This is an optimization exercise on Yosys and OpenROAD, whose aim is small area, not a production implementation.
At most, simulation tests tie the RTL to the original design; equivalence was not proved.
Not every run is shown, and edits may drop behaviour that the tests do not exercise.
The RTL of run 2 was laid out without a check of its function.
The flow treats the clock pin as an ideal source, which a real chip does not have.
No activity file was given, so power comes from the tool's default toggle rates.

==> flow/design.v <==
module alu_regs(
    input  wire        clk,
    input  wire [63:0] op1,
    input  wire [63:0] op2,
    input  wire [3:0]  alu_ctrl,
    output reg  [63:0] result,
    output reg         zero
);
    reg  [63:0] op1_q, op2_q;
    reg  [3:0]  alu_ctrl_q;
    wire [63:0] alu_result;
    wire        alu_zero;
    alu alu_inst (
        .op1(op1_q),
        .op2(op2_q),
        .alu_ctrl(alu_ctrl_q),
        .result(alu_result),
        .zero(alu_zero)
    );
    always @(posedge clk) begin
        op1_q      <= op1;
        op2_q      <= op2;
        alu_ctrl_q <= alu_ctrl;
        result     <= alu_result;
        zero       <= alu_zero;
    end
endmodule

module base_alu(
    input  wire [63:0] op1, op2,
    input  wire [3:0]  alu_ctrl,
    output wire [63:0] result
);
    reg [63:0] base_result;
    localparam ALU_ADD  = 4'b0000;
    localparam ALU_SUB  = 4'b0001;
    localparam ALU_AND  = 4'b0010;
    localparam ALU_OR   = 4'b0011;
    localparam ALU_XOR  = 4'b0100;
    localparam ALU_NOT  = 4'b0101;
    localparam ALU_SLT  = 4'b0110;   
    localparam ALU_SLTU = 4'b0111;   
    localparam ALU_SLL  = 4'b1000;   
    localparam ALU_SRL  = 4'b1001;   
    localparam ALU_SRA  = 4'b1010;   
    always @* begin
        case (alu_ctrl)
            ALU_ADD: base_result = op1 + op2;
            ALU_SUB: base_result = op1 - op2;
            ALU_AND: base_result = op1 & op2;
            ALU_OR:  base_result = op1 | op2;
            ALU_XOR: base_result = op1 ^ op2;
            ALU_NOT: base_result = ~op1;
            ALU_SLT: base_result = ($signed(op1) < $signed(op2)) ? 64'd1 : 64'd0;
            ALU_SLTU: base_result = (op1 < op2) ? 64'd1 : 64'd0;
            ALU_SLL: base_result = op1 << op2[5:0]; 
            ALU_SRL: base_result = op1 >> op2[5:0];
            ALU_SRA: base_result = $signed(op1) >>> op2[5:0];
            default: base_result = 64'b0;
        endcase
    end
    assign result = base_result;
endmodule
module alu(
    input  wire [63:0] op1, op2,
    input  wire [3:0]  alu_ctrl,
    output wire [63:0] result,
    output wire        zero                
);
    wire [63:0] base_result;
    base_alu base_alu_inst (
        .op1(op1),
        .op2(op2),
        .alu_ctrl(alu_ctrl),
        .result(base_result)
    );
    assign result = base_result;
    assign zero = (base_result == 64'b0);
endmodule
==> flow/run.sh <==
#!/bin/bash
# synth_recipe.tcl (not shown) runs the flow's synth.tcl, then flattens the netlist and writes it again
# the make line also repeats each setting of config.mk as NAME=value (left out here)
make -C /OpenROAD-flow-scripts/flow DESIGN_CONFIG=/design/flow/config.mk WORK_HOME=/design/flow/orfs CLKGATE_MAP_FILE= SYNTH_SCRIPT=/design/flow/synth_recipe.tcl finish
==> flow/config.mk <==
export PLATFORM = sky130hd
export DESIGN_NAME = alu_regs
export DESIGN_NICKNAME = alu_regs
export VERILOG_FILES = /design/flow/design.v
export SDC_FILE = /design/flow/constraint.sdc
export NUM_CORES = 8
export LEC_CHECK = 0
export CAP_MARGIN = 20
export CORE_MARGIN = 2
export CORE_UTILIZATION = 40
export SETUP_SLACK_MARGIN = 0.15
export SLEW_MARGIN = 20
==> flow/constraint.sdc <==
create_clock -name core_clock -period 6.0 [get_ports {clk}]
set_input_delay 1.2000 -clock core_clock [delete_from_list [all_inputs] [get_ports {clk}]]
set_output_delay 1.2000 -clock core_clock [all_outputs]
set_load 0.01 [all_outputs]
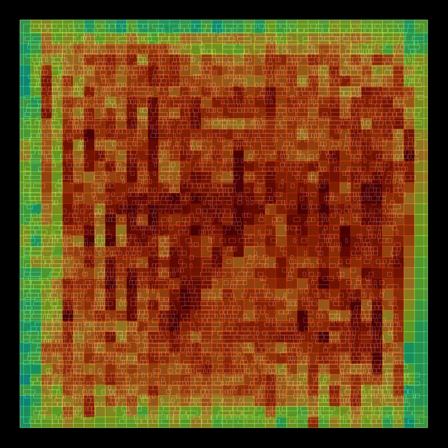
run_1/congestion_map.png
gr usage total: 0.505
GRT Max-Usage Layer: met2
met2 usage in global routing: 0.681
M3 GR Usage: 0.227
post-layout util: 0.474

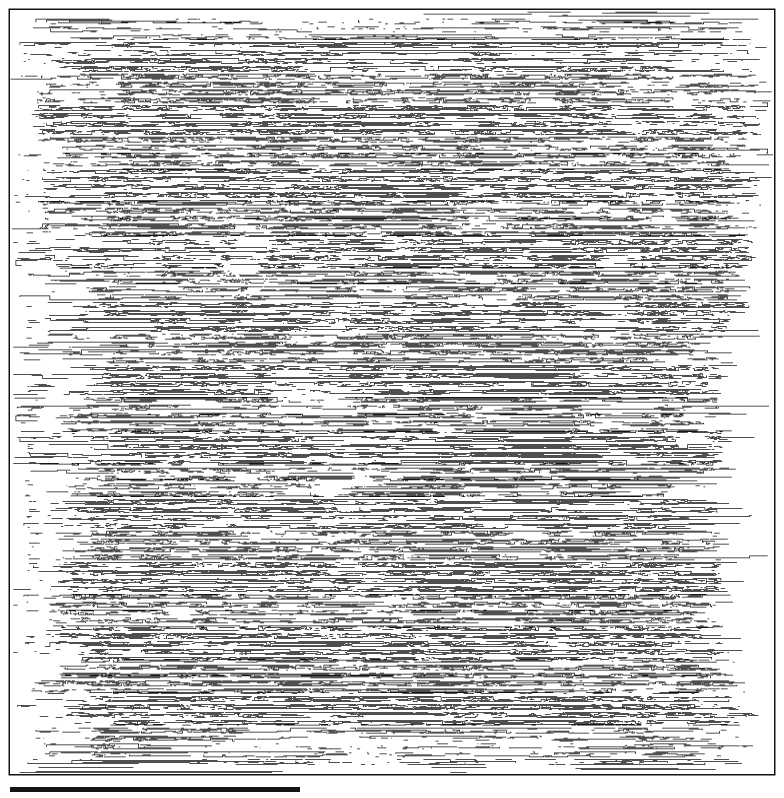
run_1/m1.png
Scale bar: 100 µm.
nets with wire on the layer: 3798
main direction: horizontal
longest straight run: 107 µm
wire length on this layer: 68.2 mm
share of all routed wire: 37%
via count: 34600
final wirelength: 182 mm

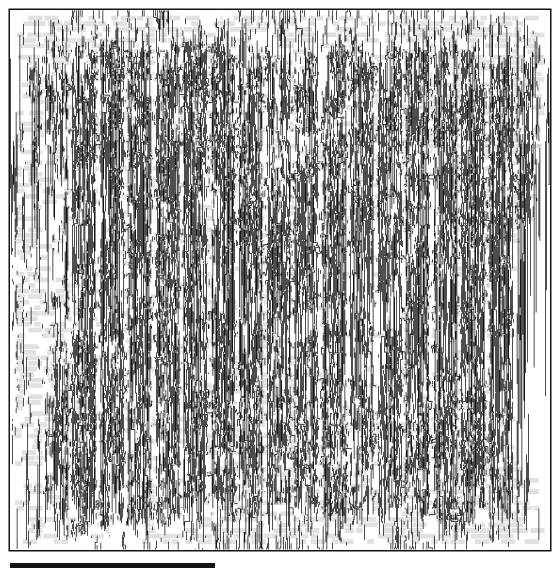
run_1/m2.png
Scale bar: 100 µm. Cells faint in the background.
longest straight run: 143 µm
share of all routed wire: 38%

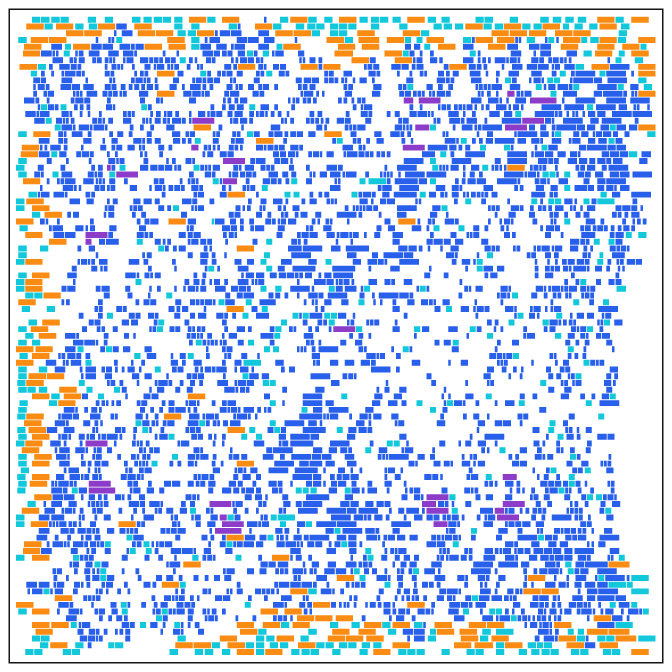
run_1/class_map.png
legend:
  purple:
    class: clock drivers and dummy loads
    cells: 32
  cyan:
    class: remaining buffers and delay cells
    cells: 475
  orange:
    class: registers
    cells: 197
  blue:
    class: remaining logic cells
    cells: 3083

==> results.yml, run 1 <==
synth:
  synth.distinct_cells: 100
  netlist_instances: 3577
  seq_area_frac_synth: 0.146
  synth_enable_flop_cells: 0
  synth_area_um2: 27000
worst_setup_path:
  r2r_cells: 16
  crit_required_ns: 6.45
  critPathMaxFanout: 78
  cp.arrival_ns: 6.18
layout:
  final_nets: 4105
clock_tree:
  htree_levels: 4
  cts_tree: "done"
  ctsHoldBuffers: 0
die:
  initial_core_util: 0.403
  ios: 198
  core_area_um2: 66900
drt:
  wire_per_inst_um: 39.0
  drtIter0Drc: 6752
run_status:
  status: "complete, no violations"
global_routing:
  first_global_vias: 31600
  grt_util_met1: 0.645
power:
  p_per_area_nw_per_um2: 192
  p_leak_nw: 12.8
placed_design:
  place.gp.congestion: 1.15
sta:
  post-route-period-util: 0.956
  setup_tns_ns: 0
## run 1: cells by family after synthesis
family / count (synthesis) / synth area share
AO/OA/AOI/OAI: 1203 / 0.305
XOR/XNOR: 24 / 0.00779
adder cells (fa/ha/maj): 198 / 0.0924
buffers and inverters: 516 / 0.0811
flip-flops: 197 / 0.146
multiplexers: 321 / 0.170
AND/OR/NAND/NOR: 1118 / 0.197
## run 1: metal layers
layer / vias to the layer above / share of wire / wire [µm]
met5: - / 0.0016 / 293
met4: 22 / 0.082 / 14900
met3: 842 / 0.16 / 29300
met2: 3308 / 0.38 / 69400
met1: 16500 / 0.37 / 68200
li1: 14000 / - / -
## run 1: synth_stat cells (all sizes together) (25+ instances only)
cell      n
o21ai   204
ha      196
or3      32
a211o    29
a211oi   78
clkbuf  186
nor4     52
nand3    71
nor2b    39
a22oi    34
o211ai   62
o22ai    87
dfxtp   197
o31ai    51
nor2    328
nor3     96
nand2b   25
a221oi   39
inv     216
mux4     98
mux2     64
a21oi   278
nand2   321
o221ai   50
buf     111
nand4    38
mux2i   159
## run 1: critical path, cell delays in order, from the launching register on
cell and delay [ns]:
dfxtp_4 0.38, buf_12 0.32, inv_1 0.21, ha_1 0.39, o21ba_2 0.18, a2111o_1 0.32, a21oi_1 0.22, o311ai_1 1.03
a31oi_1 0.22, buf_4 0.24, a211o_1 0.34, a311o_1 0.37, o21ai_0 0.34, or4bb_1 0.43, nor4bb_1 0.28, nand4_1 0.23
nor2_1 0.16
## run 1: where the power goes
part           switching (mW)  internal [mW]  leakage (nW)
Combinational            2.04           1.09          10.9
Sequential              0.136           1.43          1.66
Clock                   0.695          0.685         0.317
## run 1: flip-flops by register name (all words and copies together), names as in the netlist
signal / cells
zero: 1
op1_q: 64
result: 64
alu_ctrl_q: 4
op2_q: 64
## run 1: area by class of cell
class | instances | area [µm²]
clock inverter | 15 | 233
fill | 6781 | 35200
tap | 873 | 1090
sequential | 197 | 3970
antenna | 8 | 20.0
clock buffer | 17 | 425
inverter | 219 | 822
timing repair buffer | 475 | 4180
multi-input combinational | 2864 | 21000
## run 1: through the flow
stage                     area, µm²   util  hold WS (ns)
after floorplan               27000      -         0.668
final                         31700  0.474         0.868
after CTS                     31600  0.473         0.852
after global placement        31000  0.463         0.813
after global routing          31700  0.474         0.958
after detailed placement      31000  0.463         0.831
## run 1: timing repair
item	CTS	global route
setup buffers	0	3
resized for setup	0	5
endpoints found under the setup margin	0	1
## run 1: final timing paths
check                    to      from
setup / recovery       zero  op2_q[1]
hold / removal    result[9]  op1_q[9]
hold reg to reg   result[9]  op1_q[9]
setup reg to reg       zero  op2_q[1]
run_1/ff_map.png
Scale bar: 100 µm. Other sequential cells in the stronger grey, the rest of the logic in the fainter grey.
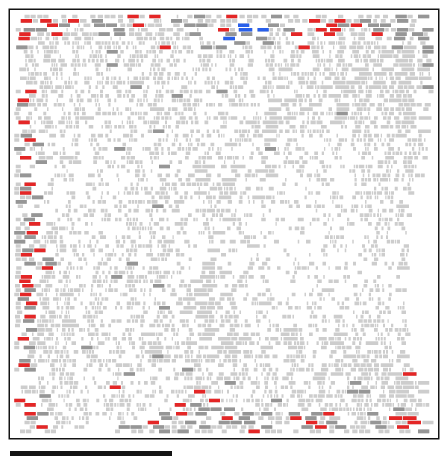

==> inputs of run 2 (changes only) <==
==> flow/design.v (replaced) <==
module alu_regs(
    input  wire        clk,
    input  wire [63:0] op1,
    input  wire [63:0] op2,
    input  wire [3:0]  alu_ctrl,
    output reg  [63:0] result,
    output reg         zero
);
    reg  [63:0] op1_q, op2_q;
    reg  [3:0]  alu_ctrl_q;
    wire [63:0] alu_result;
    wire        alu_zero;
    alu alu_inst (
        .op1(op1_q),
        .op2(op2_q),
        .alu_ctrl(alu_ctrl_q),
        .result(alu_result),
        .zero(alu_zero)
    );
    always @(posedge clk) begin
        op1_q      <= op1;
        op2_q      <= op2;
        alu_ctrl_q <= alu_ctrl;
        result     <= alu_result;
        zero       <= alu_zero;
    end
endmodule

module base_alu(
    input  wire [63:0] op1, op2,
    input  wire [3:0]  alu_ctrl,
    output wire [63:0] result
);
    wire c0 = alu_ctrl == 4'd0;    
    wire c1 = alu_ctrl == 4'd1;    
    wire c2 = alu_ctrl == 4'd2;    
    wire c3 = alu_ctrl == 4'd3;    
    wire c4 = alu_ctrl == 4'd4;    
    wire c5 = alu_ctrl == 4'd5;    
    wire c6 = alu_ctrl == 4'd6;    
    wire c7 = alu_ctrl == 4'd7;    
    wire c8 = alu_ctrl == 4'd8;    
    wire c9 = alu_ctrl == 4'd9;    
    wire c10 = alu_ctrl == 4'd10;  
    wire sub = c1 | c6 | c7;
    wire [63:0] bx = op2 ^ {64{sub}};
    wire [63:0] p = op1 ^ bx;
    wire [63:0] g = op1 & bx;
    localparam K = 8;
    wire [64:0] c;
    wire [63:0] gl, pl;
    wire [64/K:0] cb;
    assign cb[0] = sub;
    genvar i;
    generate
        for (i = 0; i < 64; i = i + 1) begin : g_carry
            if (i % K == 0) begin : g_first
                assign gl[i] = g[i];
                assign pl[i] = p[i];
            end else begin : g_next
                assign gl[i] = g[i] | (p[i] & gl[i-1]);
                assign pl[i] = p[i] & pl[i-1];
            end
            assign c[i+1] = gl[i] | (pl[i] & cb[i/K]);
            if (i % K == K - 1) begin : g_blk
                assign cb[i/K+1] = c[i+1];
            end
        end
    endgenerate
    assign c[0] = sub;
    wire [63:0] sum = p ^ c[63:0];
    wire ltu = ~c[64];
    wire lts = (op1[63] ^ op2[63]) ? op1[63] : ltu;
    wire [63:0] rin;
    generate
        for (i = 0; i < 64; i = i + 1) begin : g_rev
            assign rin[i] = c8 ? op1[63-i] : op1[i];
        end
    endgenerate
    wire fill = c10 & op1[63];
    wire [63:0] sr = $signed({fill, rin}) >>> op2[5:0];
    wire [63:0] sl;
    generate
        for (i = 0; i < 64; i = i + 1) begin : g_rev2
            assign sl[i] = sr[63-i];
        end
    endgenerate
    assign result = ({64{c0 | c1}} & sum)
                  | ({64{c2 | c3}} & (op1 & op2))
                  | ({64{c3 | c4}} & (op1 ^ op2))
                  | ({64{c5}} & ~op1)
                  | {63'd0, (c6 & lts) | (c7 & ltu)}
                  | ({64{c8}} & sl)
                  | ({64{c9 | c10}} & sr);
endmodule
module alu(
    input  wire [63:0] op1, op2,
    input  wire [3:0]  alu_ctrl,
    output wire [63:0] result,
    output wire        zero
);
    wire [63:0] base_result;
    base_alu base_alu_inst (
        .op1(op1),
        .op2(op2),
        .alu_ctrl(alu_ctrl),
        .result(base_result)
    );
    assign result = base_result;
    assign zero = ~|base_result;
endmodule
--- a/flow/config.mk
+++ b/flow/config.mk
@@ -6,7 +6,8 @@
 export NUM_CORES = 8
 export LEC_CHECK = 0
+export ABC_AREA = 1
 export CAP_MARGIN = 20
 export CORE_MARGIN = 2
 export CORE_UTILIZATION = 40
-export SETUP_SLACK_MARGIN = 0.15
+export SETUP_SLACK_MARGIN = 0.05
 export SLEW_MARGIN = 20
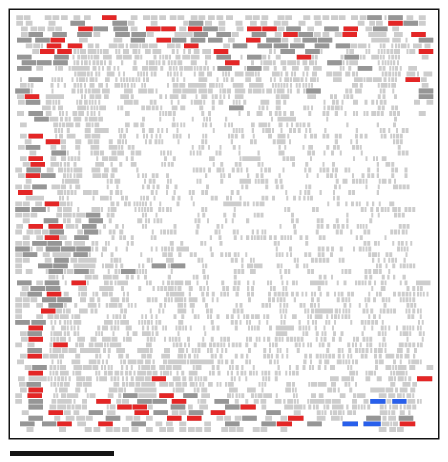
run_2/ff_map.png
Scale bar: 50 µm. Other sequential cells in the stronger grey, the rest of the logic in the fainter grey.
legend:
  red:
    signal: op2_q
    sequential_cells: 64
    where: widely spread
  blue:
    signal: alu_ctrl_q
    sequential_cells: 4
    where: south-east
not coloured: 129
fraction of area in registers: 0.197
post-layout util: 0.495

==> results.yml, run 2 <==
global_routing:
  met2_usage: 0.581
  top_usage_layer: "met2"
  grt_util_met3: 0.0776
  grt_util_met1: 0.516
  grt_first_pass_wirelength_mm: 120
  first_global_vias: 18400
  track_usage: 0.392
synth:
  yosys-top-cells-count: "nand2_1 (823), nand3_1 (638), dfxtp_1 (197)"
  yosys_warnings: 1
  synth_area_um2: 16400
  netlist_instances: 2611
  synth.distinct_cells: 44
  synth_enable_flop_cells: 0
  synth_most_common_cell: "nand2_1"
  seq_area_frac_synth: 0.241
  ys_seq_elements: 197
layout:
  regArea_um2: 3960
  fillers: 4133
  top_regs: "op1_q (64), op2_q (64), result (64)"
  multi_input_area_um2: 11400
  fin_area_um2: 20100
  final_nets: 3048
run_status:
  status: "complete, no violations"
worst_setup_path:
  crit_required_ns: 6.45
  slowest_stage: "fa_1"
  critPathMaxFanout: 11
  r2r-end: "zero"
  crit_top_cell: "nand2_4"
  cpPeakStageDelay_ns: 0.41
  r2r-start: "alu_ctrl_q[2]"
  end_kind: "flip-flop"
  cp.arrival_ns: 6.17
  r2r_cells: 42
  crit_type: "reg2reg"
drt:
  vias_per_cell: 5.91
  routed_wirelength_mm: 83.8
  drtIter0Drc: 2431
  wire_per_inst_um: 25.2
power:
  ir_worst_vdd_mv: 0.220
  p_leak_nw: 9.93
  p_total_mw: 4.59
  p_per_area_nw_per_um2: 228
die:
  die_h_um: 206
  dieArea_um2: 42600
  die_w_um: 206
  initial_core_util: 0.403
  core_area_um2: 40600
  ios: 198
min_path:
  hold_class: "reg2reg"
  whs_endpoint: "result[25]"
  hp-start: "op2_q[25]"
placed_design:
  place.gp.congestion: 1.04
  placed_area_um2: 18800
clock_tree:
  cts_tree: "done"
  htree_levels: 4
  cts_buffers: 17
  cts_buffer_depth: 2
sta:
  post-route-period-util: 0.953
  worst_slew_pin_slew_ns: 1.12
  setup_tns_ns: 0
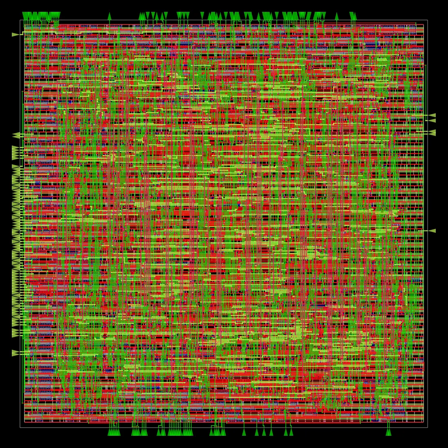
run_2/routed.png
via count: 19700
DRT met1 WL: 34.9 mm

-- run 2: cell types whose count changed after synthesis, sizes merged, moves of 98 or more --
| cell | previous run | this run |
|---|---|---|
| o21ai | 204 | 51 |
| clkbuf | 186 | 54 |
| mux2i | 159 | 0 |
| nand2 | 321 | 848 |
| mux4 | 98 | 0 |
| nand3 | 71 | 641 |
| nor2 | 328 | 137 |
| a21oi | 278 | 63 |
-- run 2: power breakdown --
part           switching [mW]  internal (mW)
Combinational            1.13          0.674
Sequential              0.113           1.42
Clock                   0.624          0.636
-- run 2: worst max path at each step --
stage,from,to,depth (start not counted)
6_report,alu_ctrl_q[2],zero,42
5_1_grt,alu_ctrl_q[2],zero,44
4_1_cts,alu_ctrl_q[2],zero,43
3_5_place_dp,alu_ctrl_q[2],zero,43
3_3_place_gp,alu_ctrl_q[2],zero,43
2_1_floorplan,alu_ctrl_q[2],zero,53
-- run 2: cell families after synthesis --
kind of cell / share of synthesized area
AOI/OAI and AO/OA: 0.0948
xor gates and xnor gates: 0.0385
adders and majority gates: 0.106
buffers and inverters: 0.0771
DFF: 0.241
and+or+nand+nor: 0.442
-- run 2: worst max-delay path: cells and delay by family, from the launching register on --
family,cells,cell delay (ns)
AOI/OAI and AO/OA,8,1.23
xor gates and xnor gates,2,0.34
adders and majority gates,2,0.60
buffers and inverters,4,0.47
DFF,1,0.40
and+or+nand+nor,26,2.59
-- run 2: layout make-up --
| cell class | count | area share |
|---|---|---|
| Antenna cell | 2 | 0.000249 |
| Clock buffer | 19 | 0.0215 |
| Clock inverter | 13 | 0.00896 |
| Inverter | 166 | 0.0313 |
| Multi-Input combinational cell | 2100 | 0.568 |
| Sequential cell | 197 | 0.197 |
| Tap cell | 532 | 0.0331 |
| Timing Repair Buffer | 298 | 0.140 |
-- run 2: what timing repair did --
item	in CTS	in global routing
gates resized for setup	4	50
cloned	1	0
hold buffers	0	0
pin swaps	2	40
setup endpoints to repair	1	1
setup buffers	2	49
-- run 2: per-layer routing --
| layer | part of all wire | up-vias |
|---|---|---|
| met5 | 0 | - |
| met4 | 0.071 | 0 |
| met3 | 0.091 | 217 |
| met2 | 0.42 | 1136 |
| met1 | 0.42 | 9213 |
| li1 | - | 9113 |
-- run 2: stage by stage --
stage / hold slack [ns] / setup slack, ns / std cells / utilization
finish: 0.724 / 0.280 / 3327 / 0.495
global route: 0.747 / -0.0798 / 3325 / 0.494
CTS: 0.718 / 0.0712 / 3276 / 0.480
detailed placement: 0.697 / -0.0900 / 3241 / 0.464
global placement: 0.679 / 0.0575 / 3241 / 0.464
floorplan: 0.542 / 0.448 / 2611 / -
run_2/m2.png
Scale bar: 50 µm. Cells faint in the background.
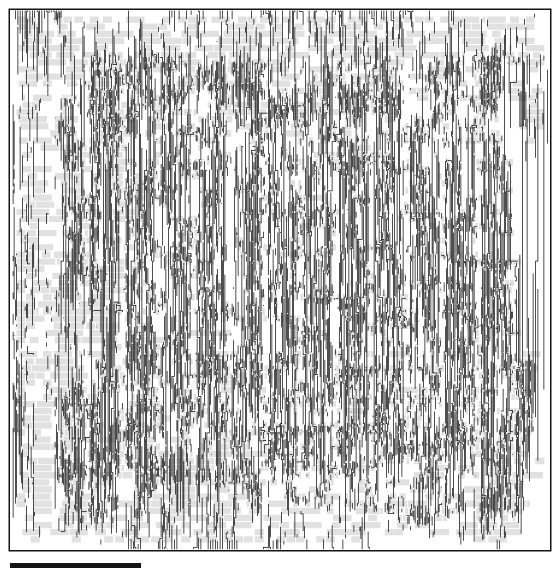

==> inputs of run 3 (changes only) <==
--- a/flow/design.v
+++ b/flow/design.v
@@ -44,7 +44,8 @@
     wire c10 = alu_ctrl == 4'd10;  
     wire sub = c1 | c6 | c7;
-    wire [63:0] bx = op2 ^ {64{sub}};
+    wire arith = c0 | c1 | c6 | c7;
+    wire [63:0] bx = (op2 ^ {64{sub}}) | {64{c5}};
     wire [63:0] p = op1 ^ bx;
-    wire [63:0] g = op1 & bx;
+    wire [63:0] g = op1 & bx & {64{arith}};
     localparam K = 8;
     wire [64:0] c;
@@ -75,5 +76,5 @@
     generate
         for (i = 0; i < 64; i = i + 1) begin : g_rev
-            assign rin[i] = c8 ? op1[63-i] : op1[i];
+            assign rin[i] = (c8 & op1[63-i]) | ((c9 | c10) & op1[i]);
         end
     endgenerate
@@ -86,8 +87,8 @@
         end
     endgenerate
-    assign result = ({64{c0 | c1}} & sum)
-                  | ({64{c2 | c3}} & (op1 & op2))
-                  | ({64{c3 | c4}} & (op1 ^ op2))
-                  | ({64{c5}} & ~op1)
+    wire [63:0] ab = op1 & op2;
+    assign result = ({64{c0 | c1 | c4 | c5}} & sum)
+                  | ({64{c2 | c3}} & ab)
+                  | ({64{c3}} & p)
                   | {63'd0, (c6 & lts) | (c7 & ltu)}
                   | ({64{c8}} & sl)
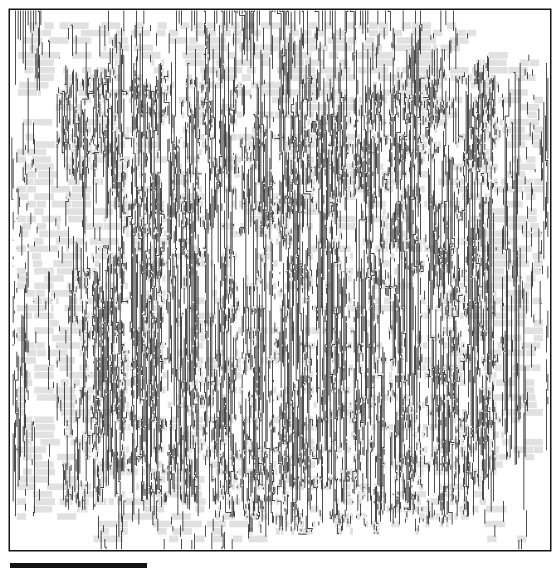
run_3/m2.png
Scale bar: 50 µm. Cells faint in the background.
share of all routed wire: 46%
nets with wire on the layer: 2128
met2 usage in global routing: 0.569
final wirelength: 66.7 mm

==> results.yml, run 3 <==
run_status:
  status: "complete, no violations"
synth:
  netlist_instances: 2332
  seq_area_frac_synth: 0.263
  synth.distinct_cells: 61
  synth_enable_flop_cells: 0
  yosys-top-cells-count: "nand2_1 (596), inv_1 (218), o21ai_0 (215)"
  synth_area_um2: 15000
  yosys_warnings: 1
  synth_most_common_cell: "nand2_1"
global_routing:
  grt_first_pass_wirelength_mm: 98.6
  track_usage: 0.339
  first_global_vias: 16300
power:
  p_per_area_nw_per_um2: 224
  intPower_mw: 2.53
  power_frac_comb: 0.333
  p_clk_frac: 0.297
  switching_share: 0.371
  p_leak_nw: 8.42
  ir_worst_vdd_mv: 0.197
min_path:
  hold_class: "reg2reg"
clock_tree:
  cts_tree: "done"
  cts_buffers: 17
  ctsResizeCount: 0
  cts_buffer_depth: 2
  cts_setup_buffers: 0
  htree_levels: 4
  ctsHoldBuffers: 0
worst_setup_path:
  end_kind: "flip-flop"
  crit_required_ns: 6.41
  critical_path_buf_inv_count: 3
  r2r_cells: 46
  cp_top_family: "simple AND/OR/NAND/NOR gates"
  cpPeakStageDelay_ns: 0.40
  cp.arrival_ns: 5.79
  crit_type: "reg2reg"
layout:
  diodes: 0
  final_nets: 2659
  top_regs: "op1_q (64), op2_q (64), result (64)"
die:
  die_h_um: 197
  die_w_um: 197
  initial_core_util: 0.408
sta:
  layout_setup_ws_ns: 0.621
  setup_tns_ns: 0
  post-route-period-util: 0.896
placed_design:
  place.gp.congestion: 0.991
drt:
  via_count: 17000
  drtIter0Drc: 1651
  vias_per_cell: 5.78
  wire_per_inst_um: 22.7
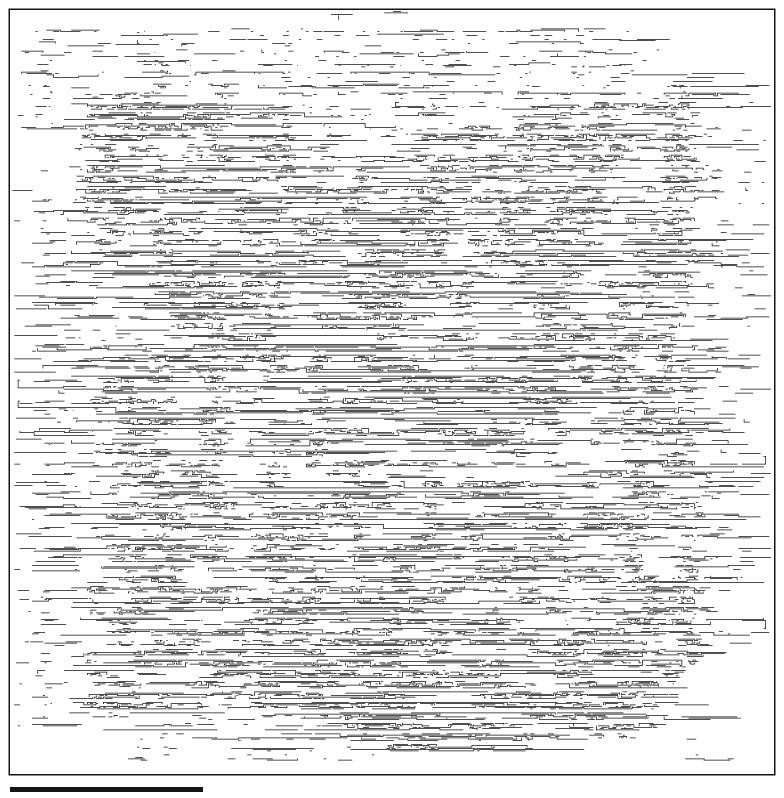
run_3/m1.png
Scale bar: 50 µm.
share of all routed wire: 40%
longest straight run: 72.2 µm
main direction: horizontal
nets with wire on the layer: 2485

[run 3: power groups by stage]
stage,registers [mW],clock network [mW],logic (mW)
final,1.49,1.19,1.34
after global routing,1.50,1.26,1.45
after CTS,1.49,1.21,1.31
after detailed placement,1.52,0,1.31
after global placement,1.52,0,1.30
after floorplan,1.52,0,0.751
[run 3: cell type report]
type	instances	area (µm²)	area share
clock inverters	14	163	0.00907
clock buffers	18	439	0.0245
repair buffers	244	2370	0.132
flip-flops and latches	197	3950	0.220
well taps	468	586	0.0327
inverters	224	846	0.0472
multi-input cells	1769	9580	0.534
[run 3: worst min-delay path, delay by kind of cell, from the launching register on]
family / cells / cell delay (ns)
flops: 1 / 0.35
simple gates: 2 / 0.19
[run 3: worst paths after layout]
| check | startpoint | to | slack (ns) |
|---|---|---|---|
| setup / recovery | alu_ctrl_q[0] | zero | 0.62 |
| hold / removal | op2_q[41] | result[41] | 0.59 |
| setup reg to reg | alu_ctrl_q[0] | zero | 0.62 |
| hold reg to reg | op2_q[41] | result[41] | 0.59 |
[run 3: cells by family after synthesis]
family / after synthesis / share of synthesized area
AOI/OAI and AO/OA: 506 / 0.198
and+or+nand+nor: 1115 / 0.330
muxes: 74 / 0.0495
buffers and inverters: 366 / 0.0980
xor gates and xnor gates: 1 / 0.000585
adders and majority gates: 73 / 0.0610
DFF: 197 / 0.263
[run 3: routing by layer]
metal	track usage	vias to the layer above	wire [µm]
met2	0.569	897	30600
met3	0.0524	200	4910
met1	0.410	7778	27000
li1	-	8090	-
met5	0	-	0
met4	0.205	0	4240
[run 3: stage by stage]
stage	hold WS (ns)	instance area (µm²)	total power, mW	utilization	instances
final	0.588	17900	4.02	0.489	2934
after CTS	0.590	17900	4.02	0.488	2934
after detailed placement	0.567	17300	2.82	0.472	2902
after floorplan	0.495	15000	2.27	-	2332
after global routing	0.619	17900	4.21	0.489	2934
after global placement	0.553	17300	2.82	0.472	2902
run_3/class_map.png
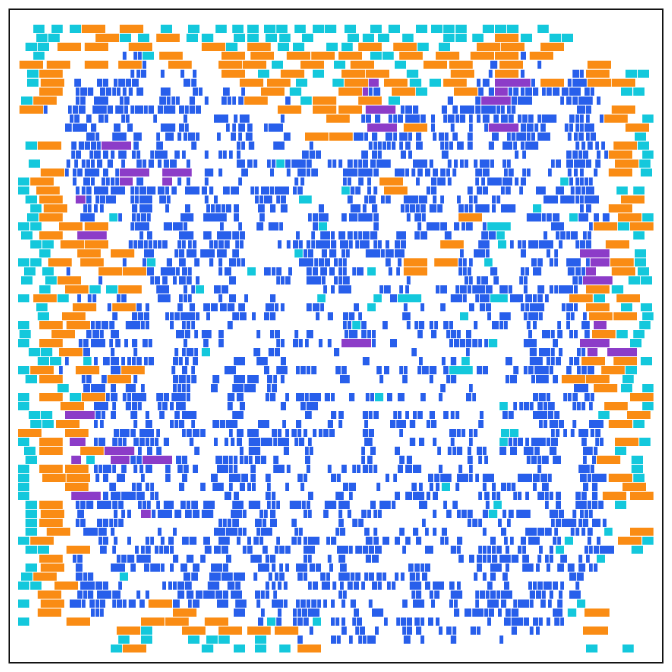

## Run 4: files that changed since run 3, shown whole
removed: flow/run.sh
==> flow/flow/run.sh <==
#!/bin/bash
# Own layout flow.
# 1. the standard synthesis (its netlist gives the register names).
# 2. flow/gen_netlist.py writes the same design as a hand-mapped netlist of
#    sky130 cells (same registers, same instance names and cell type); it
#    simulates the netlist against a model of the ALU first. If it fails, or
#    its registers differ from the standard synthesis's, the standard netlist
#    is kept.
# 3. the standard layout steps, with port buffers of the smallest buffer,
#    no dummy clock-tree loads and power (area) recovery after global routing.
# Each tool's output goes to a log_*.txt file in the work folder.
set -euo pipefail
W=$(pwd)
RES=$W/orfs/results/$FLOW_PLATFORM/alu_regs/base
LIB=$FLOW_HOME/platforms/$FLOW_PLATFORM/lib/sky130_fd_sc_hd__tt_025C_1v80.lib

bash standard.sh synth > $W/log_synth_standard.txt 2>&1
cp $RES/1_2_yosys.v $W/standard_1_2_yosys.v

regs() { grep -oE "sky130_fd_sc_hd__df[a-z0-9_]+ +\\\\[^ ]+" "$1" | sed 's/  */ /' | sort; }
if python3 $W/flow/gen_netlist.py $LIB $W/hand_1_2_yosys.v > $W/log_gen_netlist.txt 2>&1 \
   && diff <(regs $W/standard_1_2_yosys.v) <(regs $W/hand_1_2_yosys.v) > $W/log_regs_diff.txt 2>&1 \
   && [ "$(regs $W/hand_1_2_yosys.v | wc -l)" -gt 0 ]; then
  cp $W/hand_1_2_yosys.v $RES/1_2_yosys.v
  bash standard.sh do-1_synth > $W/log_synth_odb.txt 2>&1
  echo "using the hand-mapped netlist" > $W/log_netlist_choice.txt
else
  echo "using the standard netlist" > $W/log_netlist_choice.txt
fi

export BUFFER_PORTS_ARGS="-buffer_cell sky130_fd_sc_hd__buf_1"
export REMOVE_ABC_BUFFERS=1
export RECOVER_POWER=100
export CTS_ARGS="-sink_clustering_enable -repair_clock_nets -dont_use_dummy_load"
bash standard.sh finish > $W/log_layout.txt 2>&1
==> flow/flow/gen_netlist.py <==
#!/usr/bin/env python3
"""Write alu_regs as a netlist of sky130_fd_sc_hd cells, mapped by hand.

usage: gen_netlist.py LIBERTY OUT.v

The registers are the standard synthesis's (same instance names and cell);
the logic between them is the ALU of rtl/base_alu.v and rtl/alu.v built from
hand-chosen cells:
  - adder: per-bit propagate/generate, carries rippled inside 8-bit blocks,
    block carries chained with inverting muxes;
  - logic operations from the adder's propagate/generate terms;
  - one right shifter (SLL through bit reversal at its input and output),
    stages alternating a22oi/o22ai so no inverters are needed;
  - result and zero flag.
Before writing, the netlist is simulated with the cells' liberty functions
against a model of the ALU; any mismatch aborts with exit status 1.
"""
import random
import re
import sys

P = "sky130_fd_sc_hd__"


class Netlist:
    def __init__(self):
        self.cells = []  # (type, name, {pin: net})
        self.n = 0

    def net(self, hint="n"):
        self.n += 1
        return f"{hint}_{self.n}"

    def add(self, typ, out_pin, ins, hint="n", out=None):
        o = out or self.net(hint)
        pins = dict(ins)
        pins[out_pin] = o
        self.cells.append((typ, None, pins))
        return o


N = Netlist()


def g(typ, out_pin, hint="n", **ins):
    return N.add(typ, out_pin, ins, hint)


# cell helpers (all drive strength 1; repair sizes them where timing needs)
def inv(a): return g("inv_1", "Y", A=a)
def nand2(a, b): return g("nand2_1", "Y", A=a, B=b)
def nor2(a, b): return g("nor2_1", "Y", A=a, B=b)
def and2(a, b): return g("and2_1", "X", A=a, B=b)
def nand3(a, b, c): return g("nand3_1", "Y", A=a, B=b, C=c)
def nor3(a, b, c): return g("nor3_1", "Y", A=a, B=b, C=c)
def nand4(a, b, c, d): return g("nand4_1", "Y", A=a, B=b, C=c, D=d)
def nor4(a, b, c, d): return g("nor4_1", "Y", A=a, B=b, C=c, D=d)
def xor2(a, b): return g("xor2_1", "X", A=a, B=b)
def xnor2(a, b): return g("xnor2_1", "Y", A=a, B=b)
def a21oi(a1, a2, b1): return g("a21oi_1", "Y", A1=a1, A2=a2, B1=b1)
def o21ai(a1, a2, b1): return g("o21ai_0", "Y", A1=a1, A2=a2, B1=b1)
def a21boi(a1, a2, b1n): return g("a21boi_0", "Y", A1=a1, A2=a2, B1_N=b1n)
def a22oi(a1, a2, b1, b2): return g("a22oi_1", "Y", A1=a1, A2=a2, B1=b1, B2=b2)
def o22ai(a1, a2, b1, b2): return g("o22ai_1", "Y", A1=a1, A2=a2, B1=b1, B2=b2)
def a22o(a1, a2, b1, b2): return g("a22o_1", "X", A1=a1, A2=a2, B1=b1, B2=b2)
def a221oi(a1, a2, b1, b2, c1):
    return g("a221oi_1", "Y", A1=a1, A2=a2, B1=b1, B2=b2, C1=c1)
def o221ai(a1, a2, b1, b2, c1):
    return g("o221ai_1", "Y", A1=a1, A2=a2, B1=b1, B2=b2, C1=c1)
def mux2i(a0, a1, s): return g("mux2i_1", "Y", A0=a0, A1=a1, S=s)


W = 64
K = 8  # adder block size

# register outputs
A = [f"op1_q_{i}" for i in range(W)]
B = [f"op2_q_{i}" for i in range(W)]
C = [f"ctrl_q_{i}" for i in range(4)]

# ---------------------------------------------------------------- decode
Cn = [inv(c) for c in C]
c3n = Cn[3]
# codes (C3 C2 C1 C0)
# sub: 1, 6, 7      notop: 5       arith_n (carries off): 3, 4, 5
# en_s: 0 1 3 4 5   en_ab: 2, 3    c8: 8   cR: 9, 10   c10: 10   c6, c7
t_c2c1 = and2(C[2], C[1])                       # 6, 7 (and 14, 15)
t_001 = nor3(C[2], C[1], Cn[0])                 # x001
sub_pre = nor2(t_c2c1, t_001)                   # !(x11x | x001)
sub = nor2(sub_pre, C[3])                       # 1, 6, 7
notop_n = nand4(c3n, C[2], Cn[1], C[0])         # !5
x21 = xor2(C[2], C[1])
arith_n = and2(x21, g("or2_1", "X", A=C[2], B=C[0]))   # 3, 4, 5 (don't care 2, 8..15)
arith = inv(arith_n)
# en_s: codes 0,1,3,4,5 -> C3=0 and not (2, 6, 7)
#   2 = 0010, 6 = 0110, 7 = 0111 : (C1 & !C0 & !C2) | (C2 & C1)
t_0010 = nor3(C[2], Cn[1], C[0])
en_s_n = g("or3_1", "X", A=C[3], B=t_0010, C=t_c2c1)
en_ab_n = g("or3_1", "X", A=C[3], B=C[2], C=Cn[1])   # !(2, 3)
c8 = nor4(Cn[3], C[2], C[1], C[0])
cR = and2(nor2(Cn[3], C[2]), xor2(C[1], C[0]))      # 9, 10
c10 = nor4(Cn[3], C[2], Cn[1], C[0])
c6 = nor4(C[3], Cn[2], Cn[1], C[0])
c7 = nor4(C[3], Cn[2], Cn[1], Cn[0])

# ---------------------------------------------------------------- adder front
bxt = []   # op2 xor sub, or 1 for NOT
for i in range(W):
    bxn = xnor2(B[i], sub)
    bxt.append(nand2(bxn, notop_n))
gn = [nand2(A[i], bxt[i]) for i in range(W)]
# propagate polarity by position m in block: m = 0 or odd -> p_n, even >= 2 -> p
pp = {}
for i in range(W):
    m = i % K
    if m == 0 or m % 2 == 1:
        pp[i] = ("n", xnor2(A[i], bxt[i]))
    else:
        pp[i] = ("p", xor2(A[i], bxt[i]))

# ---------------------------------------------------------------- carries
# block-local prefix GL, PL: even m inverted, odd m true
GL = {}
PL = {}
for i in range(W):
    m = i % K
    pol, pv = pp[i]
    if m == 0:
        GL[i] = gn[i]          # inverted
        PL[i] = pv             # p_n, inverted
    elif m % 2 == 1:
        # inputs GL[i-1], PL[i-1] inverted; p_n
        GL[i] = o21ai(pv, GL[i - 1], gn[i])         # true
        PL[i] = nor2(pv, PL[i - 1])                 # true
    else:
        # inputs true; p true
        GL[i] = a21boi(pv, GL[i - 1], gn[i])        # inverted
        PL[i] = nand2(pv, PL[i - 1])                # inverted

nblk = W // K
cb = [None] * (nblk + 1)      # block carry in, (true, inverted)
cb_t = sub
cb[0] = (cb_t, inv(cb_t))
for j in range(nblk):
    last = j * K + K - 1      # odd m: GL, PL true
    t, n = cb[j]
    if j % 2 == 0:
        # mux2i with true data -> inverted carry
        gla = and2(GL[last], arith)
        out_n = mux2i(gla, t, PL[last])
        cb[j + 1] = (inv(out_n), out_n)
    else:
        gla_n = nand2(GL[last], arith)
        out = mux2i(gla_n, n, PL[last])
        cb[j + 1] = (out, inv(out))

# carry into each bit, with polarity
carry = {}
for i in range(W):
    m = i % K
    j = i // K
    if m == 0:
        carry[i] = ("t", cb[j][0])
    else:
        k = i - 1
        km = k % K
        if km % 2 == 1:   # GL, PL true
            carry[i] = ("n", a22oi(GL[k], arith, PL[k], cb[j][0]))
        else:             # GL, PL inverted
            carry[i] = ("t", o22ai(GL[k], arith_n, PL[k], cb[j][1]))

sum_n = []
for i in range(W):
    ppol, pv = pp[i]
    cpol, cv = carry[i]
    # sum = p ^ c; sum_n = !(p ^ c)
    if (ppol == "p") == (cpol == "t"):
        sum_n.append(xnor2(pv, cv))
    else:
        sum_n.append(xor2(pv, cv))

# ---------------------------------------------------------------- shifter
fill = and2(c10, A[W - 1])
x = [a22o(c8, A[W - 1 - i], cR, A[i]) for i in range(W)]   # true
xpol = "t"
for k in range(6):
    d = 1 << k
    s = B[k]
    sn = inv(s)
    if xpol == "t":
        F = and2(s, fill)
        y = []
        for i in range(W):
            if i + d < W:
                y.append(a22oi(x[i + d], s, x[i], sn))
            else:
                y.append(a21oi(sn, x[i], F))
        xpol = "n"
    else:
        Fn = nand2(s, fill)
        y = []
        for i in range(W):
            if i + d < W:
                y.append(o22ai(x[i + d], sn, x[i], s))
            else:
                y.append(o21ai(s, x[i], Fn))
        xpol = "t"
    x = y
assert xpol == "t"
sr = x

# ---------------------------------------------------------------- SLT / SLTU
ltu = cb[nblk][1]                       # no carry out of op1 - op2
p63n = pp[W - 1][1]
assert pp[W - 1][0] == "n"
p63 = inv(p63n)
lts = a22o(p63, ltu, p63n, A[W - 1])    # equal signs: ltu, else op1's sign
lt = a22o(c6, lts, c7, ltu)

# ---------------------------------------------------------------- result
res = []
for i in range(W):
    if i == 0:
        t2n = a221oi(sr[i], cR, sr[W - 1 - i], c8, lt)
    else:
        t2n = a22oi(sr[i], cR, sr[W - 1 - i], c8)
    res.append(o221ai(sum_n[i], en_s_n, gn[i], en_ab_n, t2n))

z1 = [nor4(*res[4 * q:4 * q + 4]) for q in range(16)]
z2 = [nand4(*z1[4 * q:4 * q + 4]) for q in range(4)]
zero = nor4(*z2)


# ---------------------------------------------------------------- check
def parse_lib(path):
    txt = open(path).read()
    funcs = {}
    for cm in re.finditer(r'\bcell\s*\(\s*"?(\w+)"?\s*\)\s*\{', txt):
        name = cm.group(1)
        if not name.startswith(P):
            continue
        end = group_end(txt, cm.end())
        body = txt[cm.end():end]
        for pm in re.finditer(r'\bpin\s*\(\s*"?(\w+)"?\s*\)\s*\{', body):
            pend = group_end(body, pm.end())
            pb = body[pm.end():pend]
            top = re.sub(r"\{[^{}]*\}", "", pb)
            while "{" in top:
                top = re.sub(r"\{[^{}]*\}", "", top)
            if re.search(r'direction\s*:\s*"?output"?', top):
                fm = re.search(r'\bfunction\s*:\s*"([^"]+)"', top)
                if fm:
                    funcs[(name[len(P):], pm.group(1))] = fm.group(1)
    return funcs


def group_end(txt, start):
    depth = 1
    i = start
    while depth:
        j = txt.index("{", i) if "{" in txt[i:i + 1] else None
        m = re.compile(r"[{}]").search(txt, i)
        depth += 1 if m.group() == "{" else -1
        i = m.end()
    return i - 1


def pyexpr(f):
    f = f.replace("!", "~").replace("+", "|").replace("*", "&")
    f = re.sub(r"\)\s+\(", ")&(", f)
    return f


def simulate(funcs, a, b, c, nvec):
    mask = (1 << nvec) - 1
    val = {}
    for i in range(W):
        val[A[i]] = a[i]
        val[B[i]] = b[i]
    for i in range(4):
        val[C[i]] = c[i]
    for typ, _, pins in N.cells:
        outs = [p for p in pins if (typ, p) in funcs]
        assert len(outs) == 1, (typ, pins)
        op = outs[0]
        env = {p: val[n] for p, n in pins.items() if p != op}
        val[pins[op]] = eval(pyexpr(funcs[(typ, op)]), {}, env) & mask
    return val


def model(a, b, c):
    m = (1 << 64) - 1
    sa = a - (1 << 64) if a >> 63 else a
    sb = b - (1 << 64) if b >> 63 else b
    sh = b & 63
    r = {0: (a + b) & m, 1: (a - b) & m, 2: a & b, 3: a | b, 4: a ^ b,
         5: ~a & m, 6: int(sa < sb), 7: int(a < b), 8: (a << sh) & m,
         9: a >> sh, 10: (sa >> sh) & m}.get(c, 0)
    return r


def check(lib):
    funcs = parse_lib(lib)
    rnd = random.Random(12345)
    specials = [0, 1, (1 << 64) - 1, 1 << 63, (1 << 63) - 1, (1 << 63) + 1,
                (1 << 32) - 1, 1 << 32, 2, 0x5555555555555555, 0xAAAAAAAAAAAAAAAA]
    vecs = []
    for c in range(16):
        for sa in specials:
            for sb in specials:
                vecs.append((sa, sb, c))
    for _ in range(20000):
        c = rnd.randrange(16)
        kind = rnd.randrange(6)
        a = rnd.getrandbits(64)
        b = rnd.getrandbits(64)
        if kind == 1:
            b = a
        elif kind == 2:
            b = (a + rnd.randrange(-8, 9)) % (1 << 64)
        elif kind == 3:
            b = (~a + rnd.randrange(2)) % (1 << 64)
        elif kind == 4:
            a = rnd.choice(specials)
            b = rnd.getrandbits(6) | (rnd.getrandbits(58) << 6)
        vecs.append((a, b, c))
    nvec = len(vecs)
    a = [sum(((v[0] >> i) & 1) << k for k, v in enumerate(vecs)) for i in range(W)]
    b = [sum(((v[1] >> i) & 1) << k for k, v in enumerate(vecs)) for i in range(W)]
    c = [sum(((v[2] >> i) & 1) << k for k, v in enumerate(vecs)) for i in range(4)]
    val = simulate(funcs, a, b, c, nvec)
    bad = 0
    for k, (va, vb, vc) in enumerate(vecs):
        exp = model(va, vb, vc)
        got = sum(((val[res[i]] >> k) & 1) << i for i in range(W))
        z = (val[zero] >> k) & 1
        if got != exp or z != int(exp == 0):
            bad += 1
            if bad < 5:
                print(f"mismatch a={va:x} b={vb:x} c={vc} got={got:x} exp={exp:x} z={z}")
    print(f"checked {nvec} vectors, {bad} mismatches, {len(N.cells)} cells")
    return bad == 0


def area(lib):
    txt = open(lib).read()
    ar = {}
    for m in re.finditer(r'cell\s*\(\s*"?(\w+)"?\s*\)\s*\{.*?\barea\s*:\s*([\d.]+)', txt, re.S):
        ar[m.group(1)[len(P):]] = float(m.group(2))
    tot = sum(ar[t] for t, _, _ in N.cells)
    return tot + W * 3 * 20.0192 + 4 * 20.0192 + 20.0192


# ---------------------------------------------------------------- write
def esc(n):
    return "\\" + n + " " if re.search(r"[^A-Za-z0-9_]", n) else n


def write(path):
    nets = set()
    for _, _, pins in N.cells:
        nets.update(pins.values())
    nets.update(A + B + C)
    nets.add(zero)
    nets.update(res)
    lines = ["module alu_regs(clk, op1, op2, alu_ctrl, result, zero);",
             "  input clk;", "  input [63:0] op1;", "  input [63:0] op2;",
             "  input [3:0] alu_ctrl;", "  output [63:0] result;", "  output zero;"]
    for n in sorted(nets):
        lines.append(f"  wire {esc(n)};")
    def ff(name, d, q):
        lines.append(f"  {P}dfxtp_1 {esc(name)} (.CLK(clk), .D({d}), .Q({q}));")
    for i in range(4):
        ff(f"alu_ctrl_q[{i}]$_DFF_P_", f"alu_ctrl[{i}]", C[i])
    for i in range(W):
        ff(f"op1_q[{i}]$_DFF_P_", f"op1[{i}]", A[i])
    for i in range(W):
        ff(f"op2_q[{i}]$_DFF_P_", f"op2[{i}]", B[i])
    for i in range(W):
        ff(f"result[{i}]$_DFF_P_", res[i], f"result[{i}]")
    ff("zero$_DFF_P_", zero, "zero")
    for k, (typ, _, pins) in enumerate(N.cells):
        conn = ", ".join(f".{p}({esc(n)})" for p, n in pins.items())
        lines.append(f"  {P}{typ} g_{k} ({conn});")
    lines.append("endmodule")
    open(path, "w").write("\n".join(lines) + "\n")


def write_comb(path):
    """The logic alone, as module alu, for an equivalence check against rtl/."""
    nets = set()
    for _, _, pins in N.cells:
        nets.update(pins.values())
    lines = ["module alu(op1, op2, alu_ctrl, result, zero);",
             "  input [63:0] op1;", "  input [63:0] op2;",
             "  input [3:0] alu_ctrl;", "  output [63:0] result;", "  output zero;"]
    for n in sorted(nets - set(A + B + C)):
        lines.append(f"  wire {esc(n)};")
    for i in range(W):
        lines.append(f"  wire {A[i]} = op1[{i}];")
        lines.append(f"  wire {B[i]} = op2[{i}];")
        lines.append(f"  assign result[{i}] = {res[i]};")
    for i in range(4):
        lines.append(f"  wire {C[i]} = alu_ctrl[{i}];")
    lines.append(f"  assign zero = {zero};")
    for k, (typ, _, pins) in enumerate(N.cells):
        conn = ", ".join(f".{p}({esc(n)})" for p, n in pins.items())
        lines.append(f"  {P}{typ} g_{k} ({conn});")
    lines.append("endmodule")
    open(path, "w").write("\n".join(lines) + "\n")


if __name__ == "__main__":
    lib, out = sys.argv[1], sys.argv[2]
    ok = check(lib)
    print(f"area estimate (cells + flops, before layout): {area(lib):.1f}")
    if not ok:
        sys.exit(1)
    write(out)
    if len(sys.argv) > 3:
        write_comb(sys.argv[3])
==> flow/standard.sh <==
#!/bin/bash
# synth_recipe.tcl (not shown) runs the flow's synth.tcl, then flattens the netlist and writes it again
# the make line also repeats each setting of config.mk as NAME=value (left out here)
make -C /OpenROAD-flow-scripts/flow DESIGN_CONFIG=/design/flow/config.mk WORK_HOME=/design/flow/orfs CLKGATE_MAP_FILE= SYNTH_SCRIPT=/design/flow/synth_recipe.tcl "${@:-finish}"
==> flow/config.mk <==
export PLATFORM = sky130hd
export DESIGN_NAME = alu_regs
export DESIGN_NICKNAME = alu_regs
export VERILOG_FILES = /design/flow/design.v
export SDC_FILE = /design/flow/constraint.sdc
export NUM_CORES = 8
export LEC_CHECK = 0
export CAP_MARGIN = 20
export CORE_MARGIN = 2
export CORE_UTILIZATION = 40
export SETUP_SLACK_MARGIN = 0.05
export SLEW_MARGIN = 20
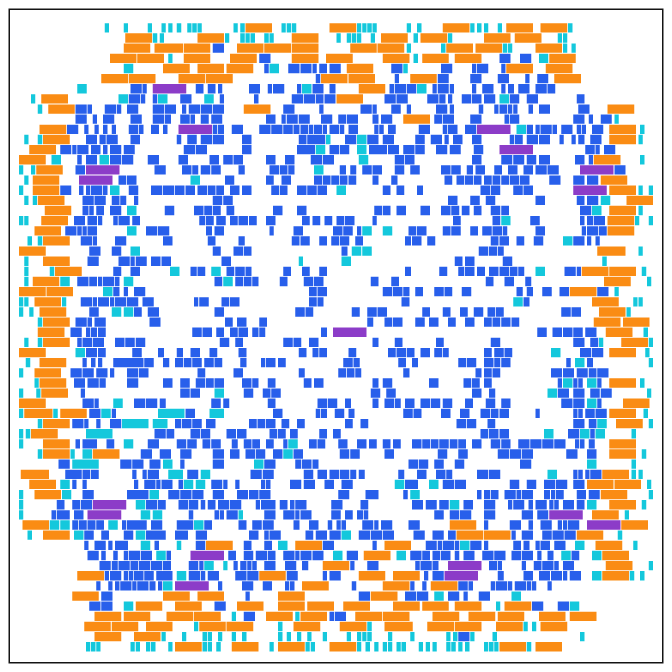
run_4/class_map.png
legend:
  cyan:
    class: remaining buffers and delay cells
    cells: 312
  purple:
    class: clock-net drivers
    cells: 17
  orange:
    class: registers
    cells: 197
  blue:
    class: remaining logic cells
    cells: 1149
fraction of area in registers: 0.276
post-layout util: 0.499

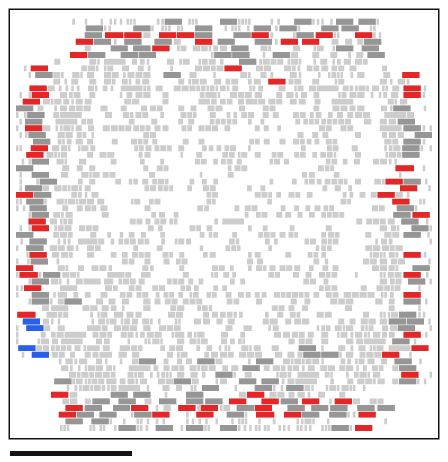
run_4/ff_map.png
Scale bar: 50 µm. Other sequential cells in the stronger grey, the rest of the logic in the fainter grey.
legend:
  red:
    signal: op2_q
    sequential_cells: 64
    where: widely spread
  blue:
    signal: alu_ctrl_q
    sequential_cells: 4
    where: south-west
not coloured: 129

==> results.yml, run 4 <==
die:
  initial_core_util: 0.407
  die_h_um: 175
  die_w_um: 175
synth:
  yosys_warnings: 1
  netlist_instances: 1346
sta:
  post-route-period-util: 0.934
global_routing:
  grt_first_pass_wirelength_mm: 70.9
  first_global_vias: 12200
  top_usage_layer: "met2"
  grt_util_met3: 0.0779
min_path:
  hp-start: "op1_q[22]"
  hold_class: "reg2reg"
placed_design:
  place.gp.congestion: 0.987
clock_tree:
  cts_buffers: 17
  cts_buffer_depth: 2
worst_setup_path:
  r2r-start: "alu_ctrl_q[2]"
  end_kind: "flip-flop"
  cpPeakStageDelay_ns: 0.36
  crit_required_ns: 6.36
drt:
  wire_per_inst_um: 22.9
  vias_per_cell: 6.35
  drtIter0Drc: 1494
  routed_wirelength_mm: 47.2
  via_count: 13100
layout:
  top_regs: "op1_q (64), op2_q (64), result (64)"
  final_nets: 1810
  final_cell_count_no_fill: 2060
  multi_input_area_um2: 7740
power:
  ir_worst_vdd_mv: 0.217
  p_per_area_nw_per_um2: 259
  p_leak_nw: 5.01
run_status:
  status: "complete, no violations"
[run 4: changes by cell type in the layout (fill, tap and decap cells not counted), moves of 155 or more]
cell / change
inv_1: -197
a22oi_1: +251
clkdlybuf4s50_1: -197
nand3_1: -209
buf_1: +197
o21ai_0: -155
nand2_1: -436
[run 4: critical path: cells and delay by family, from the launching register on]
family	cells	cell delay, ns
compound gates	9	1.55
xor+xnor	3	0.47
buf+inv	6	1.24
flops	1	0.32
mux	5	0.76
simple gates	8	1.18
[run 4: layer usage]
layer	vias up	wire, µm
li1	6122	-
met1	6199	20500
met2	674	20800
met3	80	4520
met4	2	1310
met5	-	41
[run 4: worst paths after layout]
path | endpoint | depth (start not counted) | slack [ns]
min reg2reg | result[22] | 2 | 0.64
min | result[22] | 2 | 0.64
max reg2reg | zero | 31 | 0.40
max | zero | 31 | 0.40
[run 4: what timing repair did]
action                                  in CTS  in global routing
buffers inserted                             2                  3
resized for setup                            6                 37
gates cloned                                 0                  0
endpoints found under the setup margin       1                  5
pin swaps                                    1                 12
endpoints found under the hold margin        0                  0
hold buffers                                 0                  0
[run 4: stage by stage]
| stage | setup WS (ns) | hold WS [ns] | TNS, ns | cell area, µm² | power, mW |
|---|---|---|---|---|---|
| 2_1_floorplan | -6.41 | 0.579 | -400.45 | 11700 | 2.28 |
| 3_3_place_gp | 0.0917 | 0.632 | 0 | 13800 | 2.75 |
| 3_5_place_dp | -0.197 | 0.641 | -0.197 | 13800 | 2.76 |
| 4_1_cts | 0.0519 | 0.629 | 0 | 14200 | 3.69 |
| 5_1_grt | 0.0295 | 0.661 | 0 | 14300 | 3.90 |
| 6_report | 0.398 | 0.636 | 0 | 14300 | 3.71 |
[run 4: area by class of cell]
cell class / instances / area share
Antenna cell: 1 / 0.000175
Clock buffer: 17 / 0.0297
Inverter: 21 / 0.00550
Multi-Input combinational cell: 1128 / 0.540
Sequential cell: 197 / 0.276
Tap cell: 384 / 0.0335
Timing Repair Buffer: 312 / 0.115
[run 4: where the power goes]
group	internal [mW]	switching (mW)
clock network	0.491	0.427
registers	1.43	0.0687
logic	0.518	0.772
run_4/congestion_map.png
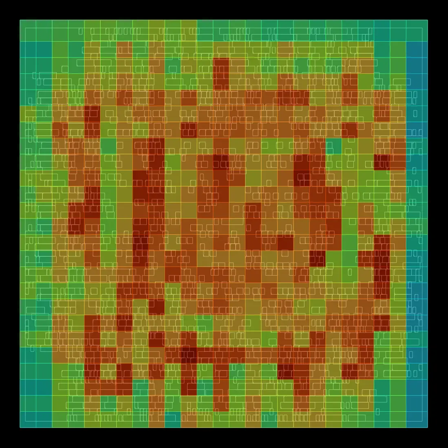

==> inputs of run 5 (changes only) <==
--- a/flow/flow/run.sh
+++ b/flow/flow/run.sh
@@ -33,3 +33,3 @@
 export RECOVER_POWER=100
 export CTS_ARGS="-sink_clustering_enable -repair_clock_nets -dont_use_dummy_load"
-bash standard.sh finish > $W/log_layout.txt 2>&1
+bash standard.sh ${FLOW_TARGET:-finish} > $W/log_layout.txt 2>&1
--- a/flow/flow/gen_netlist.py
+++ b/flow/flow/gen_netlist.py
@@ -8,5 +8,5 @@
 hand-chosen cells:
   - adder: per-bit propagate/generate, carries rippled inside 8-bit blocks,
-    block carries chained with inverting muxes;
+    block carries from a Kogge-Stone prefix network over the blocks;
   - logic operations from the adder's propagate/generate terms;
   - one right shifter (SLL through bit reversal at its input and output),
@@ -48,5 +48,5 @@
 
 # cell helpers (all drive strength 1; repair sizes them where timing needs)
-def inv(a): return g("inv_1", "Y", A=a)
+def inv(a): return g("inv_2", "Y", A=a)
 def nand2(a, b): return g("nand2_1", "Y", A=a, B=b)
 def nor2(a, b): return g("nor2_1", "Y", A=a, B=b)
@@ -59,6 +59,6 @@
 def xnor2(a, b): return g("xnor2_1", "Y", A=a, B=b)
 def a21oi(a1, a2, b1): return g("a21oi_1", "Y", A1=a1, A2=a2, B1=b1)
-def o21ai(a1, a2, b1): return g("o21ai_0", "Y", A1=a1, A2=a2, B1=b1)
-def a21boi(a1, a2, b1n): return g("a21boi_0", "Y", A1=a1, A2=a2, B1_N=b1n)
+def o21ai(a1, a2, b1): return g("o21ai_1", "Y", A1=a1, A2=a2, B1=b1)
+def a21boi(a1, a2, b1n): return g("a21boi_1", "Y", A1=a1, A2=a2, B1_N=b1n)
 def a22oi(a1, a2, b1, b2): return g("a22oi_1", "Y", A1=a1, A2=a2, B1=b1, B2=b2)
 def o22ai(a1, a2, b1, b2): return g("o22ai_1", "Y", A1=a1, A2=a2, B1=b1, B2=b2)
@@ -69,8 +69,10 @@
     return g("o221ai_1", "Y", A1=a1, A2=a2, B1=b1, B2=b2, C1=c1)
 def mux2i(a0, a1, s): return g("mux2i_1", "Y", A0=a0, A1=a1, S=s)
+def drv(a, size): return g(f"inv_{size}", "Y", A=a)
 
 
 W = 64
 K = 8  # adder block size
+FANOUT_UPSIZE = 5
 
 # register outputs
@@ -80,33 +82,45 @@
 
 # ---------------------------------------------------------------- decode
-Cn = [inv(c) for c in C]
-c3n = Cn[3]
 # codes (C3 C2 C1 C0)
 # sub: 1, 6, 7      notop: 5       arith_n (carries off): 3, 4, 5
 # en_s: 0 1 3 4 5   en_ab: 2, 3    c8: 8   cR: 9, 10   c10: 10   c6, c7
+# The registers drive the two decodes on the adder's critical path (sub,
+# notop) and one inverter each; the rest of the decode uses those copies.
+Cn = [inv(c) for c in C]
+Cp = [inv(c) for c in Cn]
+# Control nets with many loads are driven by strong inverters (drv), which
+# the layout flow keeps (it removes buffers before placement).
+# sub (1, 6, 7; don't care for 8..15, where the sum is not used):
+#   = (C0 | C2) & (C1 == C2)
+sub_n = g("o21ai_2", "Y", A1=C[0], A2=C[2], B1=xnor2(C[1], C[2]))
+sub_lo, sub_hi = drv(sub_n, 8), drv(sub_n, 8)   # bits 0..31, 32..63
+sub = sub_lo
+notop = g("nor2_2", "Y", A=nand2(C[2], C[0]), B=g("or2_1", "X", A=C[3], B=C[1]))  # 5
+notop_n_lo, notop_n_hi = drv(notop, 6), drv(notop, 6)
+C = Cp
 t_c2c1 = and2(C[2], C[1])                       # 6, 7 (and 14, 15)
-t_001 = nor3(C[2], C[1], Cn[0])                 # x001
-sub_pre = nor2(t_c2c1, t_001)                   # !(x11x | x001)
-sub = nor2(sub_pre, C[3])                       # 1, 6, 7
-notop_n = nand4(c3n, C[2], Cn[1], C[0])         # !5
 x21 = xor2(C[2], C[1])
-arith_n = and2(x21, g("or2_1", "X", A=C[2], B=C[0]))   # 3, 4, 5 (don't care 2, 8..15)
-arith = inv(arith_n)
+arith_nw = and2(x21, g("or2_1", "X", A=C[2], B=C[0]))  # 3, 4, 5 (don't care 2, 8..15)
+arith = drv(arith_nw, 4)
+arith_n = drv(arith, 4)
 # en_s: codes 0,1,3,4,5 -> C3=0 and not (2, 6, 7)
 #   2 = 0010, 6 = 0110, 7 = 0111 : (C1 & !C0 & !C2) | (C2 & C1)
 t_0010 = nor3(C[2], Cn[1], C[0])
-en_s_n = g("or3_1", "X", A=C[3], B=t_0010, C=t_c2c1)
-en_ab_n = g("or3_1", "X", A=C[3], B=C[2], C=Cn[1])   # !(2, 3)
-c8 = nor4(Cn[3], C[2], C[1], C[0])
-cR = and2(nor2(Cn[3], C[2]), xor2(C[1], C[0]))      # 9, 10
+en_s_n = drv(nor3(C[3], t_0010, t_c2c1), 8)
+en_ab_n = drv(nor3(C[3], C[2], Cn[1]), 8)      # !(2, 3)
+c8n = inv(nor4(Cn[3], C[2], C[1], C[0]))
+c8a, c8b = drv(c8n, 8), drv(c8n, 8)             # 8: shifter input, result
+cRn = nand2(nor2(Cn[3], C[2]), xor2(C[1], C[0]))
+cRa, cRb = drv(cRn, 8), drv(cRn, 8)             # 9, 10
 c10 = nor4(Cn[3], C[2], Cn[1], C[0])
 c6 = nor4(C[3], Cn[2], Cn[1], C[0])
 c7 = nor4(C[3], Cn[2], Cn[1], Cn[0])
+C = [f"ctrl_q_{i}" for i in range(4)]
 
 # ---------------------------------------------------------------- adder front
 bxt = []   # op2 xor sub, or 1 for NOT
 for i in range(W):
-    bxn = xnor2(B[i], sub)
-    bxt.append(nand2(bxn, notop_n))
+    bxn = xnor2(B[i], sub_lo if i < 32 else sub_hi)
+    bxt.append(nand2(bxn, notop_n_lo if i < 32 else notop_n_hi))
 gn = [nand2(A[i], bxt[i]) for i in range(W)]
 # propagate polarity by position m in block: m = 0 or odd -> p_n, even >= 2 -> p
@@ -139,19 +153,68 @@
 
 nblk = W // K
-cb = [None] * (nblk + 1)      # block carry in, (true, inverted)
-cb_t = sub
-cb[0] = (cb_t, inv(cb_t))
+# Block carries: a Kogge-Stone prefix network over the blocks' (generate,
+# propagate) pairs, with the carry-in folded into block 0. Signals carry a
+# polarity ("t" true, "n" inverted); each node picks the cell that takes its
+# inputs' polarities, inverting an input only where they disagree.
+_inv_cache = {}
+
+
+def flip(s):
+    net, pol = s
+    if net not in _inv_cache:
+        _inv_cache[net] = inv(net)
+    return (_inv_cache[net], "n" if pol == "t" else "t")
+
+
+def gnode(gh, ph, gl):
+    """gh | ph & gl"""
+    if ph[1] != gl[1]:
+        gl = flip(gl)
+    if ph[1] == "t":
+        if gh[1] == "t":
+            return (a21oi(ph[0], gl[0], gh[0]), "n")
+        return (a21boi(ph[0], gl[0], gh[0]), "n")
+    if gh[1] == "n":
+        return (o21ai(ph[0], gl[0], gh[0]), "t")
+    return (g("o21bai_1", "Y", A1=ph[0], A2=gl[0], B1_N=gh[0]), "t")
+
+
+def pnode(ph, pl):
+    """ph & pl"""
+    if ph[1] != pl[1]:
+        pl = flip(pl)
+    if ph[1] == "t":
+        return (nand2(ph[0], pl[0]), "n")
+    return (nor2(ph[0], pl[0]), "t")
+
+
+eG = []
+eP = []
 for j in range(nblk):
     last = j * K + K - 1      # odd m: GL, PL true
-    t, n = cb[j]
-    if j % 2 == 0:
-        # mux2i with true data -> inverted carry
-        gla = and2(GL[last], arith)
-        out_n = mux2i(gla, t, PL[last])
-        cb[j + 1] = (inv(out_n), out_n)
-    else:
-        gla_n = nand2(GL[last], arith)
-        out = mux2i(gla_n, n, PL[last])
-        cb[j + 1] = (out, inv(out))
+    if j == 0:
+        eG.append((a22oi(GL[last], arith, PL[last], sub), "n"))
+        eP.append(None)
+    else:
+        eG.append((nand2(GL[last], arith), "n"))
+        eP.append(flip((PL[last], "t")))
+# Kogge-Stone: every node drives at most two others
+lvl = 0
+while (1 << lvl) < nblk:
+    d = 1 << lvl
+    nG, nP = list(eG), list(eP)
+    for j in range(d, nblk):
+        nG[j] = gnode(eG[j], eP[j], eG[j - d])
+        nP[j] = None if eP[j - d] is None else pnode(eP[j], eP[j - d])
+    eG, eP = nG, nP
+    lvl += 1
+# each block's carry reaches its bits through two inverters, so the prefix
+# network sees one load per block
+cb = [(sub, sub_n)]
+for j in range(nblk):
+    x_, pol = eG[j]
+    y_ = inv(x_)
+    z_ = inv(y_)
+    cb.append((z_, y_) if pol == "t" else (y_, z_))
 
 # carry into each bit, with polarity
@@ -182,12 +245,12 @@
 # ---------------------------------------------------------------- shifter
 fill = and2(c10, A[W - 1])
-x = [a22o(c8, A[W - 1 - i], cR, A[i]) for i in range(W)]   # true
+x = [a22o(c8a, A[W - 1 - i], cRa, A[i]) for i in range(W)]   # true
 xpol = "t"
 for k in range(6):
     d = 1 << k
-    s = B[k]
-    sn = inv(s)
+    sn = drv(B[k], 8)
+    s = drv(inv(B[k]), 8)
     if xpol == "t":
-        F = and2(s, fill)
+        F = and2(s, fill) if d < 16 else drv(nand2(s, fill), 4)
         y = []
         for i in range(W):
@@ -198,5 +261,5 @@
         xpol = "n"
     else:
-        Fn = nand2(s, fill)
+        Fn = nand2(s, fill) if d < 16 else drv(and2(s, fill), 4)
         y = []
         for i in range(W):
@@ -215,6 +278,8 @@
 assert pp[W - 1][0] == "n"
 p63 = inv(p63n)
-lts = a22o(p63, ltu, p63n, A[W - 1])    # equal signs: ltu, else op1's sign
-lt = a22o(c6, lts, c7, ltu)
+# lt = c7 & ltu | c6 & (equal signs ? ltu : op1's sign) = k1 & ltu | k0,
+# with the late ltu last
+k1 = g("a21o_1", "X", A1=c6, A2=p63, B1=c7)
+k0 = g("and3_1", "X", A=c6, B=p63n, C=A[W - 1])
 
 # ---------------------------------------------------------------- result
@@ -222,8 +287,10 @@
 for i in range(W):
     if i == 0:
-        t2n = a221oi(sr[i], cR, sr[W - 1 - i], c8, lt)
+        t2n = a221oi(sr[i], cRb, sr[W - 1 - i], c8b, k0)
+        xn = g("o221a_1", "X", A1=sum_n[i], A2=en_s_n, B1=gn[i], B2=en_ab_n, C1=t2n)
+        res.append(nand2(xn, nand2(k1, ltu)))
     else:
-        t2n = a22oi(sr[i], cR, sr[W - 1 - i], c8)
-    res.append(o221ai(sum_n[i], en_s_n, gn[i], en_ab_n, t2n))
+        t2n = a22oi(sr[i], cRb, sr[W - 1 - i], c8b)
+        res.append(o221ai(sum_n[i], en_s_n, gn[i], en_ab_n, t2n))
 
 z1 = [nor4(*res[4 * q:4 * q + 4]) for q in range(16)]
@@ -232,4 +299,22 @@
 
 
+# ---------------------------------------------------------------- sizing
+# Cells (other than the strong inverters) driving many loads get the next
+# drive strength.
+UPSIZE = {"nand2_1": "nand2_2", "nor2_1": "nor2_2", "a21oi_1": "a21oi_2",
+          "o21ai_1": "o21ai_2", "a21boi_1": "a21boi_2", "o21bai_1": "o21bai_2",
+          "a22oi_1": "a22oi_2", "o22ai_1": "o22ai_2", "inv_2": "inv_4",
+          "and2_1": "and2_2", "mux2i_1": "mux2i_2"}
+_fo = {}
+for _t, _, _p in N.cells:
+    for _pin, _n in _p.items():
+        if _pin not in ("X", "Y"):
+            _fo[_n] = _fo.get(_n, 0) + 1
+for _k, (_t, _nm, _p) in enumerate(N.cells):
+    _out = _p.get("Y", _p.get("X"))
+    if _fo.get(_out, 0) >= FANOUT_UPSIZE and _t in UPSIZE:
+        N.cells[_k] = (UPSIZE[_t], _nm, _p)
+
+
 # ---------------------------------------------------------------- check
 def parse_lib(path):
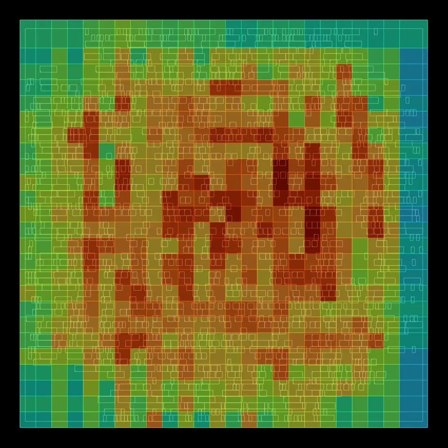
run_5/congestion_map.png
M3 GR Usage: 0.0452
routed length per instance: 23.0 µm
M1 GR Usage: 0.409
post-layout util: 0.464

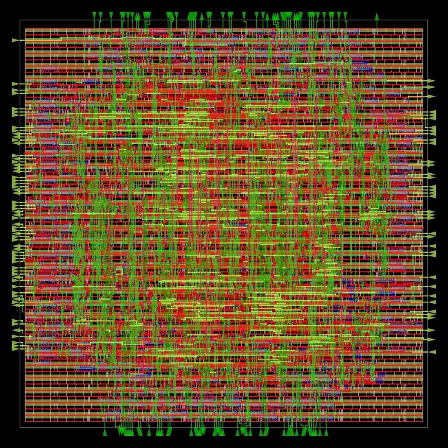
run_5/routed.png
gr usage total: 0.290
DRT met1 WL: 20.9 mm
Highest Signal Layer: met4
metal2 WL: 20.4 mm

==> results.yml, run 5 <==
layout:
  final_nets: 1770
  top_regs: "op1_q (64), op2_q (64), result (64)"
drt:
  routed_wirelength_mm: 46.6
  vias_per_cell: 6.49
  drtIter0Drc: 1306
  via_count: 13100
sta:
  setup_tns_ns: 0
  post-route-period-util: 0.924
  layout_setup_ws_ns: 0.455
worst_setup_path:
  cp_top_family: "compound AO/OA/AOI/OAI gates"
  crit_required_ns: 6.36
  end_kind: "flip-flop"
  r2r-start: "alu_ctrl_q[3]"
die:
  die_w_um: 178
  die_h_um: 178
min_path:
  hp-start: "op1_q[38]"
placed_design:
  place.gp.congestion: 0.982
clock_tree:
  cts_buffer_depth: 2
  cts_setup_buffers: 0
  ctsResizeCount: 0
  cts_buffers: 17
synth:
  netlist_instances: 1413
  yosys_warnings: 1
global_routing:
  grt_first_pass_wirelength_mm: 69.2
  first_global_vias: 11800
power:
  p_per_area_nw_per_um2: 277
run_status:
  status: "complete, no violations"
[run 5: path summary, 6_finish.rpt]
kind | depth (start not counted) | endpoint | slack [ns]
max | 25 | zero | 0.45
min | 2 | result[38] | 0.63
max reg2reg | 25 | zero | 0.45
min reg2reg | 2 | result[38] | 0.63
[run 5: area by class of cell]
cell class | count | area, µm² | share of cell area
multi-input cells | 1150 | 7700 | 0.558
well taps | 390 | 488 | 0.0354
repair buffers | 205 | 800 | 0.0579
clock buffers | 17 | 425 | 0.0308
flip-flops and latches | 197 | 3940 | 0.286
inverters | 66 | 442 | 0.0320
[run 5: tightest hold or removal path: stages, from the launching register on]
cell	delay [ns]
dfxtp_1	0.34
nand2_1	0.08
o221ai_1	0.15
[run 5: report_power, final]
part / switching [mW] / total (mW) / leakage, nW / internal, mW
combinational: 0.873 / 1.37 / 2.84 / 0.496
clock: 0.434 / 0.925 / 0.209 / 0.491
sequential: 0.0791 / 1.52 / 1.65 / 1.44
[run 5: stage by stage]
step,instances,power (mW),cell area (µm²),hold WS [ns],util
floorplan,1413,2.48,12100,0.579,-
global placement,2008,2.88,13400,0.621,0.450
detailed placement,2008,2.89,13400,0.637,0.450
CTS,2025,3.83,13800,0.642,0.464
global route,2025,4.03,13800,0.682,0.464
finish,2025,3.82,13800,0.635,0.464
[run 5: per-layer routing]
metal | part of all wire | track usage
met5 | 0 | 0
met4 | 0.033 | 0.121
met1 | 0.45 | 0.409
met3 | 0.081 | 0.0452
met2 | 0.44 | 0.438
run_5/ff_map.png
Scale bar: 50 µm. Other sequential cells in the stronger grey, the rest of the logic in the fainter grey.
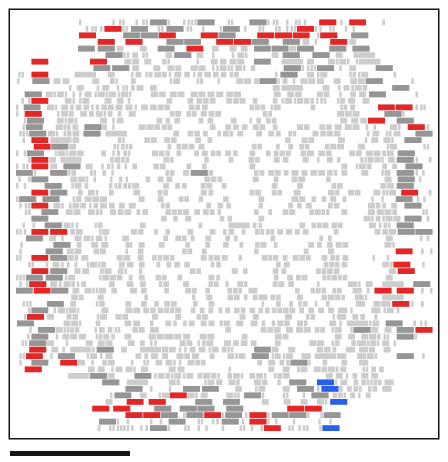

==> inputs of run 6 (changes only) <==
--- a/flow/flow/run.sh
+++ b/flow/flow/run.sh
@@ -32,4 +32,4 @@
 export REMOVE_ABC_BUFFERS=1
 export RECOVER_POWER=100
-export CTS_ARGS="-sink_clustering_enable -repair_clock_nets -dont_use_dummy_load"
+export CTS_ARGS="-sink_clustering_enable -repair_clock_nets -dont_use_dummy_load -buf_list sky130_fd_sc_hd__clkbuf_8"
 bash standard.sh ${FLOW_TARGET:-finish} > $W/log_layout.txt 2>&1
--- a/flow/flow/gen_netlist.py
+++ b/flow/flow/gen_netlist.py
@@ -107,10 +107,10 @@
 #   2 = 0010, 6 = 0110, 7 = 0111 : (C1 & !C0 & !C2) | (C2 & C1)
 t_0010 = nor3(C[2], Cn[1], C[0])
-en_s_n = drv(nor3(C[3], t_0010, t_c2c1), 8)
-en_ab_n = drv(nor3(C[3], C[2], Cn[1]), 8)      # !(2, 3)
+en_s_n = drv(nor3(C[3], t_0010, t_c2c1), 4)
+en_ab_n = drv(nor3(C[3], C[2], Cn[1]), 4)      # !(2, 3)
 c8n = inv(nor4(Cn[3], C[2], C[1], C[0]))
-c8a, c8b = drv(c8n, 8), drv(c8n, 8)             # 8: shifter input, result
+c8a, c8b = drv(c8n, 4), drv(c8n, 4)             # 8: shifter input, result
 cRn = nand2(nor2(Cn[3], C[2]), xor2(C[1], C[0]))
-cRa, cRb = drv(cRn, 8), drv(cRn, 8)             # 9, 10
+cRa, cRb = drv(cRn, 4), drv(cRn, 4)             # 9, 10
 c10 = nor4(Cn[3], C[2], Cn[1], C[0])
 c6 = nor4(C[3], Cn[2], Cn[1], C[0])
@@ -249,6 +249,6 @@
 for k in range(6):
     d = 1 << k
-    sn = drv(B[k], 8)
-    s = drv(inv(B[k]), 8)
+    sn = drv(B[k], 4)
+    s = drv(inv(B[k]), 4)
     if xpol == "t":
         F = and2(s, fill) if d < 16 else drv(nand2(s, fill), 4)
--- a/flow/config.mk
+++ b/flow/config.mk
@@ -8,5 +8,6 @@
 export CAP_MARGIN = 20
 export CORE_MARGIN = 2
-export CORE_UTILIZATION = 40
+export CORE_UTILIZATION = 60
+export PLACE_DENSITY = 0.7
 export SETUP_SLACK_MARGIN = 0.05
 export SLEW_MARGIN = 20
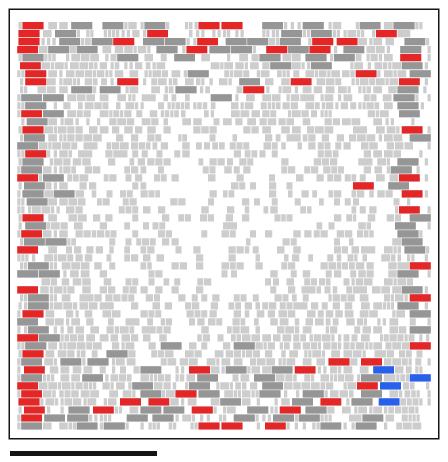
run_6/ff_map.png
Scale bar: 50 µm. Other sequential cells in the stronger grey, the rest of the logic in the fainter grey.
legend:
  red:
    signal: op2_q
    sequential_cells: 64
    where: widely spread
  blue:
    signal: alu_ctrl_q
    sequential_cells: 4
    where: south-east
fraction of area in registers: 0.295
sequential group power: 1.52 mW

==> results.yml, run 6 <==
run_status:
  status: "complete, no violations"
drt:
  top_layer_used: "met4"
  routed-wl-met2_mm: 19.9
  wl_met1_mm: 17.5
  wire_per_inst_um: 23.9
  wl_met3_mm: 5.57
  drtIter0Drc: 2314
  vias_per_cell: 7.19
clock_tree:
  clk_latency_ns: 0.49
  cts_buffer_depth: 2
  cts_setup_buffers: 0
  ctsResizeCount: 0
  cts_buffers: 17
global_routing:
  first_global_vias: 12800
  grt_first_pass_wirelength_mm: 69.5
  track_usage: 0.413
  grt_max_degree: 66
layout:
  regArea_um2: 3940
  top_regs: "op1_q (64), op2_q (64), result (64)"
  multi_input_area_um2: 7710
  final_cell_count_no_fill: 1899
die:
  ios: 198
  die_h_um: 145
  die_w_um: 145
synth:
  yosys_warnings: 1
  netlist_instances: 1413
worst_setup_path:
  r2r-end: "zero"
  r2r_setup_slack_ns: 0.26
  crit_required_ns: 6.38
  r2r_cells: 24
  cp-endpoint: "zero"
  path_depth: 24
  end_kind: "flip-flop"
  cp_top_family: "compound AO/OA/AOI/OAI gates"
power:
  ir_worst_vdd_mv: 0.253
  p_total_mw: 3.57
  power_frac_comb: 0.390
  intPower_mw: 2.19
  p_seq_frac: 0.425
  p_clk_frac: 0.186
  switching_share: 0.389
  netSwitchingPower_mw: 1.39
  p_per_area_nw_per_um2: 267
placed_design:
  placed_cells: 1882
  place.gp.congestion: 1.02
sta:
  setup_tns_ns: 0
  post-route-period-util: 0.957
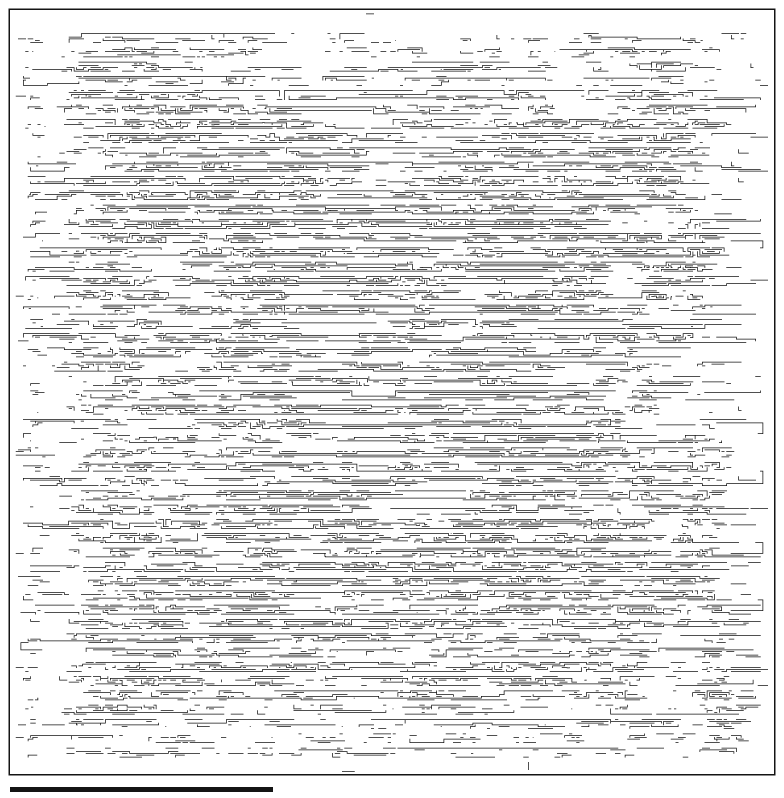
run_6/m1.png
Scale bar: 50 µm.
main direction: horizontal
nets with wire on the layer: 1645
longest straight run: 56.1 µm
share of all routed wire: 38%
M1 GR Usage: 0.537
via count: 13700
final wirelength: 45.5 mm

run 6: worst min path at each step:
| stage | startpoint | slack, ns | depth (start not counted) | to |
|---|---|---|---|---|
| 2_1_floorplan | op1_q[10] | 0.58 | 2 | result[10] |
| 3_3_place_gp | op1_q[54] | 0.63 | 2 | result[54] |
| 3_5_place_dp | op1_q[53] | 0.63 | 2 | result[53] |
| 4_1_cts | op1_q[53] | 0.65 | 2 | result[53] |
| 5_1_grt | op1_q[53] | 0.69 | 2 | result[53] |
| 6_report | op1_q[53] | 0.65 | 2 | result[53] |
run 6: layout make-up:
type / instances / share of cell area
multi-input cells: 1150 / 0.577
flip-flops and latches: 197 / 0.295
well taps: 265 / 0.0248
clock buffers: 17 / 0.0175
repair buffers: 204 / 0.0593
inverters: 66 / 0.0262
run 6: worst reg2reg max path: stages, from the launching register on:
cell and delay (ns):
dfxtp_1 0.42, xnor2_1 0.17, o21ai_2 0.14, inv_8 0.19
buf_4 0.39, xnor2_1 0.19, nand2_1 0.11, xnor2_1 0.31
o21ai_0 0.19, a21boi_1 0.24, o21ai_1 0.13, a21boi_1 0.22
o21ai_1 0.11, a21boi_1 0.22, o21ai_1 0.09, nand2_1 0.10
o21ai_1 0.09, a21oi_1 0.27, inv_4 0.10, a22oi_1 0.20
xor2_1 0.17, o221ai_1 0.19, nor4_1 0.70, nand4_1 0.36
nor4_1 0.33
run 6: through the flow:
step | instance area (µm²) | setup slack [ns] | hold slack (ns) | utilization
after global routing | 13400 | 0.0374 | 0.693 | 0.685
after floorplan | 12000 | 1.47 | 0.579 | -
final | 13400 | 0.258 | 0.652 | 0.685
after global placement | 13100 | 0.630 | 0.627 | 0.672
after detailed placement | 13100 | 0.443 | 0.632 | 0.672
after CTS | 13400 | 0.390 | 0.646 | 0.684
run 6: power by group through the flow:
| stage | clock (mW) | sequential (mW) | combinational [mW] |
|---|---|---|---|
| after floorplan | 0 | 1.57 | 0.904 |
| after global placement | 0 | 1.54 | 1.29 |
| after detailed placement | 0 | 1.54 | 1.33 |
| after CTS | 0.670 | 1.51 | 1.34 |
| after global routing | 0.714 | 1.53 | 1.48 |
| final | 0.664 | 1.52 | 1.39 |
run 6: routing by layer:
metal / up-vias / track usage
met5: - / 0
met3: 173 / 0.0940
met2: 1056 / 0.641
li1: 6075 / -
met4: 0 / 0.223
met1: 6356 / 0.537
run_6/congestion_map.png
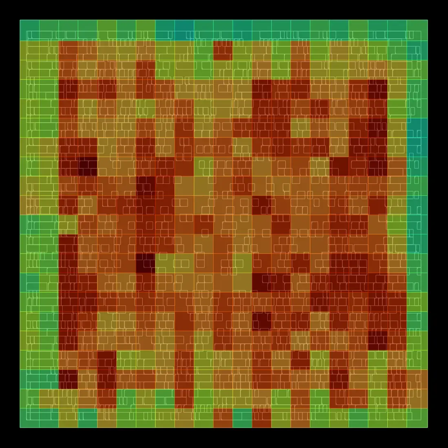

==> inputs of run 7 (changes only) <==
--- a/flow/flow/gen_netlist.py
+++ b/flow/flow/gen_netlist.py
@@ -91,11 +91,15 @@
 # Control nets with many loads are driven by strong inverters (drv), which
 # the layout flow keeps (it removes buffers before placement).
-# sub (1, 6, 7; don't care for 8..15, where the sum is not used):
+# sub (1, 6, 7; 0 for 5; don't care for 8..15, where the sum is not used):
 #   = (C0 | C2) & (C1 == C2)
 sub_n = g("o21ai_2", "Y", A1=C[0], A2=C[2], B1=xnor2(C[1], C[2]))
 sub_lo, sub_hi = drv(sub_n, 8), drv(sub_n, 8)   # bits 0..31, 32..63
 sub = sub_lo
-notop = g("nor2_2", "Y", A=nand2(C[2], C[0]), B=g("or2_1", "X", A=C[3], B=C[1]))  # 5
-notop_n_lo, notop_n_hi = drv(notop, 6), drv(notop, 6)
+notop_nw = g("or2_1", "X", A=nand2(C[2], C[0]), B=g("or2_1", "X", A=C[3], B=C[1]))  # !5
+# The adder's second operand, per bit: op2 (ADD), ~op2 (SUB), 1 (NOT), as
+# op2 ? t1 : t0 with t1 = !sub, t0 = sub | notop (sub is 0 for NOT); the
+# inverting mux takes their complements: t1_n = sub, t0_n = !(sub | notop).
+t0 = nand2(sub_n, notop_nw)
+t0_n_lo, t0_n_hi = drv(t0, 8), drv(t0, 8)
 C = Cp
 t_c2c1 = and2(C[2], C[1])                       # 6, 7 (and 14, 15)
@@ -121,6 +125,6 @@
 bxt = []   # op2 xor sub, or 1 for NOT
 for i in range(W):
-    bxn = xnor2(B[i], sub_lo if i < 32 else sub_hi)
-    bxt.append(nand2(bxn, notop_n_lo if i < 32 else notop_n_hi))
+    lo = i < 32
+    bxt.append(mux2i(t0_n_lo if lo else t0_n_hi, sub_lo if lo else sub_hi, B[i]))
 gn = [nand2(A[i], bxt[i]) for i in range(W)]
 # propagate polarity by position m in block: m = 0 or odd -> p_n, even >= 2 -> p
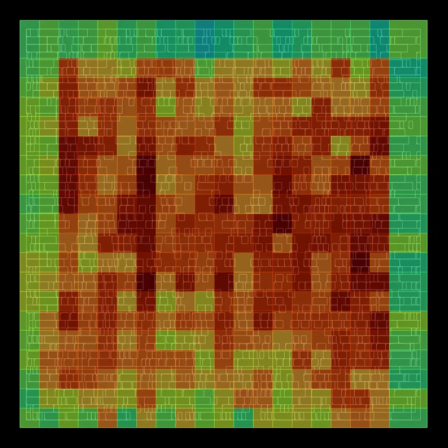
run_7/congestion_map.png
post-layout util: 0.683
routed length per instance: 24.4 µm

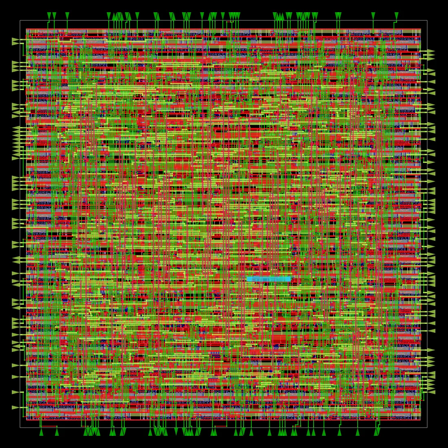
run_7/routed.png
gr usage total: 0.420
Highest Signal Layer: met5

==> results.yml, run 7 <==
drt:
  vias_per_cell: 7.31
  routed_wirelength_mm: 44.9
  via_count: 13400
  drtIter0Drc: 2115
clock_tree:
  cts_buffers: 17
  cts_setup_buffers: 0
  cts_buffer_depth: 2
  htree_levels: 4
  root_buffer: "clkbuf_8"
  clk_pin_slew_ns: 0.08
  clk_latency_ns: 0.48
synth:
  yosys_warnings: 1
layout:
  diodes: 0
  top_regs: "op1_q (64), op2_q (64), result (64)"
placed_design:
  place.gp.congestion: 1.09
  placed_area_um2: 13000
  dp_slack_ns: 0.403
global_routing:
  grt_max_degree: 66
  first_global_vias: 12300
  grt_first_pass_wirelength_mm: 67.8
power:
  p_per_area_nw_per_um2: 260
  ir_worst_vdd_mv: 0.222
die:
  die_h_um: 145
  ios: 198
  die_w_um: 145
sta:
  fin_crit_ns: 5.79
  setup_tns_ns: 0
  post-route-period-util: 0.965
worst_setup_path:
  end_kind: "flip-flop"
  crit_required_ns: 6.37
run_status:
  status: "complete, no violations"
-- run 7: changes by cell type in the layout (fill, tap and decap cells not counted), sizes merged --
cell / change
buf: +2
clkbuf: +1
mux2i: +64
or2: +1
nand2: -63
nor2: -1
xnor2: -64
-- run 7: area by class of cell --
type	count	area, µm²
multi-input combinational	1087	7560
fill	1638	6160
sequential	197	3940
clock buffer	17	234
timing repair buffer	207	811
inverter	66	355
tap	265	332
-- run 7: through the flow --
stage                     total power, mW  cells
after floorplan                      2.37   1350
after global placement               2.73   1822
after detailed placement             2.76   1822
after CTS                            3.40   1839
after global routing                 3.59   1839
final                                3.45   1839
-- run 7: worst paths after layout --
kind / start / end / slack, ns / depth (start not counted)
max: alu_ctrl_q[1] / zero / 0.21 / 24
min: op1_q[13] / result[13] / 0.63 / 2
max reg2reg: alu_ctrl_q[1] / zero / 0.21 / 24
min reg2reg: op1_q[13] / result[13] / 0.63 / 2
-- run 7: what timing repair did --
| item | 4_1_cts | 5_1_grt |
|---|---|---|
| gates resized for setup | 0 | 3 |
| hold endpoints to repair | 0 | 0 |
| endpoints found under the setup margin | 0 | 1 |
-- run 7: power breakdown --
| part | internal [mW] | switching [mW] |
|---|---|---|
| Combinational | 0.447 | 0.833 |
| Clock | 0.251 | 0.406 |
| Sequential | 1.44 | 0.0739 |
| Total | 2.13 | 1.31 |
-- run 7: layer usage --
metal	vias to the layer above	part of all wire	global-route usage
li1	5949	-	-
met1	6210	0.38	0.537
met2	1043	0.44	0.665
met3	232	0.12	0.0854
met4	2	0.066	0.233
met5	-	0.00029	0
-- run 7: critical path, stage by stage (launching register included) --
cell,delay (ns)
dfxtp_1,0.35
or2_1,0.21
or2_1,0.21
nand2_1,0.28
inv_8,0.12
mux2i_1,0.23
xnor2_1,0.21
o21ai_1,0.15
a21boi_1,0.21
o21ai_1,0.11
a21boi_1,0.20
o21ai_0,0.13
a21boi_1,0.21
o21ai_1,0.08
a22oi_1,0.43
o21ai_0,0.28
a21oi_1,0.41
inv_4,0.09
inv_1,0.16
o22ai_1,0.12
xor2_1,0.16
o221ai_1,0.19
nor4_1,0.54
nand4_1,0.32
nor4_1,0.28
run_7/ff_map.png
Scale bar: 50 µm. Other sequential cells in the stronger grey, the rest of the logic in the fainter grey.
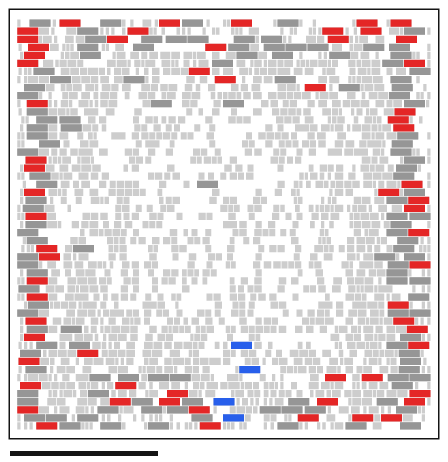

==> inputs of run 8 (changes only) <==
--- a/flow/flow/gen_netlist.py
+++ b/flow/flow/gen_netlist.py
@@ -132,8 +132,9 @@
 for i in range(W):
     m = i % K
+    # p = (op1 | b) & !(op1 & b), sharing the generate term gn
     if m == 0 or m % 2 == 1:
-        pp[i] = ("n", xnor2(A[i], bxt[i]))
+        pp[i] = ("n", o21ai(A[i], bxt[i], gn[i]))
     else:
-        pp[i] = ("p", xor2(A[i], bxt[i]))
+        pp[i] = ("p", g("o21a_1", "X", A1=A[i], A2=bxt[i], B1=gn[i]))
 
 # ---------------------------------------------------------------- carries
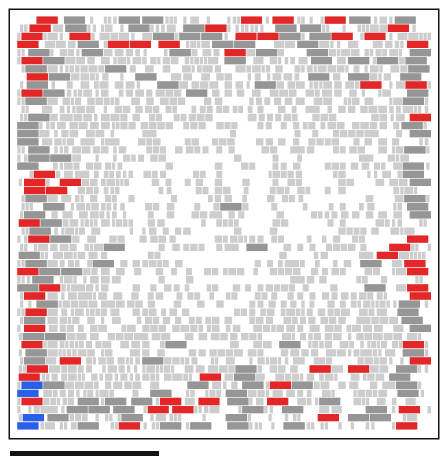
run_8/ff_map.png
Scale bar: 50 µm. Other sequential cells in the stronger grey, the rest of the logic in the fainter grey.
legend:
  blue:
    signal: alu_ctrl_q
    sequential_cells: 4
    where: south-west
  red:
    signal: op2_q
    sequential_cells: 64
    where: widely spread
not coloured: 129
fraction of area in registers: 0.302
sequential group power: 1.50 mW
register area: 3940 µm²
post-layout util: 0.679

==> results.yml, run 8 <==
sta:
  fin_crit_ns: 5.67
  setup_tns_ns: 0
clock_tree:
  clk_latency_ns: 0.49
  root_buffer: "clkbuf_8"
  cts_buffer_depth: 2
  cts_buffers: 17
  htree_levels: 4
layout:
  fillers: 1643
  final_cell_count_no_fill: 1839
  diodes: 0
  multi_input_area_um2: 7400
  top_regs: "op1_q (64), op2_q (64), result (64)"
power:
  p_per_area_nw_per_um2: 260
  p_seq_frac: 0.440
  power_frac_comb: 0.362
drt:
  wire_per_inst_um: 25.5
  vias_per_cell: 7.48
  via_count: 13800
placed_design:
  place.gp.congestion: 1.02
  dp_slack_ns: 0.156
worst_setup_path:
  r2r_setup_slack_ns: 0.33
  end_kind: "flip-flop"
  r2r-end: "zero"
  crit_required_ns: 6.39
min_path:
  min_path_cells: 2
  whs_endpoint: "result[54]"
global_routing:
  grt_first_pass_wirelength_mm: 69.9
  track_usage: 0.442
  grt_max_degree: 66
run_status:
  status: "complete, no violations"
synth:
  yosys_warnings: 1
die:
  die_w_um: 143
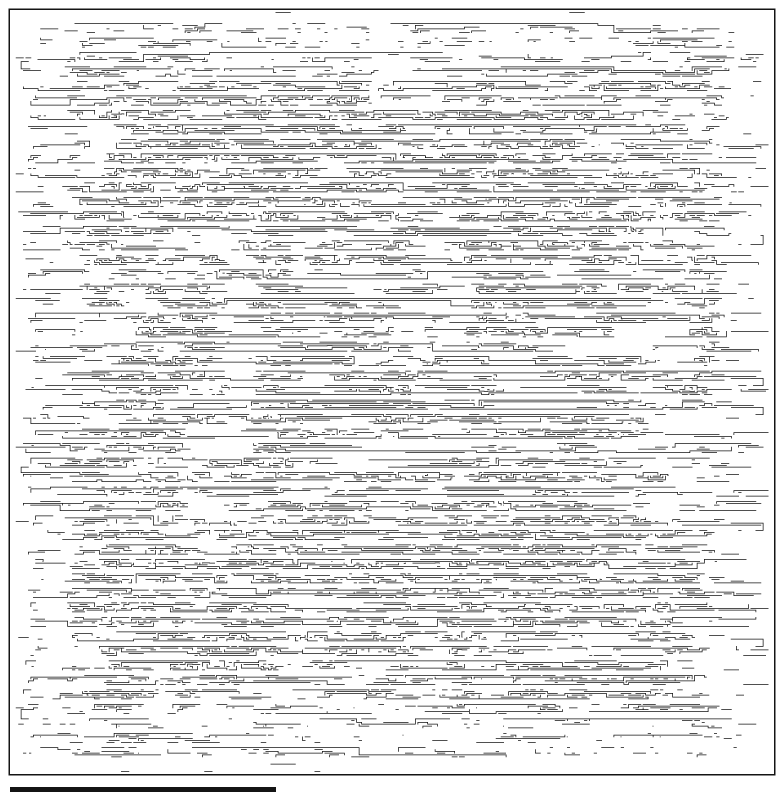
run_8/m1.png
Scale bar: 50 µm.
wire length on this layer: 17400 µm
main direction: horizontal
longest straight run: 80.0 µm
nets with wire on the layer: 1589

## run 8: changes by cell type in the layout (fill, tap and decap cells not counted), moves of 5 or more
cell,previous run,this run
o21ai_0,9,4
xnor2_1,41,1
xor2_1,90,66
o21ai_1,76,120
o21a_1,0,24
## run 8: how the worst max path moves through the flow
| stage | start | endpoint | slack (ns) | cells after the start |
|---|---|---|---|---|
| final | alu_ctrl_q[2] | zero | 0.33 | 27 |
| after global routing | alu_ctrl_q[2] | zero | 0.06 | 27 |
| after floorplan | alu_ctrl_q[0] | zero | 1.27 | 22 |
| after detailed placement | alu_ctrl_q[0] | zero | 0.16 | 26 |
| after global placement | alu_ctrl_q[2] | zero | 0.31 | 24 |
| after CTS | alu_ctrl_q[0] | zero | 0.07 | 23 |
## run 8: worst max-delay path, cell delays in order (launching register included)
cell and delay [ns]:
dfxtp_1 0.45, xnor2_1 0.20, o21ai_4 0.17, clkbuf_1 0.19, inv_8 0.14, buf_4 0.36
mux2i_1 0.16, nand2_1 0.12, o21ai_1 0.11, o21ai_0 0.29, a21boi_1 0.15, o21ai_1 0.24
a21boi_1 0.12, o21ai_1 0.18, a21boi_1 0.11, o21ai_1 0.13, nand2_1 0.08, o21ai_1 0.25
inv_2 0.04, o21ai_0 0.29, inv_4 0.09, inv_2 0.11, a22oi_1 0.09, xor2_1 0.16
o221ai_1 0.25, nor4_1 0.63, nand4_1 0.25, nor4_2 0.19
## run 8: power by group through the flow
stage,sequential [mW],clock [mW],combinational [mW]
floorplan,1.55,0,0.757
global placement,1.52,0,1.13
detailed placement,1.52,0,1.16
CTS,1.49,0.673,1.17
global route,1.51,0.724,1.31
finish,1.50,0.673,1.23
## run 8: metal layers
layer	up-vias	global-route usage	part of all wire
met2	1231	0.681	0.43
met5	-	0	0
met4	0	0.193	0.054
met1	6258	0.576	0.37
li1	6032	-	-
met3	239	0.130	0.14
## run 8: what timing repair did
action,CTS,global route
hold buffers,0,0
setup endpoints to repair,0,1
gates resized for setup,0,6
setup buffers,0,3
## run 8: layout make-up
class,count,area share
multi-input combinational,1087,0.566
sequential,197,0.302
timing repair buffer,207,0.0620
inverter,66,0.0273
tap,265,0.0254
clock buffer,17,0.0179
## run 8: stage by stage
stage	total power, mW	instance area [µm²]	util
2_1_floorplan	2.30	11700	-
3_3_place_gp	2.65	12800	0.664
3_5_place_dp	2.68	12800	0.664
4_1_cts	3.34	13000	0.676
5_1_grt	3.54	13100	0.679
6_report	3.40	13100	0.679
run_8/routed.png
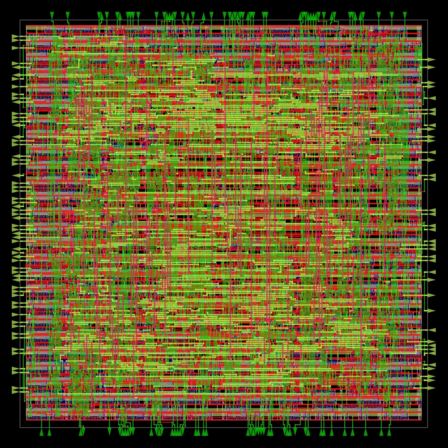

==> inputs of run 9 (changes only) <==
--- a/flow/flow/run.sh
+++ b/flow/flow/run.sh
@@ -8,5 +8,5 @@
 #    is kept.
 # 3. the standard layout steps, with port buffers of the smallest buffer,
-#    no dummy clock-tree loads and power (area) recovery after global routing.
+#    a clock tree of clkbuf_8 without dummy loads.
 # Each tool's output goes to a log_*.txt file in the work folder.
 set -euo pipefail
@@ -31,5 +31,4 @@
 export BUFFER_PORTS_ARGS="-buffer_cell sky130_fd_sc_hd__buf_1"
 export REMOVE_ABC_BUFFERS=1
-export RECOVER_POWER=100
 export CTS_ARGS="-sink_clustering_enable -repair_clock_nets -dont_use_dummy_load -buf_list sky130_fd_sc_hd__clkbuf_8"
 bash standard.sh ${FLOW_TARGET:-finish} > $W/log_layout.txt 2>&1
--- a/flow/flow/gen_netlist.py
+++ b/flow/flow/gen_netlist.py
@@ -96,9 +96,9 @@
 sub_lo, sub_hi = drv(sub_n, 8), drv(sub_n, 8)   # bits 0..31, 32..63
 sub = sub_lo
-notop_nw = g("or2_1", "X", A=nand2(C[2], C[0]), B=g("or2_1", "X", A=C[3], B=C[1]))  # !5
 # The adder's second operand, per bit: op2 (ADD), ~op2 (SUB), 1 (NOT), as
 # op2 ? t1 : t0 with t1 = !sub, t0 = sub | notop (sub is 0 for NOT); the
 # inverting mux takes their complements: t1_n = sub, t0_n = !(sub | notop).
-t0 = nand2(sub_n, notop_nw)
+# t0 (1, 5, 6, 7; don't care for 8..15) = C1 ? C2 : C0
+t0 = g("mux2_1", "X", A0=C[0], A1=C[2], S=C[1])
 t0_n_lo, t0_n_hi = drv(t0, 8), drv(t0, 8)
 C = Cp
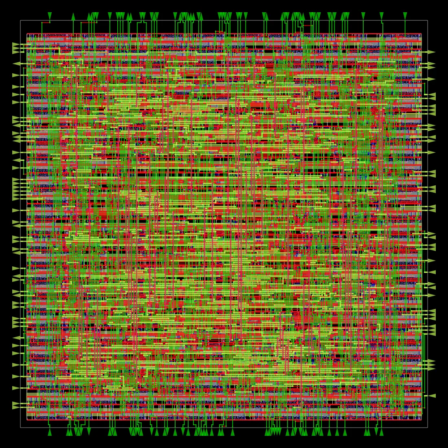
run_9/routed.png
Highest Signal Layer: met4
metal2 WL: 19.5 mm
Detail Route met3 WL: 5.93 mm

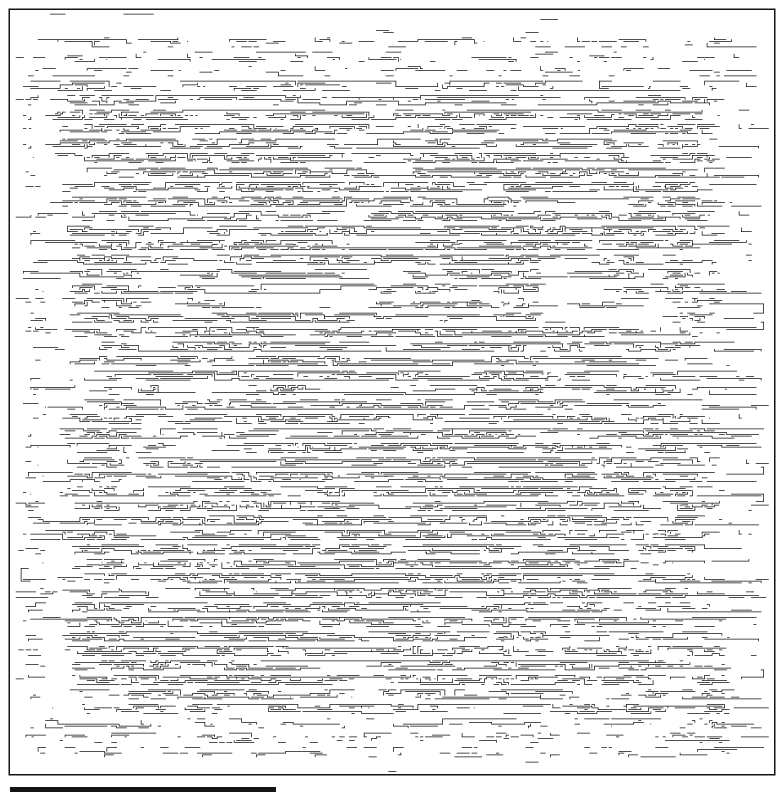
run_9/m1.png
Scale bar: 50 µm.
nets with wire on the layer: 1575
longest straight run: 48.8 µm
main direction: horizontal
share of all routed wire: 38%
wire length on this layer: 17000 µm

==> results.yml, run 9 <==
run_status:
  status: "complete, no violations"
drt:
  wire_per_inst_um: 24.4
  routed_wirelength_mm: 44.6
  via_count: 13500
  vias_per_cell: 7.39
  drt-pass1-iter-count: 9
power:
  p_per_area_nw_per_um2: 251
  power_frac_comb: 0.346
  p_clk_frac: 0.198
  switching_share: 0.371
  p_seq_frac: 0.456
  p_total_mw: 3.27
global_routing:
  track_usage: 0.414
  grt_max_degree: 66
  grt-ovfl-total: 0
  grt_first_pass_wirelength_mm: 66.7
synth:
  synth_area_um2: 11700
  netlist_instances: 1347
  postSynthAreaPerCell_um2: 8.66
  yosys_warnings: 1
clock_tree:
  clk_latency_ns: 0.48
  ctsResizeCount: 0
  cts_tree: "done"
  ctsHoldBuffers: 0
  root_buffer: "clkbuf_8"
  cts_buffers: 17
  htree_levels: 4
  cts_buffer_depth: 2
  cts_setup_buffers: 0
die:
  die_w_um: 143
  num_rows: 50
  die_h_um: 143
min_path:
  hold_class: "reg2reg"
  min_path_cells: 2
layout:
  fin_area_um2: 13000
  utilization: 0.689
  diodes: 0
  top_regs: "op1_q (64), op2_q (64), result (64)"
  fillers: 1598
worst_setup_path:
  crit_type: "reg2reg"
  worstSetupStartpoint: "alu_ctrl_q[1]"
  end_kind: "flip-flop"
  cp.arrival_ns: 6.07
  crit_required_ns: 6.36
placed_design:
  dp_hpwl_mm: 31.3
  place.gp.congestion: 1.05
  placed_area_um2: 12700
sta:
  finalClockSkew_ns: 0.0355
  fin_crit_ns: 5.71
  setup_tns_ns: 0
-- run 9: routing by layer --
metal | vias to the layer above | wire (µm) | global-route usage
met2 | 1134 | 19500 | 0.648
met4 | 0 | 2140 | 0.179
li1 | 5996 | - | -
met5 | - | 0 | 0
met1 | 6191 | 17000 | 0.553
met3 | 163 | 5930 | 0.0883
-- run 9: final cells by class --
class                           instances  area [µm²]  area share
Inverter                               66         358      0.0275
Tap cell                              260         325      0.0250
Timing Repair Buffer                  200         762      0.0586
Multi-Input combinational cell       1084        7390       0.568
Clock buffer                           17         234      0.0180
Sequential cell                       197        3940       0.303
-- run 9: path summary, 6_finish.rpt --
path              slack [ns]    endpoint
setup / recovery        0.29        zero
hold / removal          0.66  result[22]
setup reg to reg        0.29        zero
hold reg to reg         0.66  result[22]
-- run 9: metrics by stage --
step                      hold WS [ns]  worst slack, ns  instances
after CTS                        0.639            0.282       1824
after global placement           0.623            0.645       1807
final                            0.661            0.286       1824
after detailed placement         0.643            0.408       1807
after global routing             0.675           0.0607       1824
after floorplan                  0.588             1.60       1347
-- run 9: critical path, cell delays in order (launching register included) --
cell and delay, ns:
dfxtp_1 0.45, mux2_1 0.50, inv_8 0.26, mux2i_1 0.15
o21ai_1 0.26, o21ai_1 0.16, a21boi_1 0.28, o21ai_1 0.16
a21boi_1 0.24, o21ai_1 0.11, a21boi_1 0.21, o21ai_1 0.08
a22oi_1 0.18, buf_4 0.19, inv_2 0.03, a21oi_1 0.30
inv_4 0.11, a22oi_1 0.20, xor2_1 0.16, o221ai_1 0.18
nor4_1 0.75, nand4_1 0.31, nor4_1 0.32
-- run 9: power by group through the flow --
stage	Clock, mW	Sequential, mW	Combinational (mW)
6_report	0.646	1.49	1.13
5_1_grt	0.702	1.50	1.20
4_1_cts	0.652	1.49	1.07
3_5_place_dp	0	1.52	1.07
3_3_place_gp	0	1.52	1.05
2_1_floorplan	0	1.54	0.713
run_9/m2.png
Scale bar: 50 µm. Cells faint in the background.
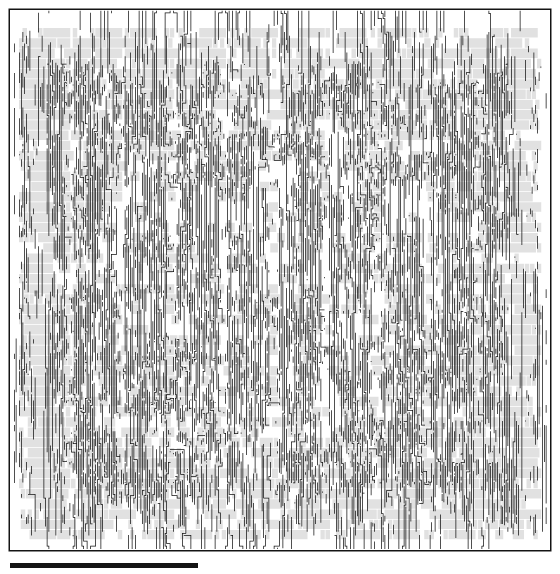

==> inputs of run 10 (changes only) <==
--- a/flow/flow/gen_netlist.py
+++ b/flow/flow/gen_netlist.py
@@ -255,5 +255,5 @@
     d = 1 << k
     sn = drv(B[k], 4)
-    s = drv(inv(B[k]), 4)
+    s = drv(sn, 4)
     if xpol == "t":
         F = and2(s, fill) if d < 16 else drv(nand2(s, fill), 4)
@@ -304,4 +304,19 @@
 
 
+# ---------------------------------------------------------------- cleanup
+# drop cells whose outputs drive nothing (e.g. an unused carry polarity)
+_keep = set(res) | {zero}
+while True:
+    _used = set(_keep)
+    for _t, _, _p in N.cells:
+        for _pin, _n in _p.items():
+            if _pin not in ("X", "Y"):
+                _used.add(_n)
+    _before = len(N.cells)
+    N.cells = [c for c in N.cells if c[2].get("Y", c[2].get("X")) in _used]
+    if len(N.cells) == _before:
+        break
+
+
 # ---------------------------------------------------------------- sizing
 # Cells (other than the strong inverters) driving many loads get the next
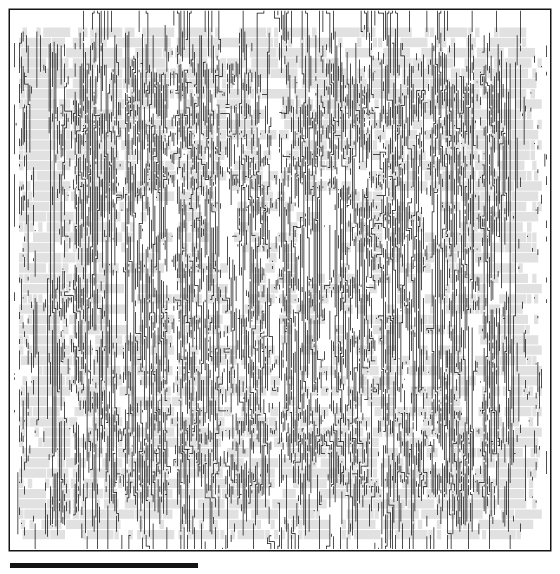
run_10/m2.png
Scale bar: 50 µm. Cells faint in the background.
longest straight run: 89.0 µm
main direction: vertical
nets with wire on the layer: 1524
met2 usage in global routing: 0.627
final wirelength: 43.1 mm

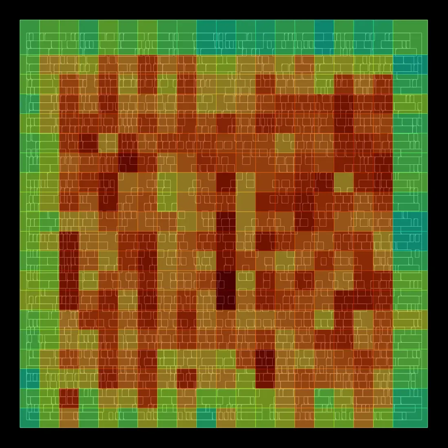
run_10/congestion_map.png
routed length per instance: 23.7 µm
post-layout util: 0.689
M1 GR Usage: 0.533
gr usage total: 0.404
M3 GR Usage: 0.0976

==> results.yml, run 10 <==
layout:
  fillers: 1636
  multi_input_area_um2: 7390
  fin_area_um2: 13000
  top_regs: "op1_q (64), op2_q (64), result (64)"
  regArea_um2: 3940
  diodes: 0
sta:
  layout_setup_ws_ns: 0.278
  worst_slew_pin_slew_ns: 0.743
  rsz0062_at_grt: "no"
  setup_tns_ns: 0
  fin_crit_ns: 5.72
  finalClockSkew_ns: 0.0352
clock_tree:
  clk_latency_ns: 0.48
  cts_buffer_depth: 2
  htree_levels: 4
  cts_setup_buffers: 0
  root_buffer: "clkbuf_8"
min_path:
  hold_class: "reg2reg"
worst_setup_path:
  crit_required_ns: 6.36
  cp.arrival_ns: 6.08
  end_kind: "flip-flop"
  crit_type: "reg2reg"
synth:
  postSynthAreaPerCell_um2: 8.68
  yosys_warnings: 1
  netlist_instances: 1341
die:
  die_h_um: 143
  num_rows: 50
placed_design:
  dp_hpwl_mm: 30.8
  place.gp.congestion: 1.06
  placed_area_um2: 12700
  dp_slack_ns: 0.292
run_status:
  status: "complete, no violations"
global_routing:
  grt_max_degree: 66
  grt_first_pass_wirelength_mm: 64.4
  grt-ovfl-total: 0
power:
  p_total_mw: 3.28
  p_per_area_nw_per_um2: 252
drt:
  via_count: 13400
  drc: 0
[run 10: cell count changes in the layout (fill, tap and decap cells not counted), sizes merged]
cell / change
inv: -6
buf: +3
[run 10: worst paths after layout]
path            startpoint          to  slack [ns]  cells past startpoint
min reg2reg      op1_q[25]  result[25]        0.65                      2
max reg2reg  alu_ctrl_q[1]        zero        0.28                     26
max          alu_ctrl_q[1]        zero        0.28                     26
min              op1_q[25]  result[25]        0.65                      2
[run 10: power breakdown]
group	leakage (nW)	switching, mW	internal [mW]	total (mW)
clock	0.122	0.401	0.251	0.652
combinational	2.74	0.747	0.386	1.13
sequential	1.65	0.0666	1.43	1.49
total	4.52	1.21	2.06	3.28
[run 10: cell type report]
class                           count  share of cell area
Multi-Input combinational cell   1084               0.568
Inverter                           60              0.0258
Tap cell                          260              0.0250
Sequential cell                   197               0.303
Clock buffer                       17              0.0180
Timing Repair Buffer              203              0.0603
[run 10: metal layers]
metal,GRT usage,share of wire,vias to the layer above
li1,-,-,6001
met1,0.533,0.38,6188
met2,0.627,0.43,1084
met3,0.0976,0.13,173
met4,0.179,0.052,0
met5,0,0,-
[run 10: repair_timing]
| item | 4_1_cts | 5_1_grt |
|---|---|---|
| resized for setup | 0 | 5 |
| endpoints found under the setup margin | 0 | 1 |
| hold buffers | 0 | 0 |
[run 10: metrics by stage]
stage	hold WS, ns	utilization	std cells
4_1_cts	0.650	0.687	1821
3_3_place_gp	0.625	0.675	1804
3_5_place_dp	0.641	0.675	1804
2_1_floorplan	0.588	-	1341
5_1_grt	0.704	0.689	1821
6_report	0.654	0.689	1821
[run 10: worst max-delay path, cell delays in order, from the launching register on]
cell,delay [ns]
dfxtp_1,0.43
mux2_1,0.50
inv_8,0.26
mux2i_1,0.14
nand2_1,0.12
o21ai_1,0.12
o21ai_1,0.22
a21boi_1,0.11
o21ai_1,0.17
a21boi_1,0.12
o21ai_1,0.18
a21boi_1,0.12
o21ai_1,0.14
a22oi_1,0.11
buf_4,0.20
o21ai_1,0.50
inv_2,0.04
o21ai_1,0.33
inv_4,0.14
inv_2,0.16
a22oi_1,0.10
xor2_1,0.16
o221ai_1,0.22
nor4_1,0.34
buf_4,0.17
nand4_1,0.21
nor4_1,0.28
run_10/routed.png
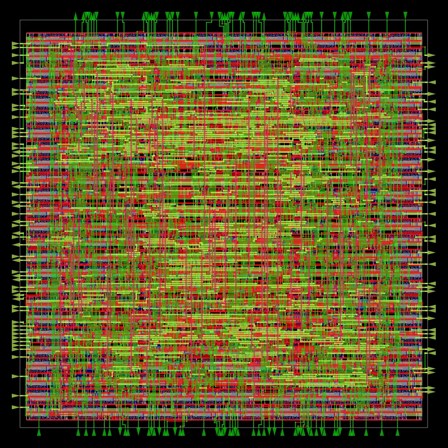

==> inputs of run 11 (changes only) <==
--- a/flow/flow/run.sh
+++ b/flow/flow/run.sh
@@ -8,5 +8,6 @@
 #    is kept.
 # 3. the standard layout steps, with port buffers of the smallest buffer,
-#    a clock tree of clkbuf_8 without dummy loads.
+#    a clock tree of clkbuf_8 without dummy loads, whose lightly loaded
+#    leaf buffers flow/leaf_resize.tcl then makes clkbuf_4.
 # Each tool's output goes to a log_*.txt file in the work folder.
 set -euo pipefail
@@ -32,3 +33,4 @@
 export REMOVE_ABC_BUFFERS=1
 export CTS_ARGS="-sink_clustering_enable -repair_clock_nets -dont_use_dummy_load -buf_list sky130_fd_sc_hd__clkbuf_8"
+export POST_CTS_TCL=$W/flow/leaf_resize.tcl
 bash standard.sh ${FLOW_TARGET:-finish} > $W/log_layout.txt 2>&1
==> flow/flow/leaf_resize.tcl (new file) <==
set leaf_limit 0.105
proc leaf_max_slew {inst} {
  set mx 0
  set net [get_nets -of_objects [get_pins -of_objects $inst -filter "direction==output"]]
  foreach p [get_pins -of_objects $net -filter "direction==input"] {
    foreach e {rise fall} {
      set s [get_property $p slew_max_$e]
      if {$s > $mx} { set mx $s }
    }
  }
  return $mx
}
if {[catch {
  set_propagated_clock [all_clocks]
  estimate_parasitics -placement
  foreach inst [get_cells clkbuf_*] {
    if {[get_property $inst ref_name] ne "sky130_fd_sc_hd__clkbuf_8"} { continue }
    set net [get_nets -of_objects [get_pins -of_objects $inst -filter "direction==output"]]
    set leaf 1
    foreach p [get_pins -of_objects $net -filter "direction==input"] {
      if {![string match "*/CLK" [get_full_name $p]]} { set leaf 0 }
    }
    if {!$leaf} { continue }
    replace_cell $inst sky130_fd_sc_hd__clkbuf_4
    estimate_parasitics -placement
    set s4 [leaf_max_slew $inst]
    if {$s4 > $leaf_limit} {
      replace_cell $inst sky130_fd_sc_hd__clkbuf_8
      estimate_parasitics -placement
      puts "leaf_resize: [get_full_name $inst] kept clkbuf_8 (clkbuf_4 slew $s4)"
    } else {
      puts "leaf_resize: [get_full_name $inst] -> clkbuf_4 (slew $s4)"
    }
  }
  unset_propagated_clock [all_clocks]
} err]} {
  puts "leaf_resize: skipped ($err)"
}
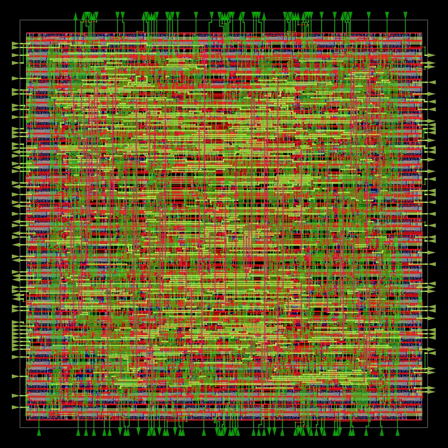
run_11/routed.png
via count: 13400
final wirelength: 43.0 mm
routed length per instance: 23.6 µm

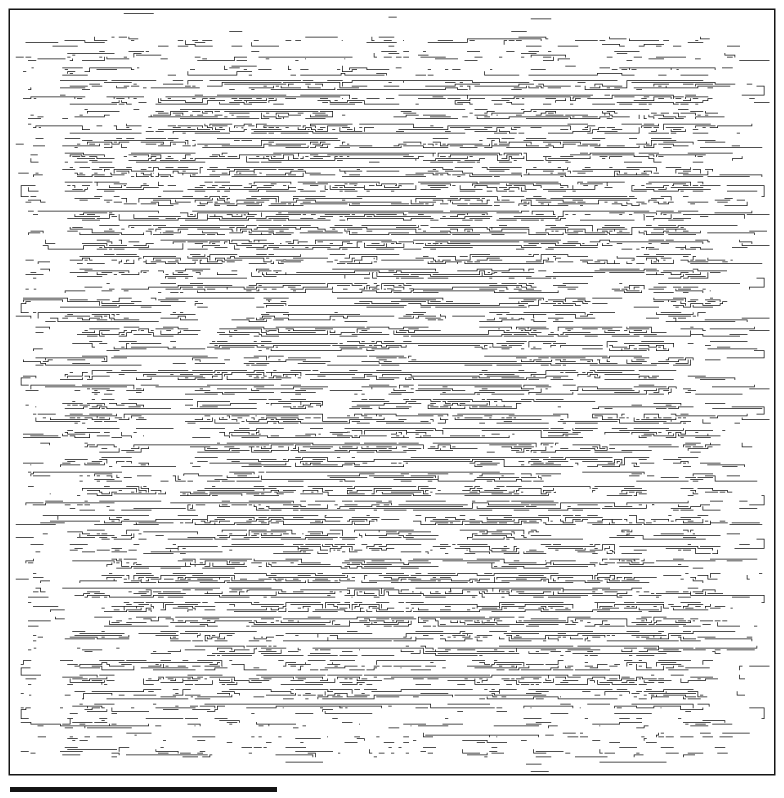
run_11/m1.png
Scale bar: 50 µm.
share of all routed wire: 39%
main direction: horizontal
longest straight run: 53.4 µm
wire length on this layer: 16600 µm
nets with wire on the layer: 1580

==> results.yml, run 11 <==
run_status:
  status: "complete, no violations"
layout:
  final_cell_count_no_fill: 1821
  top_regs: "op1_q (64), op2_q (64), result (64)"
  mostFrequentLayoutCells: "a22oi_1 (259), dfxtp_1 (197), buf_1 (197)"
  diodes: 0
die:
  die_h_um: 143
  num_rows: 50
  initial_core_util: 0.616
synth:
  yosys_warnings: 1
  netlist_instances: 1341
  postSynthAreaPerCell_um2: 8.68
global_routing:
  grt-ovfl-total: 0
  grt_max_degree: 66
  track_usage: 0.404
  grt_first_pass_wirelength_mm: 64.4
power:
  p_per_area_nw_per_um2: 250
  p_leak_nw: 4.51
worst_setup_path:
  crit_required_ns: 6.35
  end_kind: "flip-flop"
  crit_type: "reg2reg"
  cp.arrival_ns: 6.05
placed_design:
  port_buffers: 197
  place.gp.congestion: 1.06
  dp_slack_ns: 0.292
  placed_cells: 1804
  dp_hpwl_mm: 30.8
min_path:
  hold_class: "reg2reg"
sta:
  layout_setup_ws_ns: 0.298
  post-route-period-util: 0.950
  finalClockSkew_ns: 0.0334
  rsz0062_at_grt: "no"
  setup_tns_ns: 0
  worst_slew_pin_slew_ns: 0.741
  fin_crit_ns: 5.70
clock_tree:
  clk_latency_ns: 0.47
  clkSinkCount: 197
drt:
  wl_met3_mm: 5.37
  drc: 0
  top_layer_used: "met4"
  routed-wl-met2_mm: 18.8
  wl_met1_mm: 16.6
run 11: worst max-delay path: stages, from the launching register on:
cell	delay, ns
dfxtp_1	0.43
mux2_1	0.50
inv_8	0.26
mux2i_1	0.14
o21ai_1	0.25
o21ai_1	0.15
a21boi_1	0.21
o21ai_1	0.11
a21boi_1	0.22
o21ai_1	0.11
a21boi_1	0.22
o21ai_1	0.08
a22oi_1	0.21
buf_4	0.21
inv_2	0.04
a21oi_1	0.40
o21ai_1	0.19
inv_4	0.14
inv_2	0.07
a22oi_1	0.20
xor2_1	0.17
o221ai_1	0.18
nor4_2	0.51
nand4_1	0.29
nor4_1	0.27
run 11: through the flow:
stage	hold slack [ns]	total power, mW	area [µm²]	util
2_1_floorplan	0.588	2.25	11600	-
3_3_place_gp	0.625	2.56	12700	0.675
3_5_place_dp	0.641	2.59	12700	0.675
5_1_grt	0.704	3.38	13000	0.688
6_report	0.654	3.24	13000	0.688
run 11: path summary, 6_finish.rpt:
| check | startpoint | to | slack (ns) | cells after the start |
|---|---|---|---|---|
| min | op1_q[18] | result[18] | 0.65 | 2 |
| max | alu_ctrl_q[1] | zero | 0.30 | 24 |
| min reg2reg | op1_q[18] | result[18] | 0.65 | 2 |
| max reg2reg | alu_ctrl_q[1] | zero | 0.30 | 24 |
run 11: cell type report:
class                           instances  area [µm²]
Multi-Input combinational cell       1084        7390
Fill cell                            1640        5900
Sequential cell                       197        3940
Timing Repair Buffer                  203         785
Inverter                               60         335
Tap cell                              260         325
Clock buffer                           17         209
run 11: power breakdown:
group	internal, mW	total, mW	switching [mW]
logic	0.386	1.13	0.745
registers	1.43	1.49	0.0666
clock network	0.224	0.618	0.395
total	2.04	3.24	1.21
run 11: layer usage:
| metal | vias to the layer above | global-route usage |
|---|---|---|
| met2 | 1058 | 0.627 |
| met3 | 172 | 0.0976 |
| met1 | 6141 | 0.533 |
| met4 | 0 | 0.179 |
| met5 | - | 0 |
| li1 | 5992 | - |

[re-timing with driven ports]
The results above use ideal ports. As a check the final layouts listed here were re-extracted and re-timed, cells and wires unchanged.
Step 1 sets driving cells, clkbuf_16 on the clock port and buf_2 on the other inputs (assumed; they add their load-dependent delay and slew).
Step 2, shift: input delay + t, output delay - t, t = (earliest + latest rising clock arrival at the registers) / 2. This alone moves slack from input paths to output paths.
a / b / c = ideal / step 1 / step 2; a / b = the first two.
run	t, ns	setup WS [ns]	hold slack, ns	latest minus earliest clock arrival (ns)	slew at the worst register clock pin (ns)
run 1	0.587	0.264 / 0.264 / 0.264	0.868 / 0.868 / 0.868	0.022 / 0.021	0.10 / 0.10
run 2	0.556	0.280 / 0.280 / 0.280	0.724 / 0.724 / 0.724	0.019 / 0.019	0.09 / 0.09
run 3	0.520	0.621 / 0.621 / 0.621	0.588 / 0.588 / 0.588	0.014 / 0.013	0.08 / 0.08
run 4	0.494	0.398 / 0.398 / 0.398	0.636 / 0.636 / 0.636	0.021 / 0.021	0.07 / 0.07
run 5	0.499	0.455 / 0.455 / 0.455	0.635 / 0.635 / 0.635	0.033 / 0.033	0.08 / 0.08
run 6	0.510	0.258 / 0.258 / 0.258	0.652 / 0.652 / 0.652	0.047 / 0.047	0.12 / 0.12
run 7	0.506	0.207 / 0.207 / 0.207	0.633 / 0.633 / 0.633	0.036 / 0.035	0.11 / 0.11
run 8	0.520	0.335 / 0.335 / 0.335	0.649 / 0.649 / 0.649	0.043 / 0.043	0.11 / 0.11
run 9	0.502	0.286 / 0.286 / 0.286	0.661 / 0.661 / 0.661	0.036 / 0.036	0.11 / 0.11
run 10	0.506	0.278 / 0.278 / 0.278	0.654 / 0.654 / 0.654	0.035 / 0.035	0.11 / 0.11
run 11	0.497	0.298 / 0.298 / 0.298	0.654 / 0.654 / 0.654	0.034 / 0.033	0.11 / 0.11
After both steps setup and hold are still met in every run listed.
